Context: an optimization exercise on an open-source flow, tuned for small area, a short achievable clock period and few clock cycles per item. The choices shown serve that exercise and are no tape-out recipe.
Function was checked by simulation only, so behaviour that the tests miss may differ from the original.
The series may have gaps, and a smaller design here may also do less where the tests do not look.

run_1/final_congestion.png
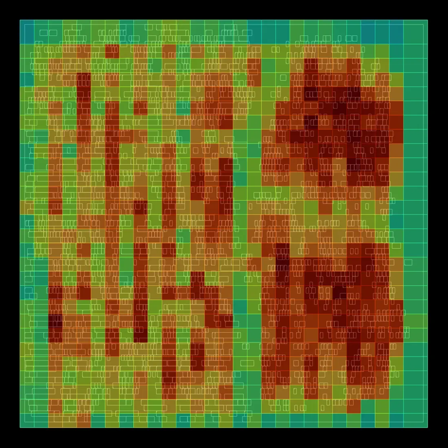
run_1/pins.png
Pins as bars across the die edge, other pins in grey.
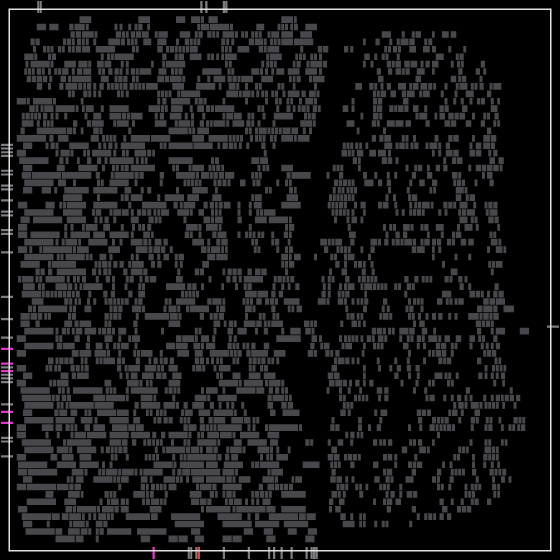
run_1/cell_classes.png
Bar = 50 um.
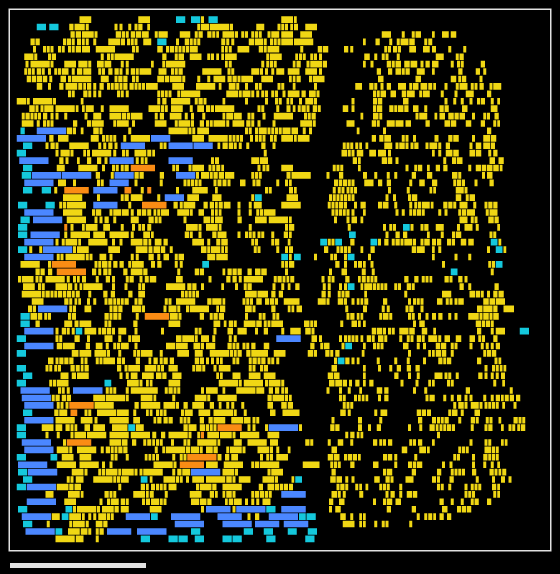
--- flow/design.v: outline only ---
// module EC_TOP: 50 lines
// module EC_COMB: 18060 lines
module EC_TOP(
    clk, rst_n, in_valid,
    in_Px, in_Py, in_Qx, in_Qy, in_prime, in_a,
    out_valid, out_Rx, out_Ry
);
  // ...
==> flow/run.sh <==
#!/bin/bash
# synth_recipe.tcl (not shown) runs the flow's synth.tcl, then flattens the netlist and writes it again
# the make line also repeats each setting of config.mk as NAME=value (left out here)
make -C /OpenROAD-flow-scripts/flow DESIGN_CONFIG=/design/flow/config.mk WORK_HOME=/design/flow/orfs CLKGATE_MAP_FILE= SYNTH_SCRIPT=/design/flow/synth_recipe.tcl finish
==> flow/config.mk <==
export PLATFORM = sky130hd
export DESIGN_NAME = EC_TOP
export DESIGN_NICKNAME = EC_TOP
export VERILOG_FILES = /design/flow/design.v
export SDC_FILE = /design/flow/constraint.sdc
export NUM_CORES = 4
export LEC_CHECK = 0
export ABC_AREA = 1
export CAP_MARGIN = 20
export CORE_MARGIN = 2
export CORE_UTILIZATION = 40
export SLEW_MARGIN = 20
==> flow/constraint.sdc <==
create_clock -name core_clock -period 90.0 [get_ports {clk}]
set_input_delay 18.0000 -clock core_clock [delete_from_list [all_inputs] [get_ports {clk}]]
set_output_delay 18.0000 -clock core_clock [all_outputs]
set_load 0.01 [all_outputs]
==> flow_summary_export.csv, run 1 <==
group,metric,value,unit
outcome,status,"timing/DRC/antenna clean",
critical_path,cp-end-kind,"flop",
drt,wl_met3,4.35,mm
yosys,synth_top_area_share,13.6,%
place,gp_congestion,1.03,
layout,instances_no_fill,2990,
clock_tree,cts_setup_buffers,0,
yosys,yosys_warnings,1,
layout,insertedDiodeCount,0,
yosys,syn_nets,2685,
drt,wl_met1,25.6,mm
critical_path,cp_num_buf_inv,35,
clock_tree,insertion_delay,0.36,ns
layout,drive_above_1_share,6.78,%
clock_tree,clkSlewWorstSetupHoldPaths,0.05,ns
critical_path,crit_type,"flop to flop",
drt,first_pass_iters,6,
sta,min_period_over_period,30.9,%
sta,maxSlewHeadroom,31.0,%
place,hpwl,49.7,mm
critical_path,crit_cells,159,
drt,wl_per_cell,20.9,um
flow_run,drv_cap,0,
yosys,synth-compound-area-share,14.0,%
sta,tns,0,ns
hold_path,hp-class,"flop to flop",
critical_path,cpMostUsedCell,"inv_1",
sta,post-route-min-period,27.85,ns
drt,drc,0,
critical_path,critPathRequiredTime,90.21,ns
yosys,synth_area_per_cell,6.20,sq um
yosys,yosys-top-cells-area,"nand2_1, ha_1, inv_1",
global_route,grt_pass1_vias,16800,
yosys,synth_top_cell_by_area,"nand2_1",
yosys,synth_top_family_by_area,"simple AND/OR/NAND/NOR gates",
yosys,ys_types,69,
clock_tree,cts.hold.buffers_added,0,
place,dpl_worst_slack,62.43,ns
yosys,syn_area,15100,sq um
layout,final_common_cell,"nand2_1",
critical_path,critPathMaxFanout,26,
drt,wl,62.5,mm
drt,drt_iter0_drc,1649,
drt,num_vias,16700,
drt,viasPerCell,5.60,
clock_tree,cts_sinks,57,
sta,fin_skew,0.0167,ns
sta,setup_violations,0,
die,dieArea,39200,sq um
critical_path,worstRegToRegCells,159,
sta,whs,0.349,ns
die,initial_core_util,40.3,%
clock_tree,cts_root_buf,"clkbuf_16",
die,ios,52,
layout,layout_common_cells,"nand2_1, inv_1, nor2_1",
global_route,grt_max_degree,38,
drt,ant_nets,0,
clock_tree,ctsResizeCount,0,
sta,grt_setup_unrepaired,"false",
sta,finalWorstSetupSlack,62.15,ns
global_route,grt_pass1_wl,96.2,mm
layout,fin_area,16400,sq um
place,place_area,16100,sq um
yosys,ys_seq_area_share,10.5,%
yosys,synth_xor_area_share,3.43,%
drt,routed.top_layer,"met4",
critical_path,worst_setup_path_start_kind,"flop",
place,numPlacedInstances,2974,
yosys,yosys_most_used_dff,"edfxtp_1",
sta,slew_viol_final,0,
yosys,synth_adder_area_share,21.8,%
yosys,muxShareOfSynthArea,0.0665,%
yosys,synth_seq_cells,57,
drt,wl_met2,28.5,mm
global_route,antenna_found_initial,0,
sta,hold_viol_final,0,
clock_tree,max-clock-path-buffers,2,
critical_path,cp_slowest_cell,"nand4_1",
clock_tree,numCtsBuffers,9,
layout,nNetsFinal,2731,
yosys,synthArstFlopShare,26.3,%
sta,worst_slew_pin_slew,1.02,ns
critical_path,cp_top_family,"adder cells",
clock_tree,cts-htree-levels,3,
hold_path,holdPathStages,0,
yosys,synth_edf_count,36,
yosys,synthCells,2428,
layout,areaGrowthSynthToFinish,9.10,%
sta,clock.fmax,0.0359,GHz
clock_tree,cts_tree,"done",
critical_path,r2r_slack,62.15,ns
global_route,grt_overflow_total,0,
yosys,synth-simple-area-share,37.0,%
critical_path,arrival,28.06,ns
critical_path,crit_path_max_incr_delay,0.65,ns
Testbench counts for the RTL of run 1, summed over its fixed seeds: cycles 9,600, items 3,200.
## Picture notes: final_congestion.png
met3 usage: 4.55%
GR met1 Demand/Resource: 39.9%
post-layout util: 43.9%
GR Util All Layers: 32.3%

## Picture notes: pins.png
| colour | port | pins | direction | edge |
|---|---|---|---|---|
| red | rst_n | 1 | input | south |
| magenta | in_Px | 6 | input | 5 west, 1 south |
all pins by edge: 30 west, 15 south, 6 north, 1 east
die width: 198 um
port bufs: 51

## Picture notes: cell_classes.png
| colour | class | cells | share of their area |
|---|---|---|---|
| orange | clock drivers and dummy loads | 16 | 2.0% |
| cyan | other buffers and delay cells | 79 | 4.5% |
| blue | flip-flops | 57 | 10% |
| yellow | all other logic | 2327 | 83% |
FP Rows: 71
CORE AREA: 37400 sq um

[run 1: final cells by class]
type	count	area [sq um]
clock inverter	5	80.1
inverter	453	1700
sequential	57	1580
multi-input combinational	1874	11500
clock buffer	11	233
tap	511	639
fill	3990	21000
timing repair buffer	79	716
[run 1: cells by family (layout without fill, tap and decap cells)]
family / count (synthesis) / in the layout
flip-flops: 57 / 57
AO/OA/AOI/OAI: 350 / 350
adder cells (fa/ha/maj): 219 / 219
XOR/XNOR: 56 / 56
AND/OR/NAND/NOR: 1248 / 1248
buffers and inverters: 497 / 548
multiplexers: 1 / 1
[run 1: metal layers]
layer,up-vias,global-route usage [%]
met4,0,18.8
met2,773,53.9
li1,7919,-
met3,269,4.55
met5,-,0
met1,7787,39.9
[run 1: synthesized netlist by cell type, drive strengths merged, types with 15 or more instances]
master	number
nand3	195
inv	448
o21ai	130
nand4	34
dfrtp	15
o22ai	45
clkbuf	15
nor4	15
xor2	44
nor2	341
fa	73
ha	145
nor3	48
o211ai	16
nand2	576
or2	15
edfxtp	36
a21oi	94
buf	29
run_1/met2.png
Bar = 50 um.
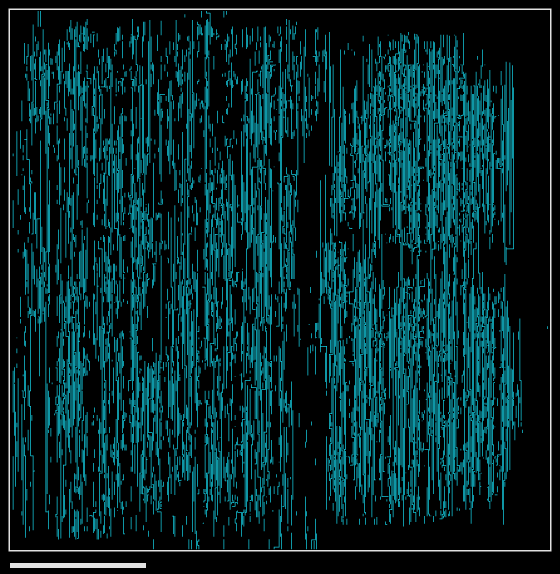

--- run 2 (diff from run 1) ---
--- a/flow/config.mk
+++ b/flow/config.mk
@@ -5,7 +5,6 @@
 export SDC_FILE = /design/flow/constraint.sdc
 export NUM_CORES = 4
 export LEC_CHECK = 0
-export ABC_AREA = 1
 export CAP_MARGIN = 20
 export CORE_MARGIN = 2
 export CORE_UTILIZATION = 40
run_2/met2.png
Bar = 50 um.
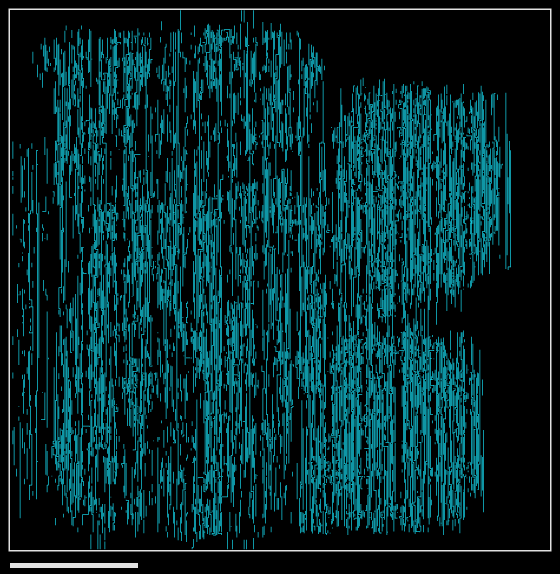
main direction: vertical
wire length on this layer: 31.5 mm
longest straight run: 80.6 um
met2 GRT Util: 50.5%
routed vias: 19100
wire length after detailed routing: 70.9 mm

run_2/cell_classes.png
Bar = 50 um.
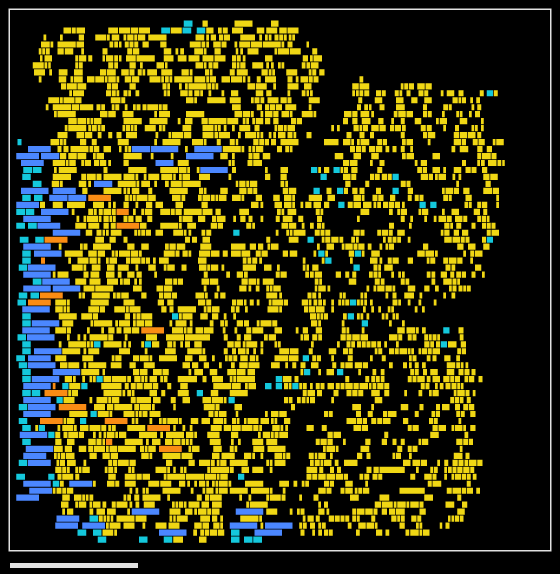
| colour | class | cells | share of their area |
|---|---|---|---|
| orange | clock drivers and dummy loads | 16 | 1.9% |
| cyan | other buffers and delay cells | 97 | 4.8% |
| yellow | all other logic | 2146 | 84% |
| blue | flip-flops | 57 | 8.9% |
CORE AREA: 42000 sq um
post-layout util: 43.6%

==> flow_summary_export.csv, run 2 <==
group,metric,value,unit
clock_tree,cts.hold.buffers_added,0,
drt,wl_met1,29.0,mm
outcome,status,"timing/DRC/antenna clean",
critical_path,critPathRequiredTime,90.22,ns
die,dieHeight,211,um
sta,tns,0,ns
die,dieArea,44400,sq um
yosys,synth_top_cell_by_area,"ha_1",
critical_path,critPathMaxFanout,57,
global_route,grt_pass1_wl,109,mm
die,rows,75,
yosys,synth_xor_area_share,6.02,%
sta,hold_viol_final,0,
die,initial_core_util,40.6,%
layout,layout_common_cells,"nor2_1, nand2_1, inv_1",
drt,wl_met3,7.01,mm
yosys,synth-simple-area-share,26.7,%
layout,areaGrowthSynthToFinish,7.29,%
global_route,grt_max_degree,58,
yosys,ys_seq_area_share,9.23,%
yosys,muxShareOfSynthArea,4.28,%
critical_path,r2r_slack,55.50,ns
critical_path,crit_type,"flop to flop",
place,numPlacedInstances,2839,
clock_tree,cts_tree,"done",
sta,slew_viol_final,0,
place,hpwl,52.7,mm
drt,routed.top_layer,"met4",
layout,multi_input_area,14200,sq um
yosys,synth_top_family_by_area,"simple AND/OR/NAND/NOR gates",
clock_tree,insertion_delay,0.34,ns
global_route,grt_pass1_vias,18600,
clock_tree,numCtsBuffers,9,
global_route,grt_overflow_total,0,
layout,nNetsFinal,2568,
layout,final_common_cell,"nor2_1",
layout,instances_no_fill,2855,
drt,viasPerCell,6.70,
sta,post-route-min-period,34.50,ns
global_route,grt.busiest_layer,"met2",
critical_path,cp_slowest_cell,"o311ai_0",
critical_path,arrival,34.72,ns
drt,first_pass_iters,9,
sta,finalWorstSetupSlack,55.50,ns
place,dpl_worst_slack,55.90,ns
sta,worst_slew_pin_slew,1.05,ns
sta,clock.fmax,0.0290,GHz
sta,fin_skew,0.0167,ns
layout,fillers,4306,
layout,insertedDiodeCount,0,
yosys,yosys_most_used_dff,"edfxtp_1",
yosys,ys_types,117,
global_route,antenna_found_initial,0,
layout,fin_area,18300,sq um
yosys,synth_edf_count,36,
yosys,synthCells,2339,
yosys,synth_top_area_share,10.6,%
sta,setup_violations,0,
place,place_area,18000,sq um
critical_path,cpMostUsedCell,"fa_1",
global_route,met1_usage,41.4,%
yosys,yosys_warnings,1,
yosys,synth.top_cells.by_count,"nor2_1, nand2_1, inv_1",
hold_path,holdPathStages,0,
sta,min_period_over_period,38.3,%
clock_tree,clkSlewWorstSetupHoldPaths,0.05,ns
yosys,synth_adder_area_share,20.4,%
sta,maxSlewHeadroom,29.5,%
drt,wl_per_cell,24.8,um
critical_path,cp-end-kind,"flop",
global_route,met3_usage,5.90,%
clock_tree,cts_setup_buffers,0,
clock_tree,cts_root_buf,"clkbuf_16",
yosys,syn_nets,2596,
critical_path,worstRegToRegCells,142,
yosys,yosys-top-cells-area,"ha_1, fa_1, edfxtp_1",
layout,regArea,1580,sq um
clock_tree,cts-htree-levels,3,
yosys,synth_seq_cells,57,
yosys,synth_area_per_cell,7.30,sq um
yosys,syn_area,17100,sq um
hold_path,hp-class,"flop to flop",
place,gp_congestion,1.03,
drt,ant_nets,0,
yosys,synthArstFlopShare,26.3,%
layout,drive_above_1_share,7.08,%
clock_tree,ctsResizeCount,0,
drt,drt_iter0_drc,2703,
critical_path,crit_path_max_incr_delay,0.74,ns
die,die_x,211,um
clock_tree,max-clock-path-buffers,2,
sta,grt_setup_unrepaired,"false",
critical_path,worst_setup_path_start_kind,"flop",
clock_tree,cts_sinks,57,
global_route,grtUsageTotal,31.5,%
yosys,synth-compound-area-share,25.6,%
drt,wl_met2,31.5,mm
flow_run,drv_cap,0,
place,port-buffer-count,51,
drt,drc,0,
die,ios,52,
yosys,yosysMostFrequentCell,"nor2_1",
## run 2: cell count changes in the layout (fill, tap and decap cells not counted), moves of 28 or more
cell	before	now
nand2_1	545	226
inv_1	437	173
nand3_1	175	83
nor2_1	313	240
nor3_1	43	112
xnor2_1	12	78
mux2i_1	1	43
nand2b_1	0	29
nor4_1	15	43
## run 2: final cells by class
| cell class | instances | share of cell area [%] |
|---|---|---|
| multi-input cells | 1969 | 77.6 |
| flip-flops and latches | 57 | 8.60 |
| repair buffers | 97 | 4.64 |
| well taps | 539 | 3.68 |
| inverters | 177 | 3.63 |
| clock buffers | 13 | 1.60 |
| clock inverters | 3 | 0.232 |
## run 2: metrics by stage
step	hold slack [ns]
floorplan	0.331
global placement	0.337
detailed placement	0.339
CTS	0.351
global route	0.363
finish	0.348
## run 2: critical path: cells and delay by family (launching register included)
| family | cells | cell delay [ns] |
|---|---|---|
| buffers and inverters | 21 | 2.06 |
| multiplexers | 6 | 2.11 |
| XOR/XNOR | 5 | 1.27 |
| flip-flops | 1 | 0.36 |
| adder cells (fa/ha/maj) | 41 | 13.21 |
| AND/OR/NAND/NOR | 33 | 6.75 |
| AO/OA/AOI/OAI | 36 | 8.57 |
run_2/final_congestion.png
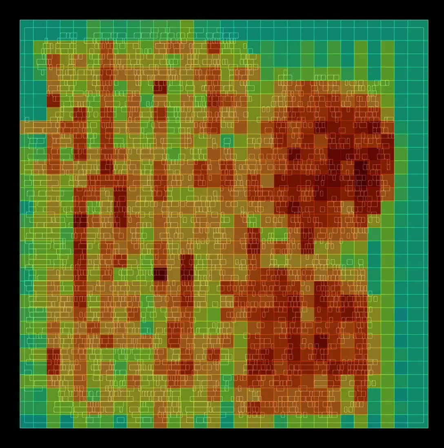

## Run 3: large edit since run 2, in outline
flow/design.v: 18110 -> 15843 lines; modules unchanged: 0
  EC_TOP: edited, 50 -> 50 lines
  EC_COMB: edited, 18060 -> 15793 lines
==> module EC_TOP as of run 3 <==
module EC_TOP(
    clk, rst_n, in_valid,
    in_Px, in_Py, in_Qx, in_Qy, in_prime, in_a,
    out_valid, out_Rx, out_Ry
);
input clk, rst_n, in_valid;
input [5:0] in_Px, in_Py, in_Qx, in_Qy, in_prime, in_a;
output reg out_valid;
output reg [5:0] out_Rx, out_Ry;
reg v1, v2;
always @(posedge clk or negedge rst_n) begin
    if (!rst_n) begin
        v1 <= 1'b0;
        v2 <= 1'b0;
    end else begin
        v1 <= in_valid;
        v2 <= v1;
    end
end
reg [5:0] p, Px, Py, Qx, aq;
reg       dbl;
wire      in_dbl = (in_Px == in_Qx);
always @(posedge clk) begin
    if (in_valid) begin
        p   <= in_prime;
        Px  <= in_Px;
        Py  <= in_Py;
        Qx  <= in_Qx;
        aq  <= in_dbl ? in_a : in_Qy;
        dbl <= in_dbl;
    end
end
reg  [5:0] sv;
reg        sflip;
wire [5:0] y, rx;
wire       flip;
always @(posedge clk) begin
    sv    <= y;
    sflip <= flip;
end
EC_COMB u_comb (
    .p(p), .Px(Px), .Py(Py), .Qx(Qx), .aq(aq), .sv(sv),
    .ph(v2), .sflip(sflip), .dbl(dbl), .y(y), .rx(rx), .flip(flip)
);
always @(posedge clk) begin
    out_valid <= v2;
    out_Rx    <= v2 ? rx : 6'd0;
    out_Ry    <= v2 ? y  : 6'd0;
end
endmodule
==> flow/flow/run.sh (new file) <==
#!/bin/bash
# Layout flow: the standard synthesis, then the combinational logic between the
# registers is re-mapped with a stronger ABC script (every register instance, its name
# and its cell type are kept as the standard synthesis made them), then the standard
# layout steps from floorplan to finish.
set -euo pipefail
HERE=$(pwd)
RES=$HERE/orfs/results/${FLOW_PLATFORM}/EC_TOP/base
LIB=$FLOW_HOME/platforms/${FLOW_PLATFORM}/lib/sky130_fd_sc_hd__tt_025C_1v80.lib
YOSYS=$FLOW_HOME/../tools/install/yosys/bin/yosys
[ -x "$YOSYS" ] || YOSYS=yosys

# 1. standard synthesis
bash standard.sh synth > std_synth.log 2>&1
cp $RES/1_2_yosys.v std_synth.v

# 2. re-map the combinational logic
DU=""
for c in $(cat flow/dont_use.txt); do DU="$DU -dont_use $c"; done
cat > resynth.ys <<EOT
read_liberty -ignore_miss_func $LIB
read_verilog std_synth.v
hierarchy -top $FLOW_TOP
setattr -mod -set keep_hierarchy 1 sky130_fd_sc_hd__*df* sky130_fd_sc_hd__*dl*
flatten
opt_clean -purge
tee -o resynth_before.txt stat -liberty $LIB
abc -script $HERE/flow/resynth.abc -liberty $LIB $DU
opt_clean -purge
hilomap -singleton -hicell sky130_fd_sc_hd__conb_1 HI -locell sky130_fd_sc_hd__conb_1 LO
splitnets
opt_clean -purge
select $FLOW_TOP
tee -o resynth_after.txt stat -liberty $LIB
write_verilog -noattr -nohex -nodec -selected resynth.v
EOT
$YOSYS -l resynth.log -q resynth.ys > /dev/null 2>&1
cp resynth.v $RES/1_2_yosys.v
rm -f $RES/1_synth.odb $RES/1_synth.sdc

# 3. standard layout from the new netlist
# the setup margin makes the resizer shorten every register-to-register path
# whose slack is under the margin (so paths longer than 90 - margin ns)
SETUP_SLACK_MARGIN=70 bash standard.sh > std_layout.log 2>&1
==> flow/flow/dont_use.txt (new file) <==
sky130_fd_sc_hd__probe_p_8 sky130_fd_sc_hd__probec_p_8 sky130_fd_sc_hd__lpflow_bleeder_1 sky130_fd_sc_hd__lpflow_clkbufkapwr_1 sky130_fd_sc_hd__lpflow_clkbufkapwr_16 sky130_fd_sc_hd__lpflow_clkbufkapwr_2 sky130_fd_sc_hd__lpflow_clkbufkapwr_4 sky130_fd_sc_hd__lpflow_clkbufkapwr_8 sky130_fd_sc_hd__lpflow_clkinvkapwr_1 sky130_fd_sc_hd__lpflow_clkinvkapwr_16 sky130_fd_sc_hd__lpflow_clkinvkapwr_2 sky130_fd_sc_hd__lpflow_clkinvkapwr_4 sky130_fd_sc_hd__lpflow_clkinvkapwr_8 sky130_fd_sc_hd__lpflow_decapkapwr_12 sky130_fd_sc_hd__lpflow_decapkapwr_3 sky130_fd_sc_hd__lpflow_decapkapwr_4 sky130_fd_sc_hd__lpflow_decapkapwr_6 sky130_fd_sc_hd__lpflow_decapkapwr_8 sky130_fd_sc_hd__lpflow_inputiso0n_1 sky130_fd_sc_hd__lpflow_inputiso0p_1 sky130_fd_sc_hd__lpflow_inputiso1n_1 sky130_fd_sc_hd__lpflow_inputiso1p_1 sky130_fd_sc_hd__lpflow_inputisolatch_1 sky130_fd_sc_hd__lpflow_isobufsrc_1 sky130_fd_sc_hd__lpflow_isobufsrc_16 sky130_fd_sc_hd__lpflow_isobufsrc_2 sky130_fd_sc_hd__lpflow_isobufsrc_4 sky130_fd_sc_hd__lpflow_isobufsrc_8 sky130_fd_sc_hd__lpflow_isobufsrckapwr_16 sky130_fd_sc_hd__lpflow_lsbuf_lh_hl_isowell_tap_1 sky130_fd_sc_hd__lpflow_lsbuf_lh_hl_isowell_tap_2 sky130_fd_sc_hd__lpflow_lsbuf_lh_hl_isowell_tap_4 sky130_fd_sc_hd__lpflow_lsbuf_lh_isowell_4 sky130_fd_sc_hd__lpflow_lsbuf_lh_isowell_tap_1 sky130_fd_sc_hd__lpflow_lsbuf_lh_isowell_tap_2 sky130_fd_sc_hd__lpflow_lsbuf_lh_isowell_tap_4
==> flow/flow/resynth.abc (new file) <==
strash
dc2
balance; rewrite; refactor; balance; rewrite; rewrite -z; balance; refactor -z; rewrite -z; balance
dch -f
&get -n
&dch -f
&nf
&put
strash
dc2
balance; rewrite; refactor; balance; rewrite; rewrite -z; balance; refactor -z; rewrite -z; balance
&get -n
&deepsyn -T 20
&put
dch -f
map -a
map -D 14000
topo
==> flow/standard.sh (new file) <==
#!/bin/bash
# synth_recipe.tcl (not shown) runs the flow's synth.tcl, then flattens the netlist and writes it again
# the make line also repeats each setting of config.mk as NAME=value (left out here)
make -C /OpenROAD-flow-scripts/flow DESIGN_CONFIG=/design/flow/config.mk WORK_HOME=/design/flow/orfs CLKGATE_MAP_FILE= SYNTH_SCRIPT=/design/flow/synth_recipe.tcl "${@:-finish}"
removed: flow/run.sh
run_3/final_congestion.png
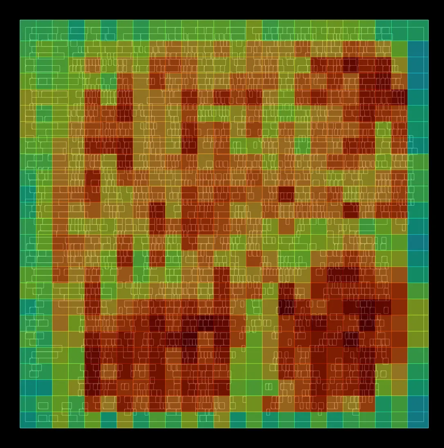
post-layout util: 55.8%
GR Util All Layers: 34.8%
met3 usage: 5.27%
GR met1 Demand/Resource: 47.4%
drt wl/cell: 21.9 um

run_3/wire_density.png
Bar = 50 um. The die is cut into 35 by 35 equal tiles; dark blue is low, red is high, scaled to the fullest tile. Values are wire area over tile area, all layers added.
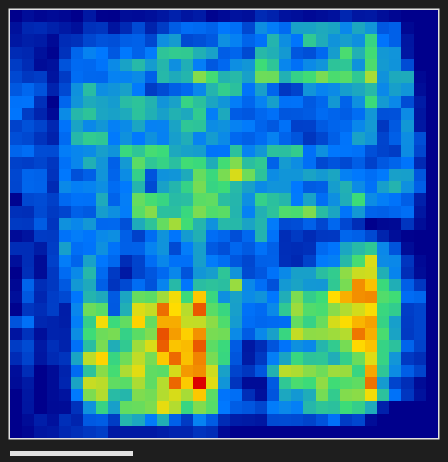
fullest tile: 1.2
mean over tiles: 0.33
tiles over half the peak: 15%
densest ninth of the die: south
nearly empty tiles: 7.8%
routed vias: 17200
wire length after detailed routing: 58.1 mm

==> flow_summary_export.csv, run 3 <==
group,metric,value,unit
global_route,grt_pass1_wl,84.3,mm
global_route,grt_max_degree,35,
sta,slew_viol_final,0,
critical_path,crit_path_max_incr_delay,0.44,ns
sta,grt_setup_unrepaired,"false",
critical_path,critPathRequiredTime,90.05,ns
layout,drive_above_1_share,25.2,%
drt,drt_iter0_drc,2774,
sta,finalWorstSetupSlack,70.19,ns
die,dieHeight,175,um
sta,fin_skew,0.0129,ns
clock_tree,numCtsBuffers,5,
place,gp_congestion,1.15,
critical_path,worst_setup_path_start_kind,"primary input",
place,hpwl,40.7,mm
sta,whs,0.377,ns
place,port-buffer-count,51,
critical_path,arrival,19.86,ns
clock_tree,cts-htree-levels,2,
drt,first_pass_iters,10,
place,dpl_worst_slack,66.03,ns
clock_tree,cts_root_buf,"clkbuf_16",
drt,ant_nets,0,
sta,setup_violations,0,
die,rows,62,
die,ios,52,
die,dieArea,30500,sq um
clock_tree,cts_sinks,53,
drt,viasPerCell,6.47,
clock_tree,clkSlewWorstSetupHoldPaths,0.07,ns
yosys,syn_nets,2099,
sta,tns,0,ns
critical_path,critPathMaxFanout,7,
flow_run,drv_cap,0,
sta,min_period_over_period,22.0,%
yosys,synthCells,2060,
sta,hold_viol_final,0,
yosys,synth_area_per_cell,5.64,sq um
critical_path,crit_type,"primary input to flop",
sta,clock.fmax,0.0505,GHz
critical_path,cp-end-kind,"flop",
layout,instances_no_fill,2656,
die,core_area,28700,sq um
die,die_x,175,um
hold_path,holdPathStages,0,
hold_path,hp-class,"flop to flop",
layout,areaGrowthSynthToFinish,37.7,%
sta,worst_slew_pin_slew,1.04,ns
layout,insertedDiodeCount,0,
layout,final_common_cell,"nand2_1",
global_route,grt_pass1_vias,14900,
critical_path,crit_cells,6,
sta,post-route-min-period,19.81,ns
critical_path,crit_chain,"clkdlybuf4s50_1, or2_2, nand2_1, o221ai_1, nor4_4, mux2_2",
place,numPlacedInstances,2519,
critical_path,worstRegToRegCells,122,
yosys,yosys_warnings,1,
clock_tree,insertion_delay,0.30,ns
layout,nNetsFinal,2310,
outcome,status,"timing/DRC/antenna clean",
global_route,grt_overflow_total,0,
sta,maxSlewHeadroom,29.0,%
critical_path,cp_top_family,"simple AND/OR/NAND/NOR gates",
clock_tree,cts_tree,"done",
clock_tree,max-clock-path-buffers,2,
layout,layout_common_cells,"nand2_1, nor2_1, clkinv_1",
drt,drc,0,
global_route,antenna_found_initial,0,
die,initial_core_util,40.5,%
critical_path,cp_num_buf_inv,1,
yosys,syn_area,11600,sq um
critical_path,r2r_slack,70.57,ns
critical_path,cp_slowest_cell,"clkdlybuf4s50_1",
Testbench counts for the RTL of run 3, summed over its fixed seeds: cycles 9,600, items 3,200.
-- run 3: timing repair --
item | 4_1_cts | 5_1_grt
pin swaps | 21 | 131
setup buffers | 34 | 91
hold buffers | 0 | 0
gates cloned | 0 | 4
resized for setup | 147 | 365
endpoints found under the setup margin | 18 | 12
-- run 3: area by class of cell --
class / count / area (sq um)
Sequential cell: 53 / 1380
Multi-Input combinational cell: 1746 / 11100
Inverter: 264 / 1110
Tap cell: 384 / 480
Clock buffer: 5 / 125
Clock inverter: 3 / 43.8
Timing Repair Buffer: 201 / 1750
Fill cell: 2747 / 12700
-- run 3: layer usage --
layer / global-route usage [%] / vias to the layer above / part of all wire (%)
li1: - / 7740 / -
met2: 55.7 / 1352 / 44
met4: 12.8 / 0 / 5.1
met1: 47.4 / 7799 / 39
met5: 0 / - / 0
met3: 5.27 / 303 / 12
-- run 3: through the flow --
step,area [sq um]
3_5_place_dp,12800
4_1_cts,13800
5_1_grt,16000
6_report,16000
3_3_place_gp,12800
2_1_floorplan,11600
run_3/cell_classes.png
Bar = 50 um.
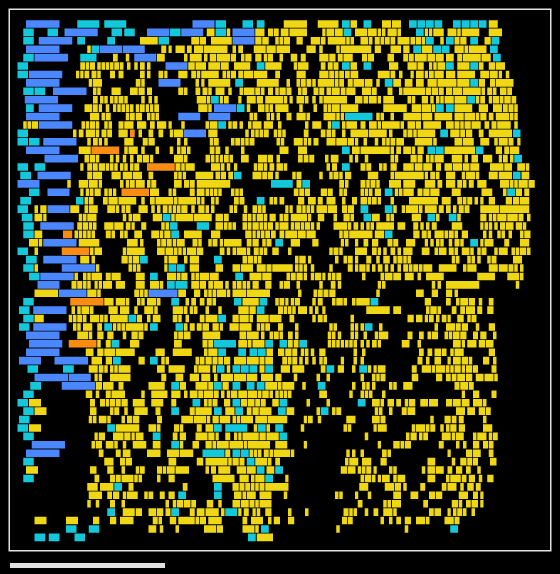

--- run 4 (diff from run 3) ---
--- a/flow/flow/run.sh
+++ b/flow/flow/run.sh
@@ -41,4 +41,4 @@
 # 3. standard layout from the new netlist
 # the setup margin makes the resizer shorten every register-to-register path
 # whose slack is under the margin (so paths longer than 90 - margin ns)
-SETUP_SLACK_MARGIN=70 bash standard.sh > std_layout.log 2>&1
+SETUP_SLACK_MARGIN=68 bash standard.sh > std_layout.log 2>&1
--- a/flow/flow/resynth.abc
+++ b/flow/flow/resynth.abc
@@ -14,5 +14,5 @@
 &put
 dch -f
 map -a
-map -D 14000
+map -a
 topo
run_4/cell_classes.png
Bar = 50 um.
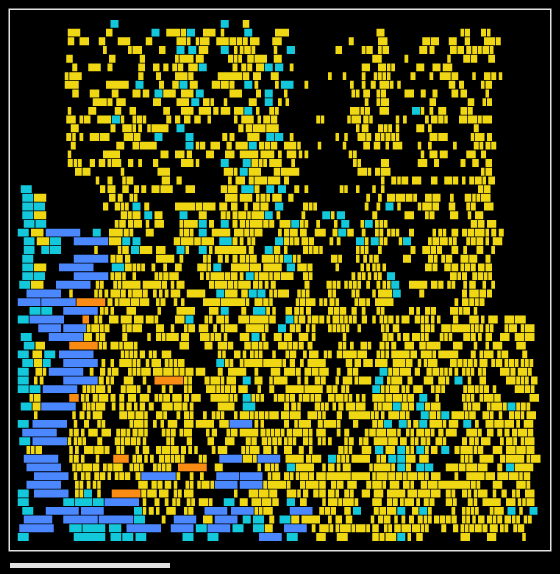
| colour | class | cells | share of their area |
|---|---|---|---|
| orange | clock drivers and dummy loads | 8 | 1.1% |
| blue | flip-flops | 53 | 9.9% |
| cyan | other buffers and delay cells | 179 | 11% |
| yellow | all other logic | 1861 | 78% |
post-layout util: 53.7%
final instance area: 14400 sq um
Seq area share: 9.62%
FP Rows: 60
CORE AREA: 26800 sq um

==> flow_summary_export.csv, run 4 <==
group,metric,value,unit
layout,regArea,1390,sq um
sta,worst_slew_pin_slew,0.935,ns
sta,whs,0.350,ns
clock_tree,cts_root_buf,"clkbuf_16",
drt,ant_nets,0,
clock_tree,cts_tree,"done",
critical_path,cp_slowest_cell,"nor2_1",
place,dpl_worst_slack,63.91,ns
layout,layout_common_cells,"nand2_1, nor2_1, clkinv_1",
critical_path,cp_top_family,"simple AND/OR/NAND/NOR gates",
yosys,synthCells,1912,
critical_path,critPathRequiredTime,90.20,ns
global_route,grt_pass1_wl,80.3,mm
clock_tree,numCtsBuffers,5,
hold_path,hp-class,"flop to flop",
critical_path,crit_type,"flop to flop",
yosys,syn_area,10900,sq um
die,ios,52,
sta,setup_violations,0,
sta,grt_setup_unrepaired,"true",
sta,slew_viol_final,0,
sta,clock.fmax,0.0473,GHz
drt,drt_iter0_drc,2122,
drt,num_vias,15300,
hold_path,holdPathStages,0,
sta,post-route-min-period,21.13,ns
layout,drive_above_1_share,22.9,%
place,numPlacedInstances,2333,
critical_path,arrival,21.33,ns
clock_tree,clkSlewWorstSetupHoldPaths,0.08,ns
place,hpwl,38.8,mm
layout,multi_input_area,9700,sq um
layout,nNetsFinal,2139,
yosys,synth_area_per_cell,5.69,sq um
clock_tree,insertion_delay,0.30,ns
global_route,grt_max_degree,35,
critical_path,r2r_slack,68.87,ns
drt,wl_per_cell,21.9,um
place,gp_congestion,1.03,
layout,final_common_cell,"nand2_1",
yosys,yosys_warnings,1,
flow_run,drv_cap,0,
sta,tns,0,ns
critical_path,crit_cells,147,
global_route,antenna_found_initial,1,
critical_path,worstRegToRegCells,147,
global_route,grtUsageTotal,36.0,%
critical_path,cpMostUsedCell,"nand2_2",
critical_path,worst_setup_path_start_kind,"flop",
critical_path,cp_num_buf_inv,19,
die,dieArea,28500,sq um
place,port-buffer-count,51,
yosys,syn_nets,1951,
sta,hold_viol_final,0,
sta,fin_skew,0.0122,ns
critical_path,crit_path_max_incr_delay,0.77,ns
global_route,grt_pass1_vias,14000,
critical_path,critPathMaxFanout,27,
layout,insertedDiodeCount,0,
layout,areaGrowthSynthToFinish,32.4,%
drt,viasPerCell,6.29,
sta,finalWorstSetupSlack,68.87,ns
outcome,status,"timing/DRC/antenna clean",
sta,min_period_over_period,23.5,%
global_route,grt_overflow_total,0,
critical_path,cp-end-kind,"flop",
clock_tree,cts-htree-levels,2,
layout,instances_no_fill,2442,
layout,fillers,2695,
clock_tree,cts_sinks,53,
sta,maxSlewHeadroom,37.5,%
drt,drc,0,
die,initial_core_util,40.6,%
clock_tree,max-clock-path-buffers,2,
drt,wl,53.6,mm
drt,first_pass_iters,6,
run_4/pins.png
Pins as bars across the die edge, other pins in grey.
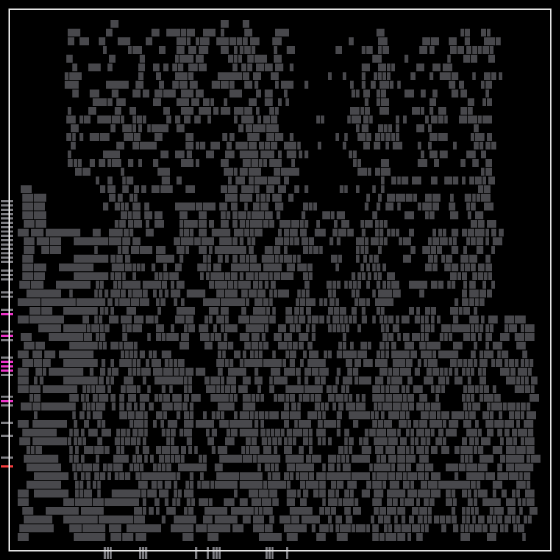
| colour | port | pins | direction | edge |
|---|---|---|---|---|
| magenta | in_Px | 6 | input | west |
| red | rst_n | 1 | input | west |
die width: 169 um
Die Span Y: 169 um

-- run 4: stage by stage --
step           cell area, sq um  utilization [%]
5_1_grt                   14400             53.7
4_1_cts                   13000             48.6
3_5_place_dp              12100             45.0
6_report                  14400             53.7
3_3_place_gp              12100             45.0
2_1_floorplan             10900                -
-- run 4: timing repair --
action                                  4_1_cts  5_1_grt
cloned                                        1        1
resized for setup                           159      268
buffers inserted                             40       59
hold buffers                                  0        0
endpoints found under the setup margin       12       12
pin swaps                                    27       81
-- run 4: cell type report --
class                      instances  area share (%)
clock inverter                     2           0.104
sequential                        53            9.62
multi-input combinational       1580            67.3
tap                              341            2.96
timing repair buffer             179            10.7
clock buffer                       6           0.964
timing repair inverter             1          0.0434
inverter                         280            8.28
-- run 4: per-layer routing --
metal	global-route usage [%]	vias up	part of all wire, %	wire (um)
met5	0	-	0.021	11
met4	12.7	2	4.1	2190
met3	7.06	220	11	5900
met2	57.6	1059	44	23800
met1	48.2	7043	40	21700
li1	-	7024	-	-
run_4/met2.png
Bar = 50 um.
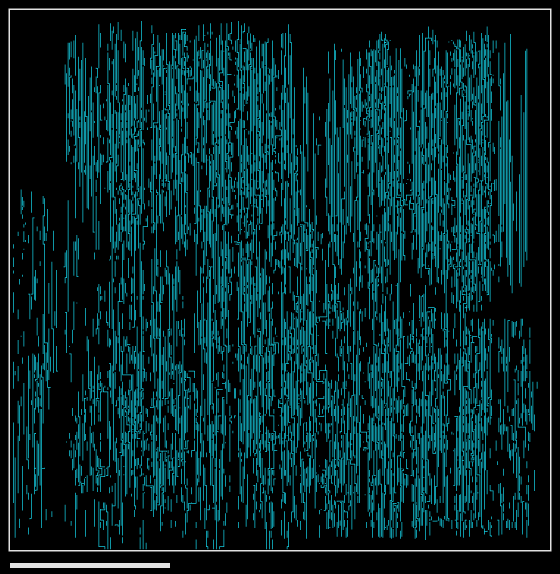

--- run 5 (diff from run 4) ---
--- a/flow/flow/resynth.abc
+++ b/flow/flow/resynth.abc
@@ -14,5 +14,5 @@
 &put
 dch -f
 map -a
-map -a
+map -D 11000
 topo
run_5/met2.png
Bar = 50 um.
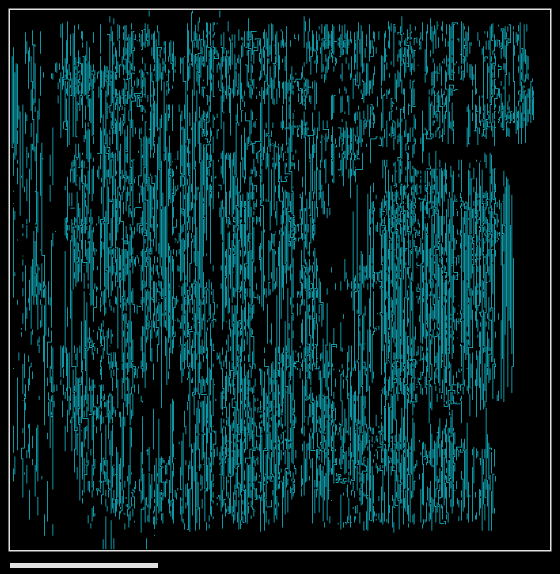
nets with wire on the layer: 2049
wire length on this layer: 26.2 mm
wire length after detailed routing: 64.9 mm
met2 GRT Util: 54.5%
routed vias: 18600

==> flow_summary_export.csv, run 5 <==
group,metric,value,unit
flow_run,drv_cap,0,
clock_tree,max-clock-path-buffers,2,
place,gp_congestion,1.15,
critical_path,worstRegToRegCells,106,
clock_tree,cts_tree,"done",
place,hpwl,49.2,mm
global_route,antenna_found_initial,1,
sta,grt_setup_unrepaired,"false",
layout,drive_above_1_share,11.3,%
layout,final_common_cell,"nand2_1",
die,dieHeight,183,um
critical_path,crit_path_max_incr_delay,0.49,ns
global_route,grt_max_degree,55,
die,rows,65,
yosys,synth_area_per_cell,5.72,sq um
critical_path,critPathMaxFanout,38,
hold_path,hp-class,"flop to flop",
die,core_area,31600,sq um
yosys,syn_area,12800,sq um
die,initial_core_util,40.6,%
place,numPlacedInstances,2722,
critical_path,critPathRequiredTime,90.24,ns
clock_tree,cts-htree-levels,2,
global_route,grt_overflow_total,0,
layout,post-route-util,47.6,%
clock_tree,cts_root_buf,"clkbuf_16",
hold_path,holdPathStages,0,
critical_path,cp_top_family,"compound AO/OA/AOI/OAI gates",
sta,tns,0,ns
sta,whs,0.361,ns
drt,ant_nets,0,
critical_path,r2r_slack,69.72,ns
global_route,met3_usage,10.6,%
drt,viasPerCell,6.78,
layout,nNetsFinal,2384,
global_route,grt_pass1_vias,16600,
die,dieArea,33400,sq um
sta,hold_viol_final,0,
critical_path,crit_type,"flop to flop",
sta,post-route-min-period,20.28,ns
critical_path,crit_cells,106,
sta,clock.fmax,0.0493,GHz
die,ios,52,
clock_tree,numCtsBuffers,5,
layout,insertedDiodeCount,0,
sta,finalWorstSetupSlack,69.72,ns
place,port-buffer-count,51,
global_route,grt_pass1_wl,97.4,mm
place,dpl_worst_slack,66.15,ns
die,die_x,183,um
clock_tree,clkSlewWorstSetupHoldPaths,0.08,ns
sta,slew_viol_final,0,
clock_tree,cts.hold.buffers_added,0,
sta,fin_skew,0.0162,ns
outcome,status,"timing/DRC/antenna clean",
clock_tree,cts_sinks,53,
critical_path,arrival,20.52,ns
drt,first_pass_iters,9,
critical_path,cp_slowest_cell,"nand4_1",
drt,drt_iter0_drc,2543,
sta,maxSlewHeadroom,40.5,%
sta,worst_slew_pin_slew,0.889,ns
critical_path,cpMostUsedCell,"nand2_1",
sta,setup_violations,0,
sta,min_period_over_period,22.5,%
critical_path,cp-end-kind,"flop",
layout,areaGrowthSynthToFinish,17.3,%
drt,drc,0,
yosys,synthCells,2236,
critical_path,worst_setup_path_start_kind,"flop",
layout,layout_common_cells,"nand2_1, nor2_1, clkinv_1",
yosys,yosys_warnings,1,
critical_path,cp_num_buf_inv,6,
layout,instances_no_fill,2748,
yosys,syn_nets,2275,
clock_tree,insertion_delay,0.31,ns
run_5/final_congestion.png
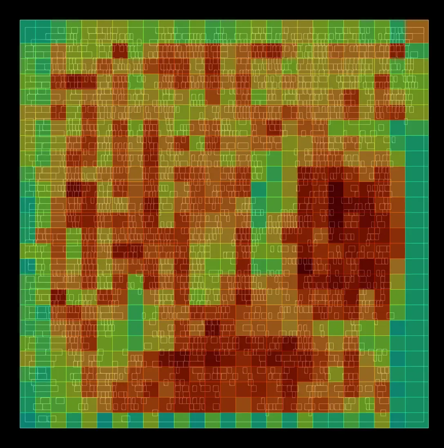
drt wl/cell: 23.6 um
GR Util All Layers: 37.3%
GR met1 Demand/Resource: 52.1%
GRT Max-Usage Layer: met2

==> run 5: area by class of cell <==
cell class              instances  area, sq um
flip-flops and latches         53         1380
multi-input cells            1953        11200
clock buffers                   5          125
repair buffers                102          938
clock inverters                 3         26.3
well taps                     402          503
inverters                     230          875
fillers                      3329        16500
==> run 5: routing by layer <==
metal,part of all wire [%],up-vias
met3,14,281
met2,40,1360
met5,0,-
met4,4.7,0
li1,-,8451
met1,41,8531
==> run 5: what timing repair did <==
action                                 4_1_cts  5_1_grt
pin swaps                                    3       10
setup buffers                                7       11
gates resized for setup                     28      159
endpoints found under the hold margin        0        0
setup endpoints to repair                   12       12
==> run 5: per-stage QoR <==
| stage | instance area, sq um |
|---|---|
| global placement | 14100 |
| floorplan | 12800 |
| global route | 15000 |
| finish | 15000 |
| CTS | 14300 |
| detailed placement | 14100 |
run_5/pins.png
Pins as bars across the die edge, other pins in grey.
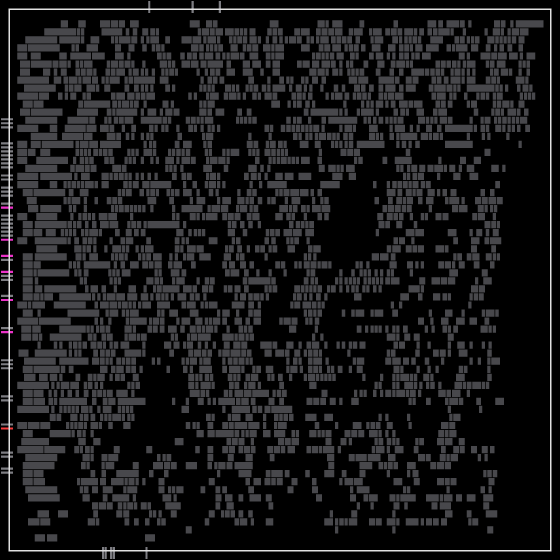

--- run 6 (diff from run 5) ---
--- a/flow/flow/resynth.abc
+++ b/flow/flow/resynth.abc
@@ -14,5 +14,5 @@
 &put
 dch -f
 map -a
-map -D 11000
+map -D 14000
 topo
--- a/flow/config.mk
+++ b/flow/config.mk
@@ -8,4 +8,5 @@
 export CAP_MARGIN = 20
 export CORE_MARGIN = 2
 export CORE_UTILIZATION = 40
+export PLACE_DENSITY = 0.8
 export SLEW_MARGIN = 20
run_6/pins.png
Pins as bars across the die edge, other pins in grey.
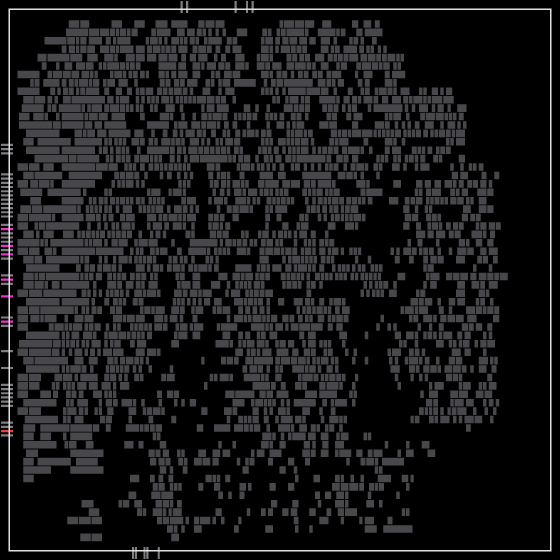
| colour | port | pins | direction | edge |
|---|---|---|---|---|
| red | rst_n | 1 | input | west |
| magenta | in_Px | 6 | input | west |
all pins by edge: 42 west, 5 south, 5 north
die width: 175 um
Die Span Y: 175 um

run_6/cell_classes.png
Bar = 50 um.
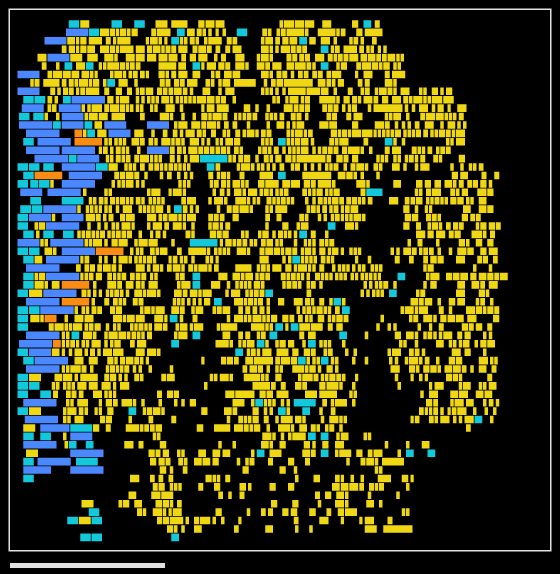
| colour | class | cells | share of their area |
|---|---|---|---|
| yellow | all other logic | 2009 | 81% |
| blue | flip-flops | 53 | 10% |
| orange | clock drivers and dummy loads | 8 | 1.1% |
| cyan | other buffers and delay cells | 118 | 8.2% |
Seq area share: 9.83%
FP Rows: 62
final instance area: 14100 sq um
CORE AREA: 28700 sq um
post-layout util: 49.0%

==> flow_summary_export.csv, run 6 <==
group,metric,value,unit
outcome,status,"timing/DRC/antenna clean",
yosys,synthCells,2060,
critical_path,crit_type,"flop to flop",
layout,multi_input_area,9930,sq um
sta,worst_slew_pin_slew,1.14,ns
critical_path,crit_cells,113,
yosys,syn_nets,2099,
place,dpl_worst_slack,65.69,ns
yosys,syn_area,11600,sq um
drt,num_vias,16600,
die,ios,52,
drt,wl_met3,6.72,mm
yosys,synth_area_per_cell,5.64,sq um
place,hpwl,40.7,mm
sta,clock.fmax,0.0486,GHz
critical_path,critPathRequiredTime,90.16,ns
clock_tree,cts_root_buf,"clkbuf_16",
sta,min_period_over_period,22.9,%
layout,layout_common_cells,"nand2_1, nor2_1, clkinv_1",
layout,nNetsFinal,2226,
layout,drive_above_1_share,13.9,%
critical_path,critPathMaxFanout,26,
drt,wl,55.3,mm
sta,grt_setup_unrepaired,"false",
global_route,grt_max_degree,43,
drt,viasPerCell,6.45,
global_route,grt_pass1_wl,83.3,mm
clock_tree,cts_tree,"done",
global_route,grt_overflow_total,0,
clock_tree,numCtsBuffers,5,
layout,final_common_cell,"nand2_1",
sta,maxSlewHeadroom,23.5,%
clock_tree,cts_sinks,53,
sta,finalWorstSetupSlack,69.42,ns
critical_path,cp-end-kind,"flop",
layout,regArea,1380,sq um
critical_path,arrival,20.74,ns
sta,setup_violations,0,
sta,slew_viol_final,0,
critical_path,cpMostUsedCell,"nand2_1",
drt,drt_iter0_drc,2578,
global_route,antenna_found_initial,0,
drt,ant_nets,0,
critical_path,worst_setup_path_start_kind,"flop",
sta,tns,0,ns
critical_path,crit_path_max_incr_delay,0.49,ns
drt,routed.top_layer,"met4",
critical_path,r2r_slack,69.42,ns
yosys,yosys_warnings,1,
sta,hold_viol_final,0,
place,gp_congestion,1.06,
place,port-buffer-count,51,
layout,fillers,2934,
critical_path,cp_slowest_cell,"clkinvlp_4",
layout,instances_no_fill,2573,
place,numPlacedInstances,2524,
drt,wl_met2,22.8,mm
critical_path,cp_num_buf_inv,12,
clock_tree,insertion_delay,0.29,ns
die,dieArea,30500,sq um
drt,drc,0,
drt,wl_met1,22.4,mm
die,initial_core_util,40.5,%
clock_tree,clkSlewWorstSetupHoldPaths,0.07,ns
critical_path,cp_top_family,"compound AO/OA/AOI/OAI gates",
drt,wl_per_cell,21.5,um
==> run 6: final cells by class <==
type / count / share of cell area (%)
timing repair buffer: 118 / 7.89
sequential: 53 / 9.83
tap: 384 / 3.41
inverter: 264 / 7.19
clock buffer: 5 / 0.889
clock inverter: 3 / 0.187
multi-input combinational: 1745 / 70.6
antenna: 1 / 0.0178
==> run 6: routing by layer <==
metal | global-route usage, % | up-vias
met5 | 0 | -
met4 | 14.6 | 0
met3 | 7.13 | 325
met2 | 52.0 | 1263
met1 | 46.7 | 7464
li1 | - | 7556
==> run 6: through the flow <==
step / area (sq um) / hold WS (ns)
finish: 14100 / 0.364
floorplan: 11600 / 0.331
CTS: 13100 / 0.371
detailed placement: 12800 / 0.355
global placement: 12800 / 0.336
global route: 14100 / 0.375
==> run 6: what timing repair did <==
action,CTS,global route
setup endpoints to repair,12,12
gates cloned,0,4
gates resized for setup,47,175
pin swaps,0,29
setup buffers,0,36
hold buffers,0,0
run_6/final_congestion.png
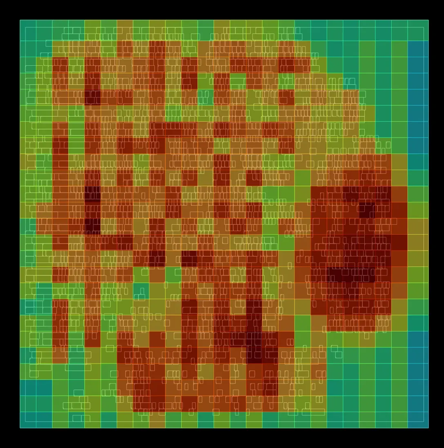

--- run 7 (diff from run 6) ---
--- a/flow/config.mk
+++ b/flow/config.mk
@@ -8,5 +8,4 @@
 export CAP_MARGIN = 20
 export CORE_MARGIN = 2
 export CORE_UTILIZATION = 40
-export PLACE_DENSITY = 0.8
 export SLEW_MARGIN = 20
run_7/final_congestion.png
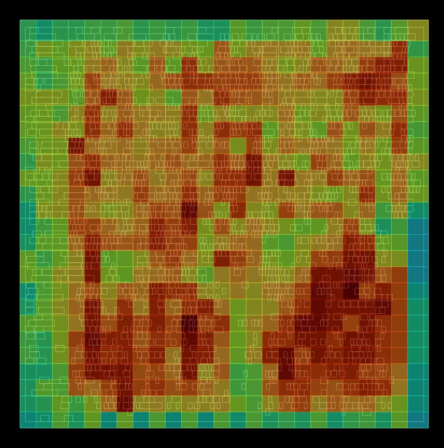
GR met1 Demand/Resource: 46.7%
GR Util All Layers: 34.6%
met2 GRT Util: 54.8%
drt wl/cell: 21.8 um

==> flow_summary_export.csv, run 7 <==
group,metric,value,unit
drt,wl_met1,22.8,mm
sta,tns,0,ns
die,rows,62,
layout,insertedDiodeCount,0,
sta,fin_skew,0.0106,ns
global_route,grt_overflow_total,0,
sta,setup_violations,0,
sta,worst_slew_pin_slew,1.04,ns
yosys,synth_area_per_cell,5.64,sq um
sta,clock.fmax,0.0486,GHz
clock_tree,cts_setup_buffers,1,
critical_path,critPathRequiredTime,90.18,ns
clock_tree,cts-htree-levels,2,
outcome,status,"timing/DRC/antenna clean",
place,hpwl,41.5,mm
critical_path,cp_top_family,"compound AO/OA/AOI/OAI gates",
sta,maxSlewHeadroom,30.7,%
drt,drt_iter0_drc,2142,
place,gp_congestion,1.11,
yosys,syn_nets,2099,
sta,finalWorstSetupSlack,69.44,ns
global_route,grt_pass1_wl,83.4,mm
critical_path,arrival,20.73,ns
critical_path,worstRegToRegCells,123,
clock_tree,clkSlewWorstSetupHoldPaths,0.08,ns
critical_path,cpMostUsedCell,"nand2_1",
critical_path,cp_slowest_cell,"dfrtp_2",
layout,layout_common_cells,"nand2_1, nor2_1, clkinv_1",
critical_path,crit_type,"flop to flop",
place,dpl_worst_slack,65.34,ns
clock_tree,cts_tree,"done",
critical_path,cp-end-kind,"flop",
critical_path,crit_path_max_incr_delay,0.48,ns
sta,min_period_over_period,22.8,%
clock_tree,numCtsBuffers,5,
yosys,synthCells,2060,
global_route,grt_pass1_vias,14600,
die,core_area,28700,sq um
die,ios,52,
layout,nNetsFinal,2222,
critical_path,worst_setup_path_start_kind,"flop",
yosys,yosys_warnings,1,
sta,hold_viol_final,0,
critical_path,cp_num_buf_inv,9,
drt,first_pass_iters,9,
layout,final_common_cell,"nand2_1",
clock_tree,ctsResizeCount,55,
die,dieHeight,175,um
sta,grt_setup_unrepaired,"false",
critical_path,crit_cells,123,
die,die_x,175,um
layout,drive_above_1_share,14.9,%
global_route,grt_max_degree,43,
drt,drc,0,
layout,fillers,3017,
drt,ant_nets,0,
drt,wl_met2,24.4,mm
sta,post-route-min-period,20.56,ns
flow_run,drv_cap,0,
clock_tree,cts.hold.buffers_added,0,
hold_path,holdPathStages,0,
die,dieArea,30500,sq um
critical_path,critPathMaxFanout,21,
drt,viasPerCell,6.36,
hold_path,hp-class,"flop to flop",
clock_tree,max-clock-path-buffers,2,
layout,areaGrowthSynthToFinish,21.9,%
die,initial_core_util,40.5,%
drt,wl_met3,6.29,mm
global_route,antenna_found_initial,0,
critical_path,r2r_slack,69.44,ns
run_7/wire_density.png
Bar = 50 um. The die is cut into 35 by 35 equal tiles; dark blue is low, red is high, scaled to the fullest tile. Values are wire area over tile area, all layers added.
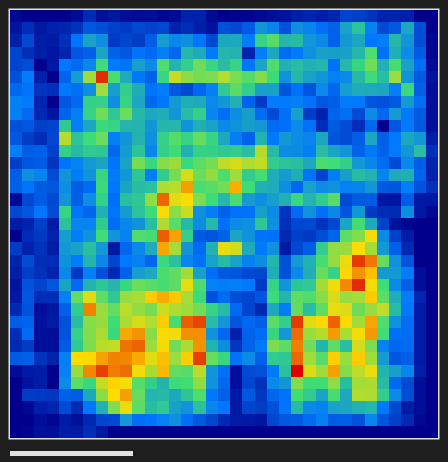
nearly empty tiles: 6.7%
mean over tiles: 0.32
fullest tile: 0.99
tiles over half the peak: 21%
densest ninth of the die: centre
wire length after detailed routing: 56.1 mm
routed vias: 16300

[run 7: final cells by class]
cell class / count / area (sq um) / share of cell area (%)
sequential: 53 / 1380 / 9.75
inverter: 264 / 1020 / 7.21
timing repair buffer: 115 / 1080 / 7.65
clock buffer: 5 / 125 / 0.883
clock inverter: 3 / 25.0 / 0.177
tap: 384 / 480 / 3.39
multi-input combinational: 1744 / 10100 / 70.9
[run 7: metal layers]
metal  up-vias  GRT usage (%)
met5         -              0
met4         0           12.8
met3       216           6.65
met2      1155           54.8
met1      7409           46.7
li1       7565              -
[run 7: through the flow]
step | utilization [%] | cell area [sq um] | hold slack [ns] | std cells
after floorplan | - | 11600 | 0.331 | 2060
after global placement | 44.8 | 12900 | 0.333 | 2527
after detailed placement | 44.8 | 12900 | 0.336 | 2527
after CTS | 45.9 | 13200 | 0.353 | 2536
after global routing | 49.4 | 14200 | 0.360 | 2568
final | 49.4 | 14200 | 0.351 | 2568
run_7/pins.png
Pins as bars across the die edge, other pins in grey.
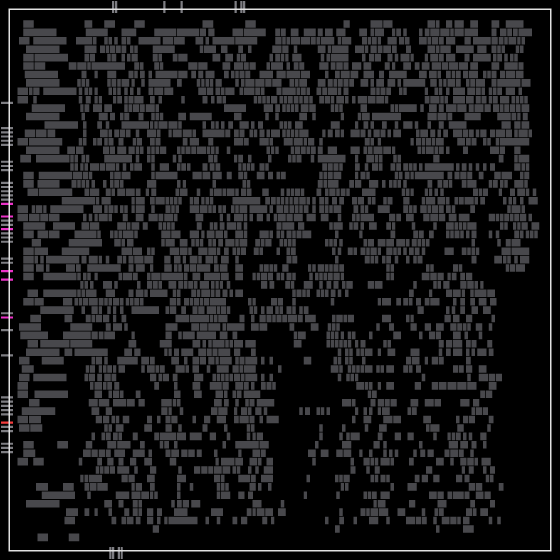

--- run 8 (diff from run 7) ---
--- a/flow/config.mk
+++ b/flow/config.mk
@@ -5,7 +5,7 @@
 export SDC_FILE = /design/flow/constraint.sdc
 export NUM_CORES = 4
 export LEC_CHECK = 0
-export CAP_MARGIN = 20
+export CAP_MARGIN = 0
 export CORE_MARGIN = 2
 export CORE_UTILIZATION = 40
-export SLEW_MARGIN = 20
+export SLEW_MARGIN = 0
run_8/pins.png
Pins as bars across the die edge, other pins in grey.
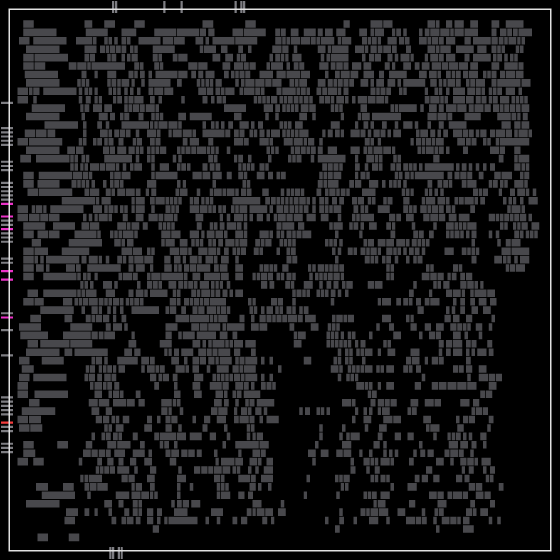
| colour | port | pins | direction | edge |
|---|---|---|---|---|
| magenta | in_Px | 6 | input | west |
| red | rst_n | 1 | input | west |

==> flow_summary_export.csv, run 8 <==
group,metric,value,unit
critical_path,arrival,20.73,ns
drt,first_pass_iters,9,
clock_tree,numCtsBuffers,5,
sta,fin_skew,0.0111,ns
clock_tree,clkSlewWorstSetupHoldPaths,0.08,ns
drt,wl,55.9,mm
layout,drive_above_1_share,14.9,%
layout,insertedDiodeCount,0,
die,rows,62,
sta,grt_setup_unrepaired,"false",
critical_path,worst_setup_path_start_kind,"flop",
critical_path,cp-end-kind,"flop",
critical_path,crit_cells,122,
critical_path,crit_path_max_incr_delay,0.41,ns
global_route,grt_pass1_vias,14600,
sta,setup_violations,0,
global_route,grt_overflow_total,0,
layout,nNetsFinal,2222,
critical_path,critPathMaxFanout,18,
critical_path,crit_type,"flop to flop",
sta,min_period_over_period,22.8,%
place,gp_congestion,1.11,
place,hpwl,41.5,mm
layout,layout_common_cells,"nand2_1, nor2_1, clkinv_1",
place,dpl_worst_slack,65.34,ns
drt,num_vias,16400,
critical_path,critPathRequiredTime,90.18,ns
global_route,met1_usage,46.7,%
clock_tree,cts_root_buf,"clkbuf_16",
drt,drt_iter0_drc,2077,
sta,worst_slew_pin_slew,1.34,ns
critical_path,cp_top_family,"compound AO/OA/AOI/OAI gates",
clock_tree,insertion_delay,0.30,ns
drt,viasPerCell,6.37,
sta,post-route-min-period,20.56,ns
yosys,syn_nets,2099,
clock_tree,cts_sinks,53,
clock_tree,cts_tree,"done",
yosys,syn_area,11600,sq um
layout,final_common_cell,"nand2_1",
layout,instances_no_fill,2568,
global_route,grt_pass1_wl,83.4,mm
die,core_area,28700,sq um
clock_tree,cts-htree-levels,2,
global_route,grt.busiest_layer,"met2",
global_route,met2_usage,54.8,%
critical_path,cp_num_buf_inv,8,
die,dieHeight,175,um
critical_path,cpMostUsedCell,"nand2_1",
sta,finalWorstSetupSlack,69.44,ns
critical_path,r2r_slack,69.44,ns
hold_path,holdPathStages,0,
die,ios,52,
clock_tree,max-clock-path-buffers,2,
sta,clock.fmax,0.0486,GHz
drt,ant_nets,0,
drt,drc,0,
yosys,synthCells,2060,
outcome,status,"timing/DRC/antenna clean",
sta,tns,0,ns
global_route,antenna_found_initial,0,
critical_path,worstRegToRegCells,122,
sta,whs,0.351,ns
hold_path,hp-class,"flop to flop",
critical_path,cp_slowest_cell,"edfxtp_1",
layout,fillers,3018,
global_route,grtUsageTotal,34.6,%
layout,areaGrowthSynthToFinish,21.9,%
die,die_x,175,um
place,port-buffer-count,51,
sta,hold_viol_final,0,
place,numPlacedInstances,2527,
sta,slew_viol_final,0,
yosys,yosys_warnings,1,
yosys,synth_area_per_cell,5.64,sq um
sta,maxSlewHeadroom,8.05,%
die,initial_core_util,40.5,%
die,dieArea,30500,sq um
global_route,grt_max_degree,43,
flow_run,drv_cap,0,
run_8/final_congestion.png
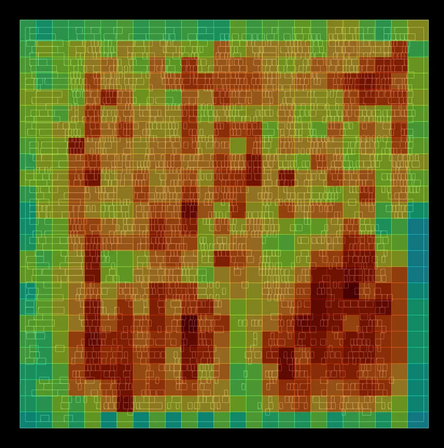
met3 usage: 6.65%
post-layout util: 49.4%
drt wl/cell: 21.8 um

==> run 8: changes by cell type in the layout (fill, tap and decap cells not counted) <==
cell,previous run,this run
a2111oi_0,3,4
a2111oi_1,1,0
==> run 8: area by class of cell <==
class / count / area [sq um] / area share [%]
clock buffer: 5 / 125 / 0.883
clock inverter: 3 / 25.0 / 0.177
inverter: 264 / 1020 / 7.21
multi-input combinational: 1744 / 10100 / 70.9
sequential: 53 / 1380 / 9.75
tap: 384 / 480 / 3.39
timing repair buffer: 115 / 1080 / 7.65
==> run 8: layer usage <==
layer / routed length (um) / up-vias
met2: 24300 / 1104
met5: 0 / -
met4: 2520 / 0
li1: - / 7567
met3: 6130 / 218
met1: 22900 / 7472
==> run 8: through the flow <==
stage / area (sq um)
detailed placement: 12900
finish: 14200
floorplan: 11600
global route: 14200
global placement: 12900
CTS: 13200
==> run 8: repair_timing <==
item / 4_1_cts / 5_1_grt
gates resized for setup: 55 / 200
hold buffers: 0 / 0
pin swaps: 1 / 29
gates cloned: 0 / 3
buffers inserted: 1 / 29
setup endpoints to repair: 12 / 12
run_8/met2.png
Bar = 50 um.
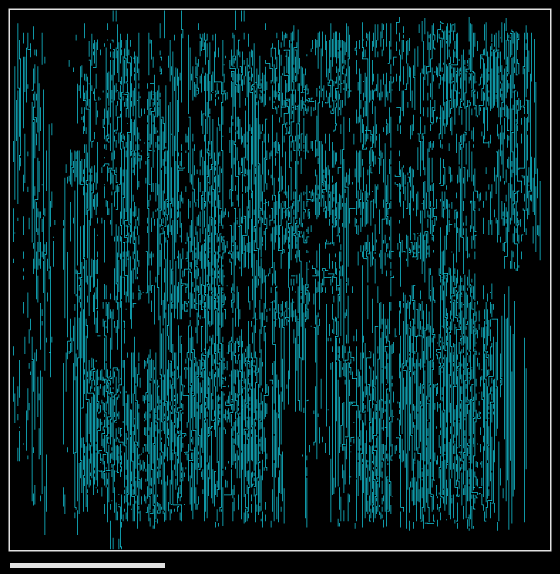

--- run 9: outline of the changes from run 8 ---
flow/design.v: 15843 -> 14584 lines; modules unchanged: 0
  EC_TOP: edited, 50 -> 51 lines
  EC_COMB: edited, 15793 -> 14533 lines
==> module EC_TOP as of run 9 <==
module EC_TOP(
    clk, rst_n, in_valid,
    in_Px, in_Py, in_Qx, in_Qy, in_prime, in_a,
    out_valid, out_Rx, out_Ry
);
input clk, rst_n, in_valid;
input [5:0] in_Px, in_Py, in_Qx, in_Qy, in_prime, in_a;
output reg out_valid;
output reg [5:0] out_Rx, out_Ry;
reg v1, v2;
always @(posedge clk or negedge rst_n) begin
    if (!rst_n) begin
        v1 <= 1'b0;
        v2 <= 1'b0;
    end else begin
        v1 <= in_valid;
        v2 <= v1;
    end
end
reg [5:1] p;         
reg [5:0] Px, Py, Qx, aq;
reg       dbl;
wire      in_dbl = (in_Px == in_Qx);
always @(posedge clk) begin
    if (in_valid) begin
        p   <= in_prime[5:1];
        Px  <= in_Px;
        Py  <= in_Py;
        Qx  <= in_Qx;
        aq  <= in_dbl ? in_a : in_Qy;
        dbl <= in_dbl;
    end
end
reg  [5:0] sv;
reg        sflip;
wire [5:0] y, rx;
wire       flip;
always @(posedge clk) begin
    sv    <= y;
    sflip <= flip;
end
EC_COMB u_comb (
    .pu(p), .Px(Px), .Py(Py), .Qx(Qx), .aq(aq), .sv(sv),
    .ph(v2), .sflip(sflip), .dbl(dbl), .y(y), .rx(rx), .flip(flip)
);
always @(posedge clk) begin
    out_valid <= v2;
    out_Rx    <= v2 ? rx : 6'd0;
    out_Ry    <= v2 ? y  : 6'd0;
end
endmodule
--- a/flow/flow/run.sh
+++ b/flow/flow/run.sh
@@ -42,3 +42,3 @@
 # the setup margin makes the resizer shorten every register-to-register path
 # whose slack is under the margin (so paths longer than 90 - margin ns)
-SETUP_SLACK_MARGIN=68 bash standard.sh > std_layout.log 2>&1
+SETUP_SLACK_MARGIN=69 bash standard.sh > std_layout.log 2>&1
--- a/flow/config.mk
+++ b/flow/config.mk
@@ -6,6 +6,6 @@
 export NUM_CORES = 4
 export LEC_CHECK = 0
-export CAP_MARGIN = 0
+export CAP_MARGIN = 20
 export CORE_MARGIN = 2
 export CORE_UTILIZATION = 40
-export SLEW_MARGIN = 0
+export SLEW_MARGIN = 20
run_9/met2.png
Bar = 50 um.
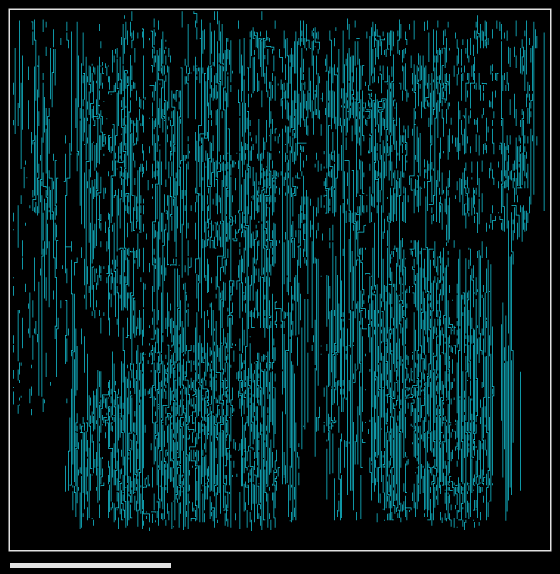
nets with wire on the layer: 1738
wire length on this layer: 22.1 mm
share of all routed wire: 43%
met2 GRT Util: 54.8%
wire length after detailed routing: 50.9 mm
routed vias: 14800

==> flow_summary_export.csv, run 9 <==
group,metric,value,unit
outcome,status,"timing/DRC/antenna clean",
global_route,grt_pass1_wl,76.1,mm
drt,drc,0,
yosys,syn_nets,1966,
die,initial_core_util,40.3,%
layout,fin_area,13400,sq um
layout,post-route-util,50.2,%
sta,slew_viol_final,0,
hold_path,holdPathStages,0,
sta,maxSlewHeadroom,35.4,%
critical_path,cp-end-kind,"flop",
clock_tree,cts-htree-levels,2,
sta,post-route-min-period,20.01,ns
global_route,antenna_found_initial,0,
critical_path,cp_num_buf_inv,10,
sta,hold_viol_final,0,
hold_path,hp-class,"flop to flop",
critical_path,crit_cells,118,
die,rows,60,
die,dieArea,28300,sq um
layout,drive_above_1_share,15.1,%
global_route,grt_max_degree,51,
sta,worst_slew_pin_slew,0.956,ns
place,place_area,11900,sq um
clock_tree,clkSlewWorstSetupHoldPaths,0.08,ns
critical_path,worst_setup_path_start_kind,"flop",
drt,wl_per_cell,21.2,um
critical_path,critPathRequiredTime,90.22,ns
sta,min_period_over_period,22.2,%
sta,fin_skew,0.00649,ns
critical_path,cp_slowest_cell,"or4_2",
yosys,synthCells,1927,
yosys,yosys_warnings,1,
layout,nNetsFinal,2097,
critical_path,critPathMaxFanout,29,
sta,setup_violations,0,
clock_tree,max-clock-path-buffers,2,
critical_path,crit_type,"flop to flop",
clock_tree,cts_sinks,52,
die,core_area,26700,sq um
clock_tree,cts_root_buf,"clkbuf_16",
sta,grt_setup_unrepaired,"false",
layout,areaGrowthSynthToFinish,24.5,%
global_route,grt_pass1_vias,13400,
yosys,syn_area,10800,sq um
critical_path,r2r_slack,69.99,ns
sta,whs,0.354,ns
layout,final_common_cell,"nand2_1",
flow_run,drv_cap,0,
place,gp_congestion,1.03,
clock_tree,insertion_delay,0.30,ns
layout,layout_common_cells,"nand2_1, nor2_1, clkinv_1",
global_route,grt_overflow_total,0,
clock_tree,numCtsBuffers,5,
drt,drt_iter0_drc,1588,
drt,viasPerCell,6.17,
sta,tns,0,ns
critical_path,cp_top_family,"compound AO/OA/AOI/OAI gates",
drt,ant_nets,0,
critical_path,worstRegToRegCells,118,
place,hpwl,36.9,mm
sta,clock.fmax,0.0500,GHz
layout,insertedDiodeCount,0,
clock_tree,cts_tree,"done",
global_route,grtUsageTotal,34.3,%
drt,first_pass_iters,6,
critical_path,cpMostUsedCell,"nand2_1",
die,ios,52,
yosys,synth_area_per_cell,5.59,sq um
critical_path,arrival,20.23,ns
critical_path,crit_path_max_incr_delay,0.63,ns
Testbench counts for the RTL of run 9, summed over its fixed seeds: cycles 9,600, items 3,200.
run_9/pins.png
Pins as bars across the die edge, other pins in grey.
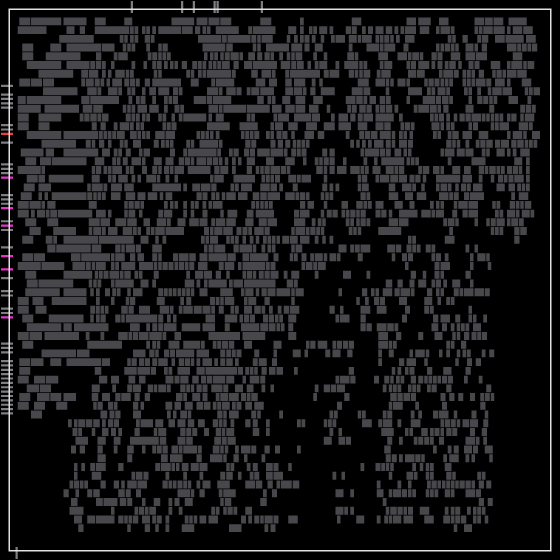
| colour | port | pins | direction | edge |
|---|---|---|---|---|
| red | rst_n | 1 | input | west |
| magenta | in_Px | 6 | input | west |
Die Span Y: 168 um
port bufs: 50
die width: 168 um

==> run 9: through the flow <==
stage | std cells | setup slack, ns
2_1_floorplan | 1927 | 69.20
3_3_place_gp | 2348 | 66.60
3_5_place_dp | 2348 | 66.15
4_1_cts | 2358 | 69.03
5_1_grt | 2400 | 68.62
6_report | 2400 | 69.99
==> run 9: layer usage <==
metal  global-route usage, %  vias to the layer above  part of all wire, %
li1                        -                     6994                    -
met4                    13.1                        0                  5.2
met3                    7.05                      235                   11
met5                       0                        -                    0
met1                    45.6                     6698                   40
met2                    54.8                      886                   43
==> run 9: cell type report <==
| type | instances | area, sq um |
|---|---|---|
| multi-input combinational | 1641 | 9420 |
| timing repair buffer | 123 | 1150 |
| inverter | 235 | 908 |
| fill | 2768 | 13300 |
| sequential | 52 | 1350 |
| tap | 341 | 427 |
| clock inverter | 3 | 28.8 |
| clock buffer | 5 | 125 |
==> run 9: what timing repair did <==
action | CTS | global route
cloned | 0 | 4
hold buffers | 0 | 0
setup endpoints to repair | 12 | 12
pin swaps | 1 | 36
setup buffers | 2 | 38
resized for setup | 72 | 182
run_9/cell_classes.png
Bar = 50 um.
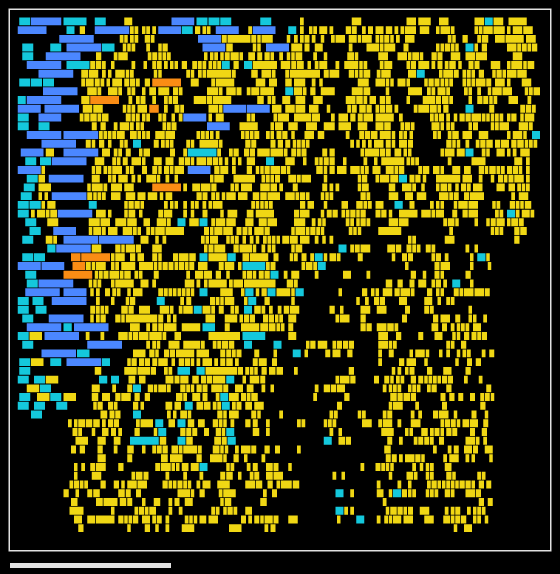

--- run 10 (diff from run 9) ---
--- a/flow/flow/run.sh
+++ b/flow/flow/run.sh
@@ -41,4 +41,4 @@
 # 3. standard layout from the new netlist
 # the setup margin makes the resizer shorten every register-to-register path
 # whose slack is under the margin (so paths longer than 90 - margin ns)
-SETUP_SLACK_MARGIN=69 bash standard.sh > std_layout.log 2>&1
+SETUP_SLACK_MARGIN=67 bash standard.sh > std_layout.log 2>&1
run_10/cell_classes.png
Bar = 50 um.
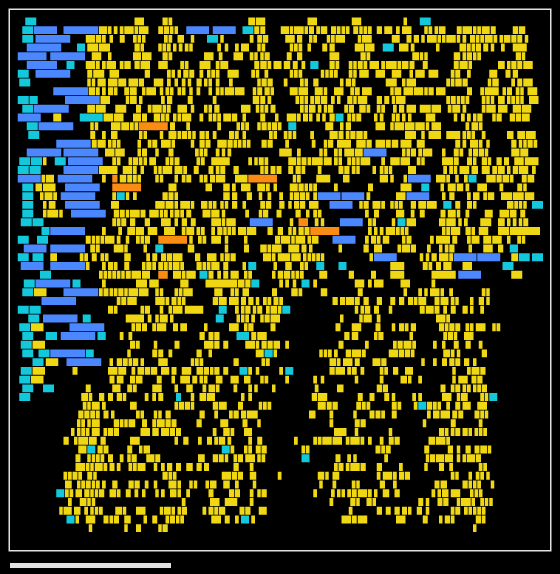
| colour | class | cells | share of their area |
|---|---|---|---|
| yellow | all other logic | 1875 | 81% |
| cyan | other buffers and delay cells | 91 | 6.8% |
| blue | flip-flops | 52 | 11% |
| orange | clock drivers and dummy loads | 8 | 1.2% |
final instance area: 12400 sq um
post-layout util: 46.6%
FP Rows: 60
Seq area share: 10.9%

==> flow_summary_export.csv, run 10 <==
group,metric,value,unit
sta,fin_skew,0.0175,ns
critical_path,crit_path_max_incr_delay,0.55,ns
critical_path,worstRegToRegCells,113,
layout,layout_common_cells,"nand2_1, nor2_1, clkinv_1",
outcome,status,"timing/DRC/antenna clean",
critical_path,worst_setup_path_start_kind,"flop",
critical_path,cp_num_buf_inv,13,
drt,wl_met3,5.00,mm
yosys,synthCells,1927,
die,initial_core_util,40.3,%
critical_path,cp_top_family,"compound AO/OA/AOI/OAI gates",
drt,drt_iter0_drc,1832,
layout,instances_no_fill,2367,
layout,areaGrowthSynthToFinish,15.5,%
hold_path,holdPathStages,0,
critical_path,crit_cells,113,
drt,first_pass_iters,8,
sta,tns,0,ns
layout,insertedDiodeCount,0,
die,ios,52,
global_route,antenna_found_initial,0,
die,dieHeight,168,um
critical_path,critPathMaxFanout,42,
clock_tree,max-clock-path-buffers,2,
hold_path,hp-class,"flop to flop",
sta,slew_viol_final,0,
drt,wl,48.7,mm
sta,min_period_over_period,23.5,%
critical_path,cp-end-kind,"flop",
critical_path,crit_type,"flop to flop",
layout,drive_above_1_share,8.29,%
drt,wl_met2,21.2,mm
drt,viasPerCell,6.16,
place,place_area,11900,sq um
sta,post-route-min-period,21.15,ns
global_route,grtUsageTotal,33.1,%
die,die_x,168,um
place,numPlacedInstances,2345,
sta,maxSlewHeadroom,34.6,%
clock_tree,clkSlewWorstSetupHoldPaths,0.09,ns
sta,hold_viol_final,0,
global_route,grt_overflow_total,0,
yosys,yosys_warnings,1,
yosys,syn_area,10800,sq um
layout,final_common_cell,"nand2_1",
drt,wl_met1,20.2,mm
drt,drc,0,
sta,worst_slew_pin_slew,0.972,ns
clock_tree,insertion_delay,0.32,ns
die,dieArea,28300,sq um
layout,nNetsFinal,2064,
clock_tree,numCtsBuffers,5,
flow_run,drv_cap,0,
critical_path,critPathRequiredTime,90.21,ns
global_route,grt_max_degree,43,
clock_tree,cts-htree-levels,2,
global_route,grt_pass1_vias,13100,
clock_tree,cts_sinks,52,
layout,fillers,2949,
drt,ant_nets,0,
place,gp_congestion,1.09,
clock_tree,cts_root_buf,"clkbuf_16",
critical_path,r2r_slack,68.85,ns
global_route,grt_pass1_wl,73.6,mm
place,hpwl,36.1,mm
die,core_area,26700,sq um
critical_path,arrival,21.37,ns
critical_path,cpMostUsedCell,"nand2_1",
sta,grt_setup_unrepaired,"false",
yosys,syn_nets,1966,
drt,routed.top_layer,"met4",
clock_tree,cts_tree,"done",
critical_path,cp_slowest_cell,"or4_2",
yosys,synth_area_per_cell,5.59,sq um
place,port-buffer-count,50,
drt,num_vias,14600,
sta,clock.fmax,0.0473,GHz
sta,setup_violations,0,
run_10/final_congestion.png
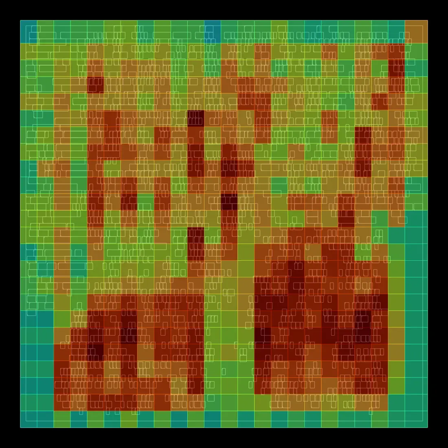
GR met1 Demand/Resource: 43.6%
drt wl/cell: 20.6 um

-- run 10: timing repair --
item                       4_1_cts  5_1_grt
cloned                           0        1
pin swaps                        0       10
setup buffers                    0       13
hold buffers                     0        0
gates resized for setup          6       77
setup endpoints to repair       12       12
-- run 10: per-stage QoR --
stage	hold WS, ns	setup WS [ns]
after floorplan	0.331	68.30
after global placement	0.339	66.92
after detailed placement	0.343	66.52
after CTS	0.364	67.02
after global routing	0.384	66.85
final	0.369	68.85
-- run 10: area by class of cell --
cell class              count  area (sq um)  area share, %
clock inverters             3          22.5          0.181
clock buffers               5           125           1.01
well taps                 341           427           3.43
inverters                 235           890           7.15
flip-flops and latches     52          1350           10.9
multi-input cells        1640          8810           70.8
repair buffers             91           822           6.60
-- run 10: layer usage --
metal | vias to the layer above | track usage [%]
li1 | 6926 | -
met1 | 6560 | 43.6
met2 | 883 | 52.7
met3 | 204 | 6.84
met4 | 0 | 13.7
met5 | - | 0
run_10/pins.png
Pins as bars across the die edge, other pins in grey.
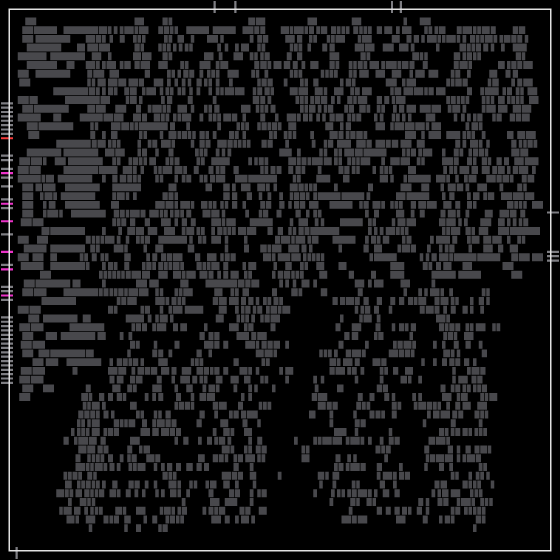

--- run 11 (diff from run 10) ---
--- a/flow/flow/run.sh
+++ b/flow/flow/run.sh
@@ -41,4 +41,4 @@
 # 3. standard layout from the new netlist
 # the setup margin makes the resizer shorten every register-to-register path
 # whose slack is under the margin (so paths longer than 90 - margin ns)
-SETUP_SLACK_MARGIN=67 bash standard.sh > std_layout.log 2>&1
+SETUP_SLACK_MARGIN=68 bash standard.sh > std_layout.log 2>&1
run_11/pins.png
Pins as bars across the die edge, other pins in grey.
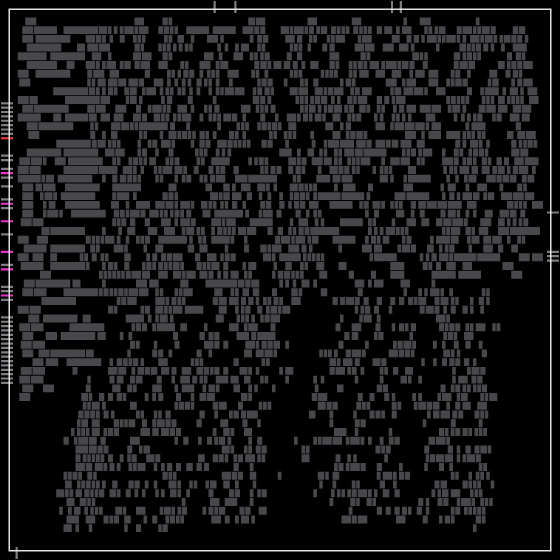
| colour | port | pins | direction | edge |
|---|---|---|---|---|
| magenta | in_Px | 6 | input | west |
| red | rst_n | 1 | input | west |

run_11/final_congestion.png
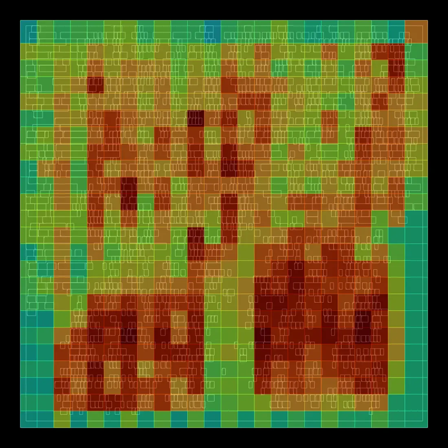
met2 GRT Util: 52.7%
GR Util All Layers: 33.1%
drt wl/cell: 20.6 um
post-layout util: 47.4%
met3 usage: 7.12%

==> flow_summary_export.csv, run 11 <==
group,metric,value,unit
sta,worst_slew_pin_slew,0.914,ns
outcome,status,"timing/DRC/antenna clean",
sta,slew_viol_final,0,
clock_tree,ctsResizeCount,20,
sta,maxSlewHeadroom,38.6,%
clock_tree,cts_tree,"done",
layout,fin_area,12700,sq um
die,initial_core_util,40.3,%
layout,nNetsFinal,2072,
layout,layout_common_cells,"nand2_1, nor2_1, clkinv_1",
sta,grt_setup_unrepaired,"false",
layout,multi_input_area_share,70.6,%
layout,dominant-cell-class,"multi-input gates",
flow_run,drv_cap,0,
global_route,antenna_found_initial,0,
yosys,synth_area_per_cell,5.59,sq um
place,hpwl,36.1,mm
drt,num_vias,14700,
critical_path,worstRegToRegCells,115,
layout,nClkBuffers,5,
yosys,synthCells,1927,
critical_path,crit_cells,115,
clock_tree,numCtsBuffers,5,
critical_path,cp_num_buf_inv,12,
critical_path,critPathRequiredTime,90.22,ns
yosys,yosys_warnings,1,
layout,num-multi-input-gates,1640,
layout,seq_area_share,10.7,%
sta,post-route-min-period,20.36,ns
global_route,grt_overflow_total,0,
critical_path,critPathMaxFanout,36,
sta,min_period_over_period,22.6,%
hold_path,holdPathStages,0,
drt,drc,0,
critical_path,worst_setup_path_start_kind,"flop",
layout,final-clk-cell-share,1.16,%
clock_tree,cts.hold.buffers_added,0,
drt,wl,49.0,mm
clock_tree,cts_sinks,52,
critical_path,arrival,20.58,ns
drt,first_pass_iters,6,
critical_path,crit_type,"flop to flop",
drt,ant_nets,0,
global_route,grt_pass1_vias,13200,
critical_path,cp-end-kind,"flop",
place,dpl_worst_slack,66.52,ns
critical_path,cpMostUsedCell,"nand2_1",
sta,tns,0,ns
die,ios,52,
clock_tree,cts_root_buf,"clkbuf_16",
drt,viasPerCell,6.18,
die,core_area,26700,sq um
critical_path,r2r_slack,69.64,ns
hold_path,hp-class,"flop to flop",
yosys,syn_nets,1966,
layout,fillers,2922,
yosys,syn_area,10800,sq um
die,dieHeight,168,um
layout,regArea,1350,sq um
die,dieArea,28300,sq um
layout,num-nonclk-inverters,235,
layout,buf_share,7.15,%
critical_path,cp_slowest_cell,"or4_2",
layout,drive_above_1_share,10.4,%
die,die_x,168,um
layout,multi_input_area,8960,sq um
critical_path,crit_path_max_incr_delay,0.55,ns
sta,hold_viol_final,0,
sta,finalWorstSetupSlack,69.64,ns
global_route,grt_max_degree,43,
die,rows,60,
[run 11: changes by cell type in the layout (fill, tap and decap cells not counted), sizes merged]
cell	before	now
buf	41	48
clkbuf	5	6
clkinv	234	231
inv	2	5
[run 11: worst register-to-register path, delay by kind of cell (launching register included)]
family | cells | cell delay [ns]
adders and majority gates | 4 | 1.52
AOI/OAI and AO/OA | 40 | 7.42
and+or+nand+nor | 55 | 8.22
xor gates and xnor gates | 4 | 0.98
DFF | 1 | 0.36
buffers and inverters | 12 | 1.84
[run 11: per-layer routing]
layer,GRT usage (%),vias to the layer above,share of wire [%]
li1,-,6949,-
met1,43.5,6636,41
met2,52.7,913,44
met3,7.12,188,11
met4,13.9,0,4.5
met5,0,-,0
[run 11: metrics by stage]
stage | util [%] | hold WS, ns | std cells
after floorplan | - | 0.331 | 1927
after global placement | 44.5 | 0.339 | 2345
after detailed placement | 44.5 | 0.343 | 2345
after CTS | 45.3 | 0.364 | 2353
after global routing | 47.4 | 0.384 | 2375
final | 47.4 | 0.369 | 2375
run_11/wire_density.png
Bar = 50 um. The die is cut into 34 by 34 equal tiles; dark blue is low, red is high, scaled to the fullest tile. Values are wire area over tile area, all layers added.
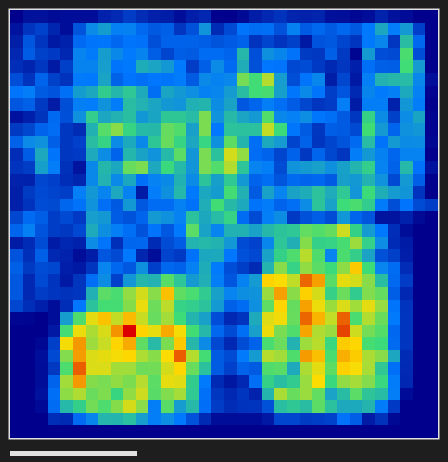

--- run 12 (diff from run 11) ---
--- a/flow/flow/run.sh
+++ b/flow/flow/run.sh
@@ -41,4 +41,6 @@
 # 3. standard layout from the new netlist
 # the setup margin makes the resizer shorten every register-to-register path
 # whose slack is under the margin (so paths longer than 90 - margin ns)
+# ports get the smallest plain buffer rather than the resizer's pick (a delay cell)
+export BUFFER_PORTS_ARGS="-buffer_cell sky130_fd_sc_hd__buf_1"
 SETUP_SLACK_MARGIN=68 bash standard.sh > std_layout.log 2>&1
run_12/wire_density.png
Bar = 50 um. The die is cut into 34 by 34 equal tiles; dark blue is low, red is high, scaled to the fullest tile. Values are wire area over tile area, all layers added.
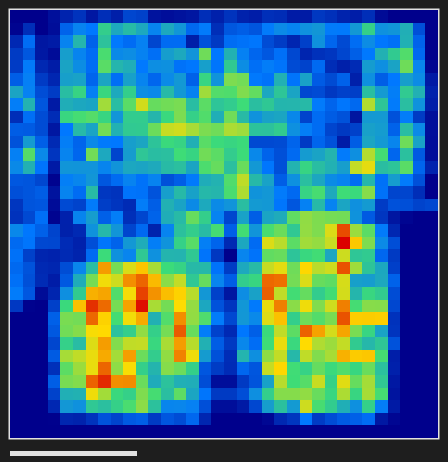
fullest tile: 0.94
tiles over half the peak: 23%
emptiest ninth of the die: north-east
mean over tiles: 0.30
GR Util All Layers: 33.4%
drt wl/cell: 20.8 um
wire length after detailed routing: 49.4 mm
routed vias: 14700

==> flow_summary_export.csv, run 12 <==
group,metric,value,unit
sta,slew_viol_final,0,
drt,wl_met2,21.3,mm
drt,ant_nets,0,
global_route,antenna_found_initial,0,
critical_path,cp_slowest_cell,"clkinv_1",
sta,hold_viol_final,0,
critical_path,critPathMaxFanout,35,
critical_path,crit_type,"flop to flop",
drt,first_pass_iters,6,
hold_path,holdPathStages,0,
sta,finalWorstSetupSlack,69.41,ns
clock_tree,cts_root_buf,"clkbuf_16",
drt,drc,0,
critical_path,r2r_slack,69.41,ns
yosys,yosys_warnings,1,
layout,final_common_cell,"nand2_1",
critical_path,worstRegToRegCells,103,
clock_tree,cts_setup_buffers,0,
drt,routed.top_layer,"met4",
clock_tree,numCtsBuffers,5,
layout,areaGrowthSynthToFinish,15.7,%
drt,viasPerCell,6.20,
critical_path,crit_path_max_incr_delay,0.77,ns
sta,setup_violations,0,
critical_path,worst_setup_path_start_kind,"flop",
clock_tree,insertion_delay,0.31,ns
drt,wl_met3,5.12,mm
global_route,grt_pass1_wl,73.9,mm
global_route,grt_max_degree,43,
die,dieHeight,168,um
place,port-buffer-count,50,
place,gp_congestion,1.02,
die,die_x,168,um
clock_tree,clkSlewWorstSetupHoldPaths,0.07,ns
sta,maxSlewHeadroom,36.7,%
clock_tree,cts-htree-levels,2,
sta,fin_skew,0.0119,ns
sta,clock.fmax,0.0486,GHz
critical_path,arrival,20.83,ns
place,hpwl,36.8,mm
sta,min_period_over_period,22.9,%
layout,insertedDiodeCount,0,
drt,wl_met1,20.4,mm
yosys,syn_area,10800,sq um
layout,layout_common_cells,"nand2_1, nor2_1, clkinv_1",
yosys,synth_area_per_cell,5.59,sq um
die,dieArea,28300,sq um
sta,grt_setup_unrepaired,"false",
clock_tree,ctsResizeCount,26,
yosys,syn_nets,1966,
clock_tree,cts_sinks,52,
die,rows,60,
clock_tree,cts_tree,"done",
die,ios,52,
flow_run,drv_cap,0,
sta,post-route-min-period,20.59,ns
sta,tns,0,ns
global_route,grt_pass1_vias,13100,
outcome,status,"timing/DRC/antenna clean",
global_route,grt_overflow_total,0,
drt,drt_iter0_drc,1656,
clock_tree,cts.hold.buffers_added,0,
die,initial_core_util,40.3,%
global_route,grt.busiest_layer,"met2",
layout,drive_above_1_share,10.8,%
clock_tree,max-clock-path-buffers,2,
place,dpl_worst_slack,66.37,ns
critical_path,cp-end-kind,"flop",
sta,worst_slew_pin_slew,0.946,ns
hold_path,hp-class,"flop to flop",
layout,nNetsFinal,2074,
yosys,synthCells,1927,
critical_path,critPathRequiredTime,90.23,ns
die,core_area,26700,sq um
critical_path,cpMostUsedCell,"nand2_1",
run_12/final_congestion.png
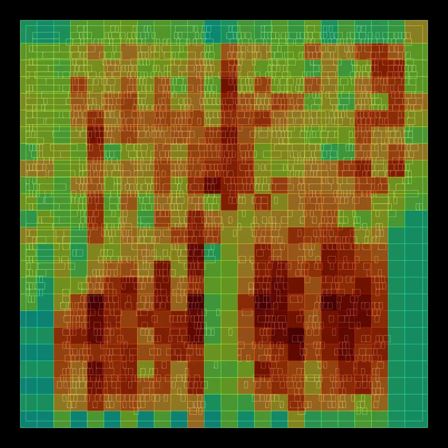
post-layout util: 46.6%
GR met1 Demand/Resource: 44.2%
met2 GRT Util: 52.8%
met3 usage: 5.99%

## run 12: per-stage QoR
| step | instances | hold WS (ns) | cell area [sq um] |
|---|---|---|---|
| 4_1_cts | 2355 | 0.358 | 11800 |
| 3_3_place_gp | 2347 | 0.344 | 11600 |
| 2_1_floorplan | 1927 | 0.331 | 10800 |
| 5_1_grt | 2377 | 0.361 | 12500 |
| 6_report | 2377 | 0.354 | 12500 |
| 3_5_place_dp | 2347 | 0.339 | 11600 |
## run 12: layout make-up
type | count | area (sq um)
fillers | 2868 | 14300
clock buffers | 5 | 125
repair buffers | 101 | 629
multi-input cells | 1640 | 9020
well taps | 341 | 427
clock inverters | 3 | 21.3
inverters | 235 | 893
flip-flops and latches | 52 | 1350
## run 12: worst max-delay path: cells and delay by family, from the launching register on
family,cells,cell delay [ns]
xor gates and xnor gates,4,0.64
DFF,1,0.32
buffers and inverters,10,2.34
and+or+nand+nor,40,7.44
AOI/OAI and AO/OA,45,8.25
adders and majority gates,4,1.52
run_12/met2.png
Bar = 50 um.
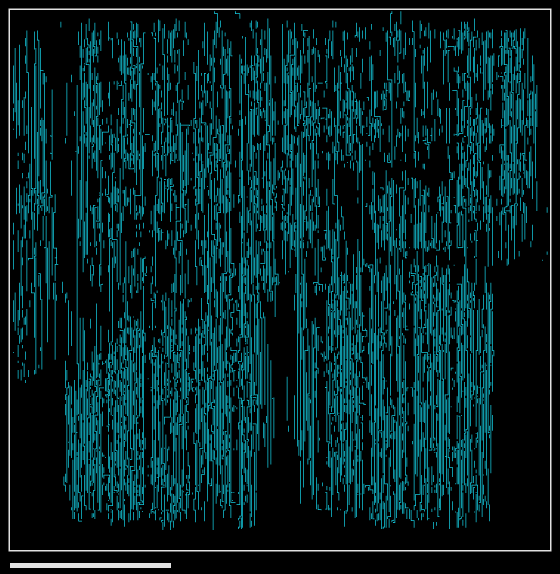

--- run 13 (diff from run 12) ---
--- a/flow/config.mk
+++ b/flow/config.mk
@@ -8,4 +8,5 @@
 export CAP_MARGIN = 20
 export CORE_MARGIN = 2
 export CORE_UTILIZATION = 40
+export PLACE_DENSITY = 0.75
 export SLEW_MARGIN = 20
run_13/met2.png
Bar = 50 um.
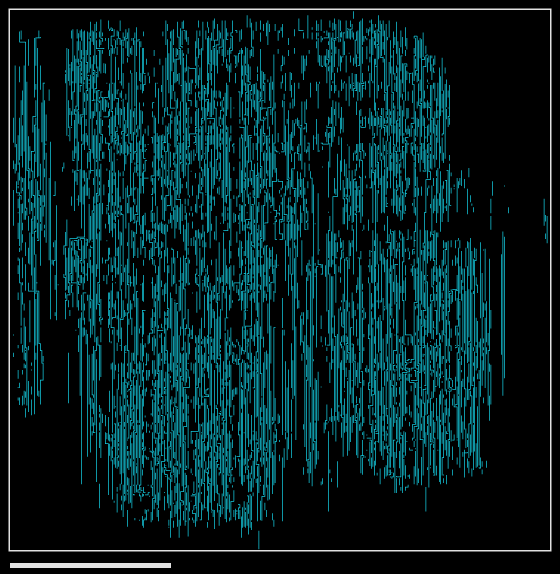
main direction: vertical
wire length on this layer: 20.8 mm
nets with wire on the layer: 1738
share of all routed wire: 42%
longest straight run: 71.4 um
met2 GRT Util: 52.3%
wire length after detailed routing: 49.0 mm
routed vias: 15100

==> flow_summary_export.csv, run 13 <==
group,metric,value,unit
layout,insertedDiodeCount,0,
global_route,grt_pass1_wl,73.5,mm
layout,instances_no_fill,2382,
yosys,syn_nets,1966,
layout,final_common_cell,"nand2_1",
hold_path,hp-class,"flop to flop",
critical_path,cp_slowest_cell,"or4_2",
die,die_x,168,um
outcome,status,"timing/DRC/antenna clean",
drt,viasPerCell,6.33,
yosys,synthCells,1927,
layout,fin_area,12400,sq um
sta,tns,0,ns
clock_tree,cts-htree-levels,2,
clock_tree,insertion_delay,0.31,ns
drt,drc,0,
critical_path,critPathRequiredTime,90.18,ns
critical_path,cp_num_buf_inv,7,
layout,layout_common_cells,"nand2_1, nor2_1, clkinv_1",
clock_tree,max-clock-path-buffers,2,
critical_path,cp-end-kind,"flop",
clock_tree,cts_tree,"done",
yosys,synth_area_per_cell,5.59,sq um
sta,fin_skew,0.00349,ns
place,port-buffer-count,50,
sta,slew_viol_final,0,
die,rows,60,
critical_path,crit_type,"flop to flop",
critical_path,crit_cells,120,
drt,wl_per_cell,20.6,um
sta,whs,0.361,ns
sta,hold_viol_final,0,
global_route,grtUsageTotal,32.7,%
drt,first_pass_iters,9,
yosys,yosys_warnings,1,
sta,maxSlewHeadroom,35.4,%
layout,nNetsFinal,2079,
critical_path,worstRegToRegCells,120,
layout,drive_above_1_share,10.3,%
die,dieArea,28300,sq um
die,core_area,26700,sq um
hold_path,holdPathStages,0,
clock_tree,numCtsBuffers,5,
layout,areaGrowthSynthToFinish,14.8,%
place,hpwl,35.8,mm
sta,grt_setup_unrepaired,"false",
clock_tree,cts_root_buf,"clkbuf_16",
drt,ant_nets,0,
global_route,grt_pass1_vias,13500,
place,gp_congestion,1.02,
die,ios,52,
sta,worst_slew_pin_slew,0.960,ns
place,place_area,11600,sq um
critical_path,cp_top_family,"simple AND/OR/NAND/NOR gates",
critical_path,crit_path_max_incr_delay,0.56,ns
critical_path,arrival,20.65,ns
critical_path,r2r_slack,69.53,ns
sta,min_period_over_period,22.7,%
critical_path,critPathMaxFanout,36,
clock_tree,clkSlewWorstSetupHoldPaths,0.07,ns
sta,clock.fmax,0.0488,GHz
die,initial_core_util,40.3,%
global_route,grt_max_degree,41,
sta,post-route-min-period,20.47,ns
critical_path,worst_setup_path_start_kind,"flop",
global_route,grt_overflow_total,0,
flow_run,drv_cap,0,
place,numPlacedInstances,2348,
sta,setup_violations,0,
critical_path,cpMostUsedCell,"nand2_1",
drt,drt_iter0_drc,1716,
global_route,antenna_found_initial,0,
yosys,syn_area,10800,sq um
die,dieHeight,168,um
clock_tree,cts_sinks,52,
run_13/final_congestion.png
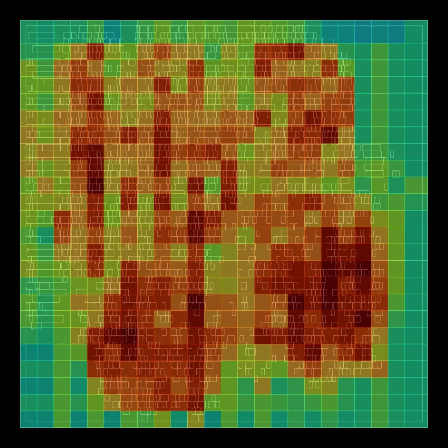
GR met1 Demand/Resource: 42.8%
met3 usage: 6.16%
post-layout util: 46.3%

run 13: repair_timing:
action | 4_1_cts | 5_1_grt
gates cloned | 0 | 1
resized for setup | 18 | 100
endpoints found under the hold margin | 0 | 0
pin swaps | 0 | 15
setup endpoints to repair | 12 | 12
hold buffers | 0 | 0
setup buffers | 0 | 25
run 13: final cells by class:
cell class	instances	area, sq um
inverter	235	893
tap	341	427
multi-input combinational	1640	8920
fill	2782	14400
clock buffer	5	125
clock inverter	3	21.3
sequential	52	1350
timing repair buffer	106	626
run 13: stage by stage:
step / setup WS [ns] / util [%]
after floorplan: 68.30 / -
final: 69.53 / 46.3
after global routing: 67.82 / 46.3
after detailed placement: 66.58 / 43.5
after global placement: 67.18 / 43.5
after CTS: 68.01 / 44.1
run 13: per-layer routing:
layer	GRT usage (%)	share of wire [%]	up-vias
li1	-	-	6945
met1	42.8	39	6734
met2	52.3	42	1131
met3	6.16	13	271
met4	15.1	6.2	0
met5	0	0	-
run_13/pins.png
Pins as bars across the die edge, other pins in grey.
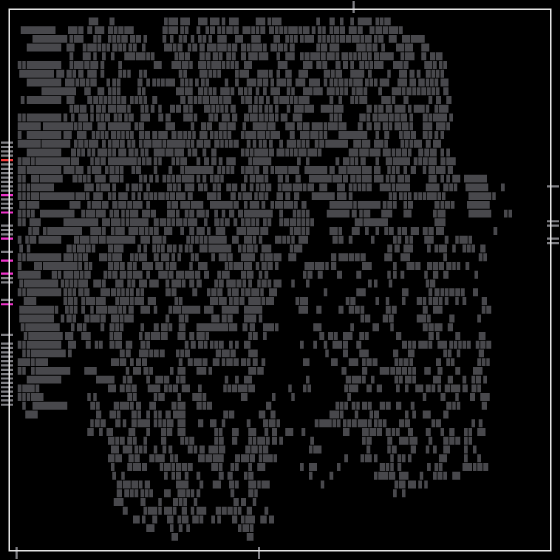

--- run 14 (diff from run 13) ---
--- a/flow/design.v
+++ b/flow/design.v
@@ -6,7 +6,7 @@
 input clk, rst_n, in_valid;
 input [5:0] in_Px, in_Py, in_Qx, in_Qy, in_prime, in_a;
 output reg out_valid;
-output reg [5:0] out_Rx, out_Ry;
+output [5:0] out_Rx, out_Ry;
 reg v1, v2;
 always @(posedge clk or negedge rst_n) begin
     if (!rst_n) begin
@@ -21,19 +21,25 @@
 reg [5:0] Px, Py, Qx, aq;
 reg       dbl;
 wire      in_dbl = (in_Px == in_Qx);
+wire [5:0] rx;
 always @(posedge clk) begin
     if (in_valid) begin
         p   <= in_prime[5:1];
         Px  <= in_Px;
         Py  <= in_Py;
         Qx  <= in_Qx;
-        aq  <= in_dbl ? in_a : in_Qy;
         dbl <= in_dbl;
     end
 end
+always @(posedge clk) begin
+    if (in_valid)
+        aq <= in_dbl ? in_a : in_Qy;
+    else if (v2)
+        aq <= rx;
+end
 reg  [5:0] sv;
 reg        sflip;
-wire [5:0] y, rx;
+wire [5:0] y;
 wire       flip;
 always @(posedge clk) begin
     sv    <= y;
@@ -43,11 +49,10 @@
     .pu(p), .Px(Px), .Py(Py), .Qx(Qx), .aq(aq), .sv(sv),
     .ph(v2), .sflip(sflip), .dbl(dbl), .y(y), .rx(rx), .flip(flip)
 );
-always @(posedge clk) begin
+always @(posedge clk)
     out_valid <= v2;
-    out_Rx    <= v2 ? rx : 6'd0;
-    out_Ry    <= v2 ? y  : 6'd0;
-end
+assign out_Rx = out_valid ? aq : 6'd0;
+assign out_Ry = out_valid ? sv : 6'd0;
 endmodule
 module EC_COMB(pu, Px, Py, Qx, aq, sv, ph, sflip, dbl, y, rx, flip);
   input [5:1] pu;
run_14/pins.png
Pins as bars across the die edge, other pins in grey.
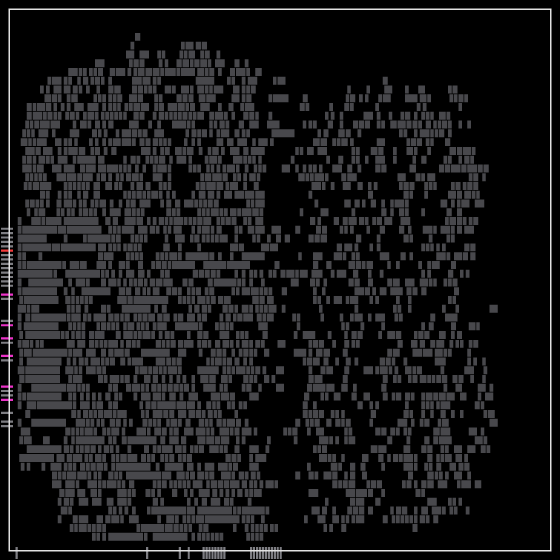
| colour | port | pins | direction | edge |
|---|---|---|---|---|
| magenta | in_Px | 6 | input | west |
| red | rst_n | 1 | input | west |
die width: 167 um
Die Span Y: 167 um

run_14/cell_classes.png
Bar = 50 um.
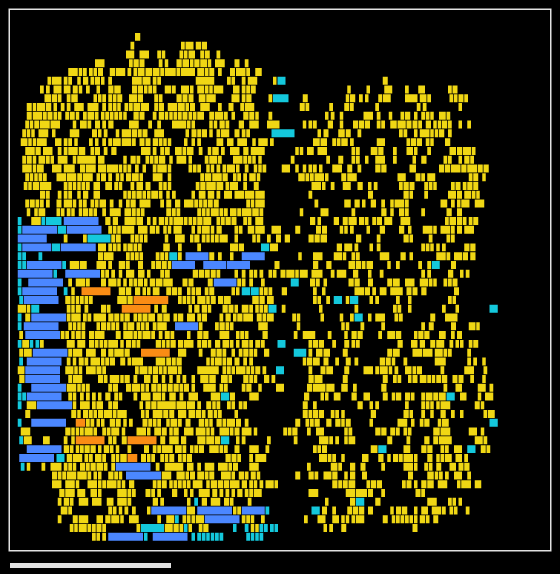
| colour | class | cells | share of their area |
|---|---|---|---|
| orange | clock drivers and dummy loads | 8 | 1.5% |
| cyan | other buffers and delay cells | 82 | 4.2% |
| yellow | all other logic | 1959 | 85% |
| blue | flip-flops | 40 | 9.6% |
FP Rows: 59
final instance area: 11900 sq um
Seq area share: 9.31%
post-layout util: 45.7%

==> flow_summary_export.csv, run 14 <==
group,metric,value,unit
drt,wl_met2,20.6,mm
critical_path,crit_type,"flop to flop",
critical_path,crit_path_max_incr_delay,0.67,ns
hold_path,hp-class,"flop to flop",
global_route,met1_usage,41.3,%
die,core_area,26100,sq um
layout,final_common_cell,"nand2_1",
hold_path,holdPathStages,0,
clock_tree,cts_sinks,40,
sta,grt_setup_unrepaired,"false",
drt,drc,0,
sta,min_period_over_period,22.3,%
sta,whs,0.358,ns
critical_path,cpMostUsedCell,"nand2_1",
drt,wl,47.5,mm
drt,ant_nets,0,
sta,tns,0,ns
sta,maxSlewHeadroom,22.2,%
critical_path,arrival,20.29,ns
global_route,grt_max_degree,47,
global_route,grtUsageTotal,32.5,%
yosys,synth_area_per_cell,5.35,sq um
sta,fin_skew,0.0112,ns
place,numPlacedInstances,2409,
layout,drive_above_1_share,6.61,%
layout,insertedDiodeCount,0,
sta,setup_violations,0,
place,port-buffer-count,50,
layout,instances_no_fill,2424,
critical_path,worstRegToRegCells,124,
drt,viasPerCell,6.27,
place,gp_congestion,1.04,
layout,fillers,2871,
sta,post-route-min-period,20.05,ns
die,dieArea,28000,sq um
global_route,grt_pass1_vias,13900,
critical_path,cp_slowest_cell,"o21ai_0",
sta,worst_slew_pin_slew,1.16,ns
global_route,grt_pass1_wl,73.2,mm
global_route,met2_usage,51.7,%
clock_tree,clkSlewWorstSetupHoldPaths,0.07,ns
place,dpl_worst_slack,67.80,ns
clock_tree,cts-htree-levels,2,
flow_run,drv_cap,0,
global_route,grt.busiest_layer,"met2",
critical_path,worst_setup_path_start_kind,"flop",
drt,num_vias,15200,
place,hpwl,35.5,mm
drt,wl_met3,5.62,mm
yosys,synthCells,1998,
critical_path,r2r_slack,69.95,ns
sta,finalWorstSetupSlack,69.95,ns
layout,layout_common_cells,"nand2_1, nor2_1, clkinv_1",
clock_tree,max-clock-path-buffers,2,
clock_tree,cts_root_buf,"clkbuf_16",
outcome,status,"timing/DRC/antenna clean",
clock_tree,cts.hold.buffers_added,0,
drt,wl_met1,18.0,mm
layout,areaGrowthSynthToFinish,11.7,%
die,ios,52,
Testbench counts for the RTL of run 14, summed over its fixed seeds: cycles 9,600, items 3,200.
## run 14: layout make-up
cell class / count / area, sq um / area share (%)
repair inverters: 1 / 5.00 / 0.0419
well taps: 335 / 419 / 3.51
clock buffers: 5 / 125 / 1.05
multi-input cells: 1681 / 8690 / 72.7
clock inverters: 3 / 47.5 / 0.398
flip-flops and latches: 40 / 1110 / 9.31
inverters: 277 / 1060 / 8.92
repair buffers: 82 / 482 / 4.03
## run 14: worst max-delay path: cells and delay by family, from the launching register on
family	cells	cell delay, ns
xor gates and xnor gates	2	0.38
AOI/OAI and AO/OA	42	8.52
buffers and inverters	18	2.69
and+or+nand+nor	62	7.95
DFF	1	0.38
## run 14: repair_timing
action                     CTS  global route
resized for setup            2            72
buffers inserted             0             6
gates cloned                 0             1
pin swaps                    0             4
setup endpoints to repair    6             6
hold endpoints to repair     0             0
run_14/registers.png
Bar = 50 um. Other sequential cells in the stronger grey, the rest of the logic in the fainter grey.
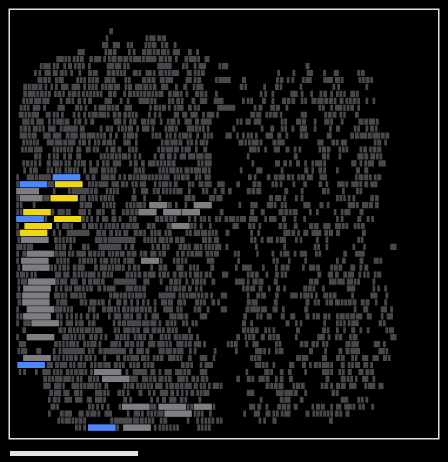

--- run 15 (diff from run 14) ---
--- a/flow/config.mk
+++ b/flow/config.mk
@@ -8,5 +8,4 @@
 export CAP_MARGIN = 20
 export CORE_MARGIN = 2
 export CORE_UTILIZATION = 40
-export PLACE_DENSITY = 0.75
 export SLEW_MARGIN = 20
run_15/registers.png
Bar = 50 um. Other sequential cells in the stronger grey, the rest of the logic in the fainter grey.
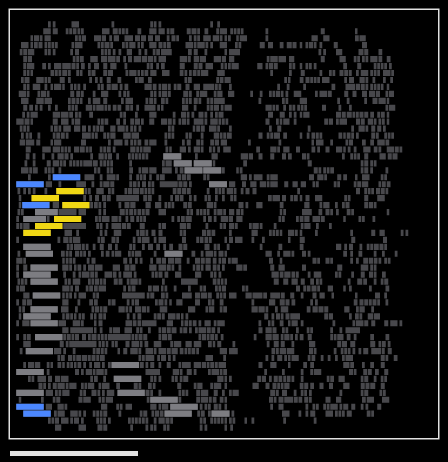
| colour | netlist name | placed flops |
|---|---|---|
| blue | p | 5 |
| yellow | Py | 6 |
not coloured: 29
area occupied by registers: 1110 sq um
post-layout util: 45.5%
Seq area share: 9.33%

run_15/pins.png
Pins as bars across the die edge, other pins in grey.
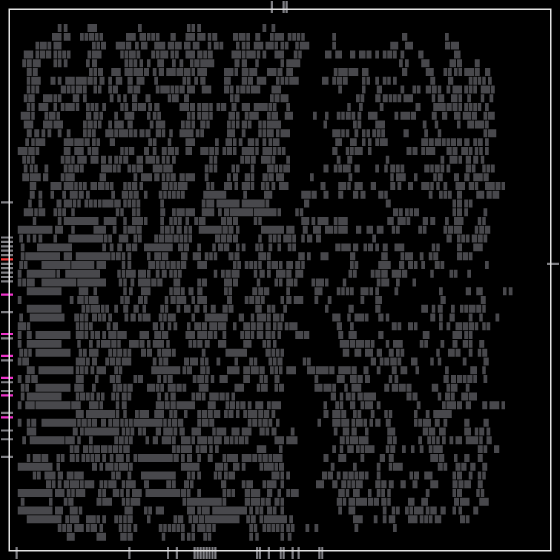
| colour | port | pins | direction | edge |
|---|---|---|---|---|
| red | rst_n | 1 | input | west |
| magenta | in_Px | 6 | input | west |
all pins by edge: 27 west, 21 south, 3 north, 1 east

==> flow_summary_export.csv, run 15 <==
group,metric,value,unit
place,hpwl,36.7,mm
drt,wl,48.3,mm
sta,fin_skew,0.00816,ns
critical_path,cp-end-kind,"flop",
flow_run,drv_cap,0,
sta,worst_slew_pin_slew,1.02,ns
sta,slew_viol_final,0,
drt,num_vias,14800,
sta,post-route-min-period,19.76,ns
global_route,grt_overflow_total,0,
layout,areaGrowthSynthToFinish,11.4,%
clock_tree,cts_tree,"done",
sta,tns,0,ns
yosys,synth_area_per_cell,5.35,sq um
sta,clock.fmax,0.0506,GHz
die,dieArea,28000,sq um
layout,drive_above_1_share,6.77,%
layout,layout_common_cells,"nand2_1, nor2_1, clkinv_1",
die,core_area,26100,sq um
clock_tree,insertion_delay,0.29,ns
drt,wl_per_cell,20.0,um
sta,finalWorstSetupSlack,70.24,ns
clock_tree,max-clock-path-buffers,2,
global_route,grt_pass1_wl,75.2,mm
clock_tree,numCtsBuffers,5,
sta,grt_setup_unrepaired,"false",
die,initial_core_util,40.9,%
global_route,grt_pass1_vias,13700,
layout,insertedDiodeCount,0,
clock_tree,cts_setup_buffers,0,
clock_tree,cts.hold.buffers_added,0,
place,numPlacedInstances,2408,
layout,nNetsFinal,2122,
outcome,status,"timing/DRC/antenna clean",
sta,setup_violations,0,
die,ios,52,
critical_path,crit_type,"primary input to flop",
critical_path,critPathRequiredTime,90.03,ns
sta,maxSlewHeadroom,31.9,%
layout,final_common_cell,"nand2_1",
sta,whs,0.352,ns
place,port-buffer-count,50,
hold_path,hp-class,"flop to flop",
global_route,antenna_found_initial,0,
drt,ant_nets,0,
global_route,grt_max_degree,47,
layout,instances_no_fill,2419,
yosys,synthCells,1998,
die,rows,59,
sta,min_period_over_period,22.0,%
clock_tree,cts_sinks,40,
yosys,yosys_warnings,1,
drt,viasPerCell,6.13,
run 15: cell type report:
class	instances	area, sq um
clock buffers	5	125
clock inverters	3	46.3
fillers	2923	14200
inverters	277	1070
multi-input cells	1681	8700
flip-flops and latches	40	1110
well taps	335	419
repair buffers	78	427
run 15: critical path: stages:
cell and delay [ns]:
buf_1 0.09, or2_2 0.29, a21oi_1 0.15, o21ai_0 0.17, nor2_1 0.50, clkinv_1 0.28, nand2_1 0.11, nand2_1 0.05
nand2_1 0.06, o21ai_0 0.07
run 15: per-layer routing:
| metal | share of wire, % | track usage, % | vias to the layer above |
|---|---|---|---|
| met2 | 45 | 56.2 | 853 |
| met3 | 9.6 | 4.49 | 213 |
| met4 | 6.0 | 17.3 | 0 |
| met5 | 0 | 0 | - |
| met1 | 40 | 42.8 | 6691 |
| li1 | - | - | 7069 |

## Gallery

Metal 2.
Bar = 50 um.
(a)
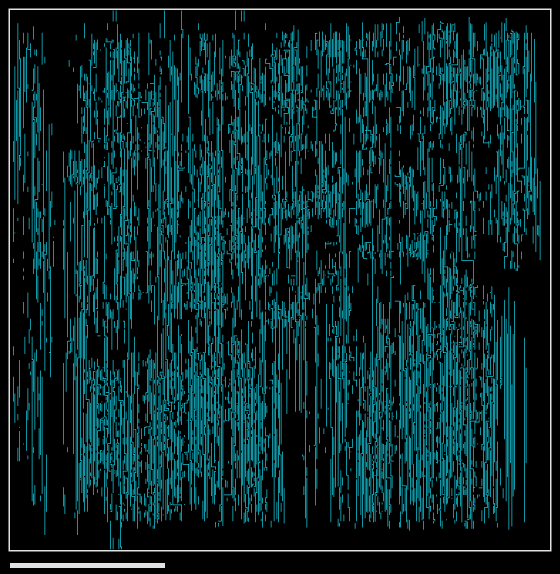
(b)
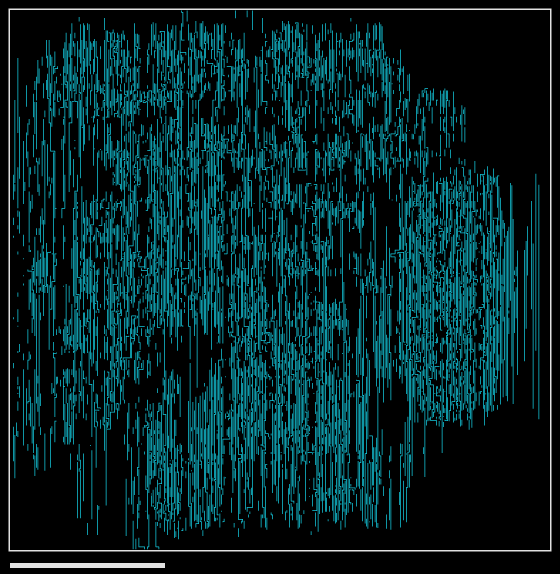
(c)
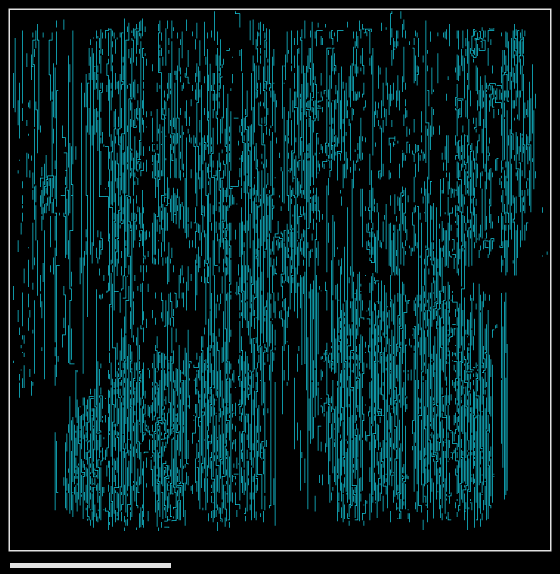
run 6: (b)
run 10: (c)
run 7: (a)

Key to (b):
wire length on this layer: 22.8 mm
longest straight run: 75.6 um
nets with wire on the layer: 1929
share of all routed wire: 41%


==> screenshots <==
Placement by cell class.
Bar = 50 um.
shot_01.png
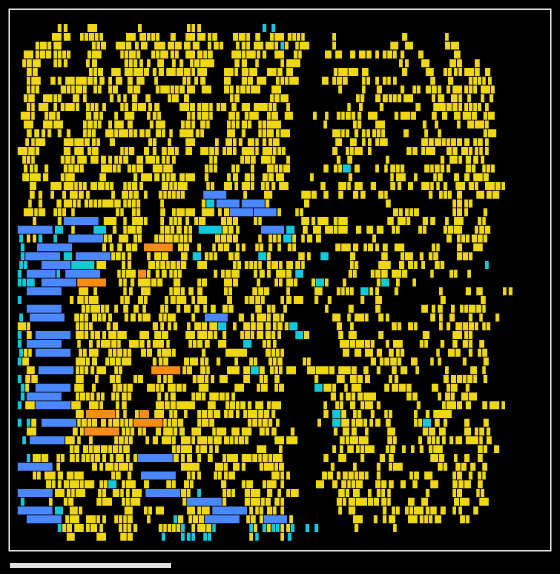
shot_02.png
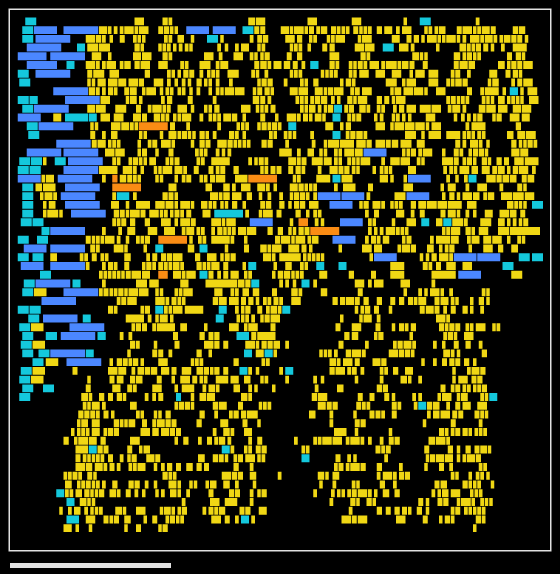
shot_03.png
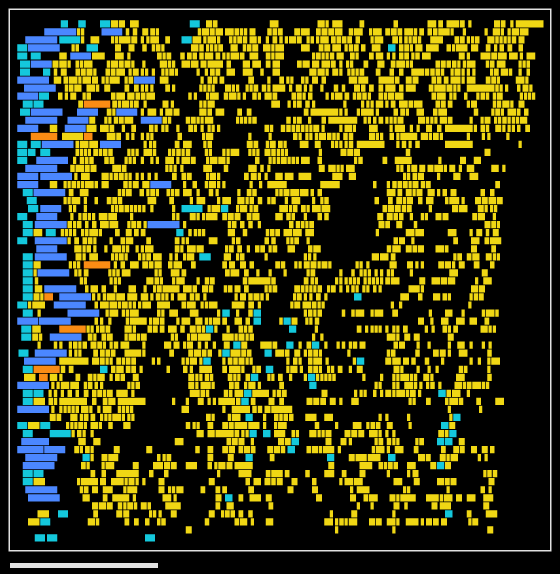
Run 11 is shot_02.png.
Run 15 is shot_01.png.
Run 5 is shot_03.png.
Of these, largest die: shot_03.png
Of these, fewest sequential cells: shot_01.png

Key to shot_03.png:
| colour | class | cells | share of their area |
|---|---|---|---|
| yellow | all other logic | 2183 | 83% |
| blue | flip-flops | 53 | 9.5% |
| orange | clock drivers and dummy loads | 8 | 1.0% |
| cyan | other buffers and delay cells | 102 | 6.5% |

## port drivers added, routing unchanged
The flow's constraints put no driver on any port. The routed layouts listed below were extracted and timed again, unchanged, in two steps.
Step 1: set_driving_cell puts a clkbuf_16 on clk and a buf_2 on each other input, an assumption about the parent block.
Step 2 times the ports against the registers' clock, not the clock port: input delays grow and output delays shrink by t, the midpoint of the rising clock arrivals with the driver on.
a / b / c = ideal ports / drivers / drivers and shift; a / b = the first two.
run | t, ns | setup slack, ns | pins driven straight from the clock port
run 1 | 0.391 | 62.150 / 62.150 / 62.150 | 1
run 2 | 0.384 | 55.497 / 55.497 / 55.497 | 1
run 3 | 0.330 | 70.188 / 70.189 / 69.860 | 1
run 4 | 0.332 | 68.872 / 68.872 / 68.872 | 1
run 5 | 0.337 | 69.721 / 69.721 / 69.721 | 1
run 6 | 0.324 | 69.422 / 69.422 / 69.422 | 1
run 7 | 0.339 | 69.444 / 69.444 / 69.444 | 1
run 8 | 0.339 | 69.444 / 69.444 / 69.444 | 1
run 9 | 0.337 | 69.990 / 69.990 / 69.854 | 1
run 10 | 0.352 | 68.845 / 68.845 / 68.845 | 1
run 11 | 0.349 | 69.636 / 69.636 / 69.636 | 1
run 12 | 0.343 | 69.406 / 69.406 / 69.406 | 1
run 13 | 0.345 | 69.529 / 69.529 / 69.529 | 1
run 14 | 0.327 | 69.948 / 69.948 / 69.883 | 1
run 15 | 0.331 | 70.243 / 70.265 / 69.934 | 1
After both steps setup and hold are still met in every run listed. For run 3, which loses most, drivers alone change the setup slack by +0.001 ns; drivers and shift together by -0.328 ns.
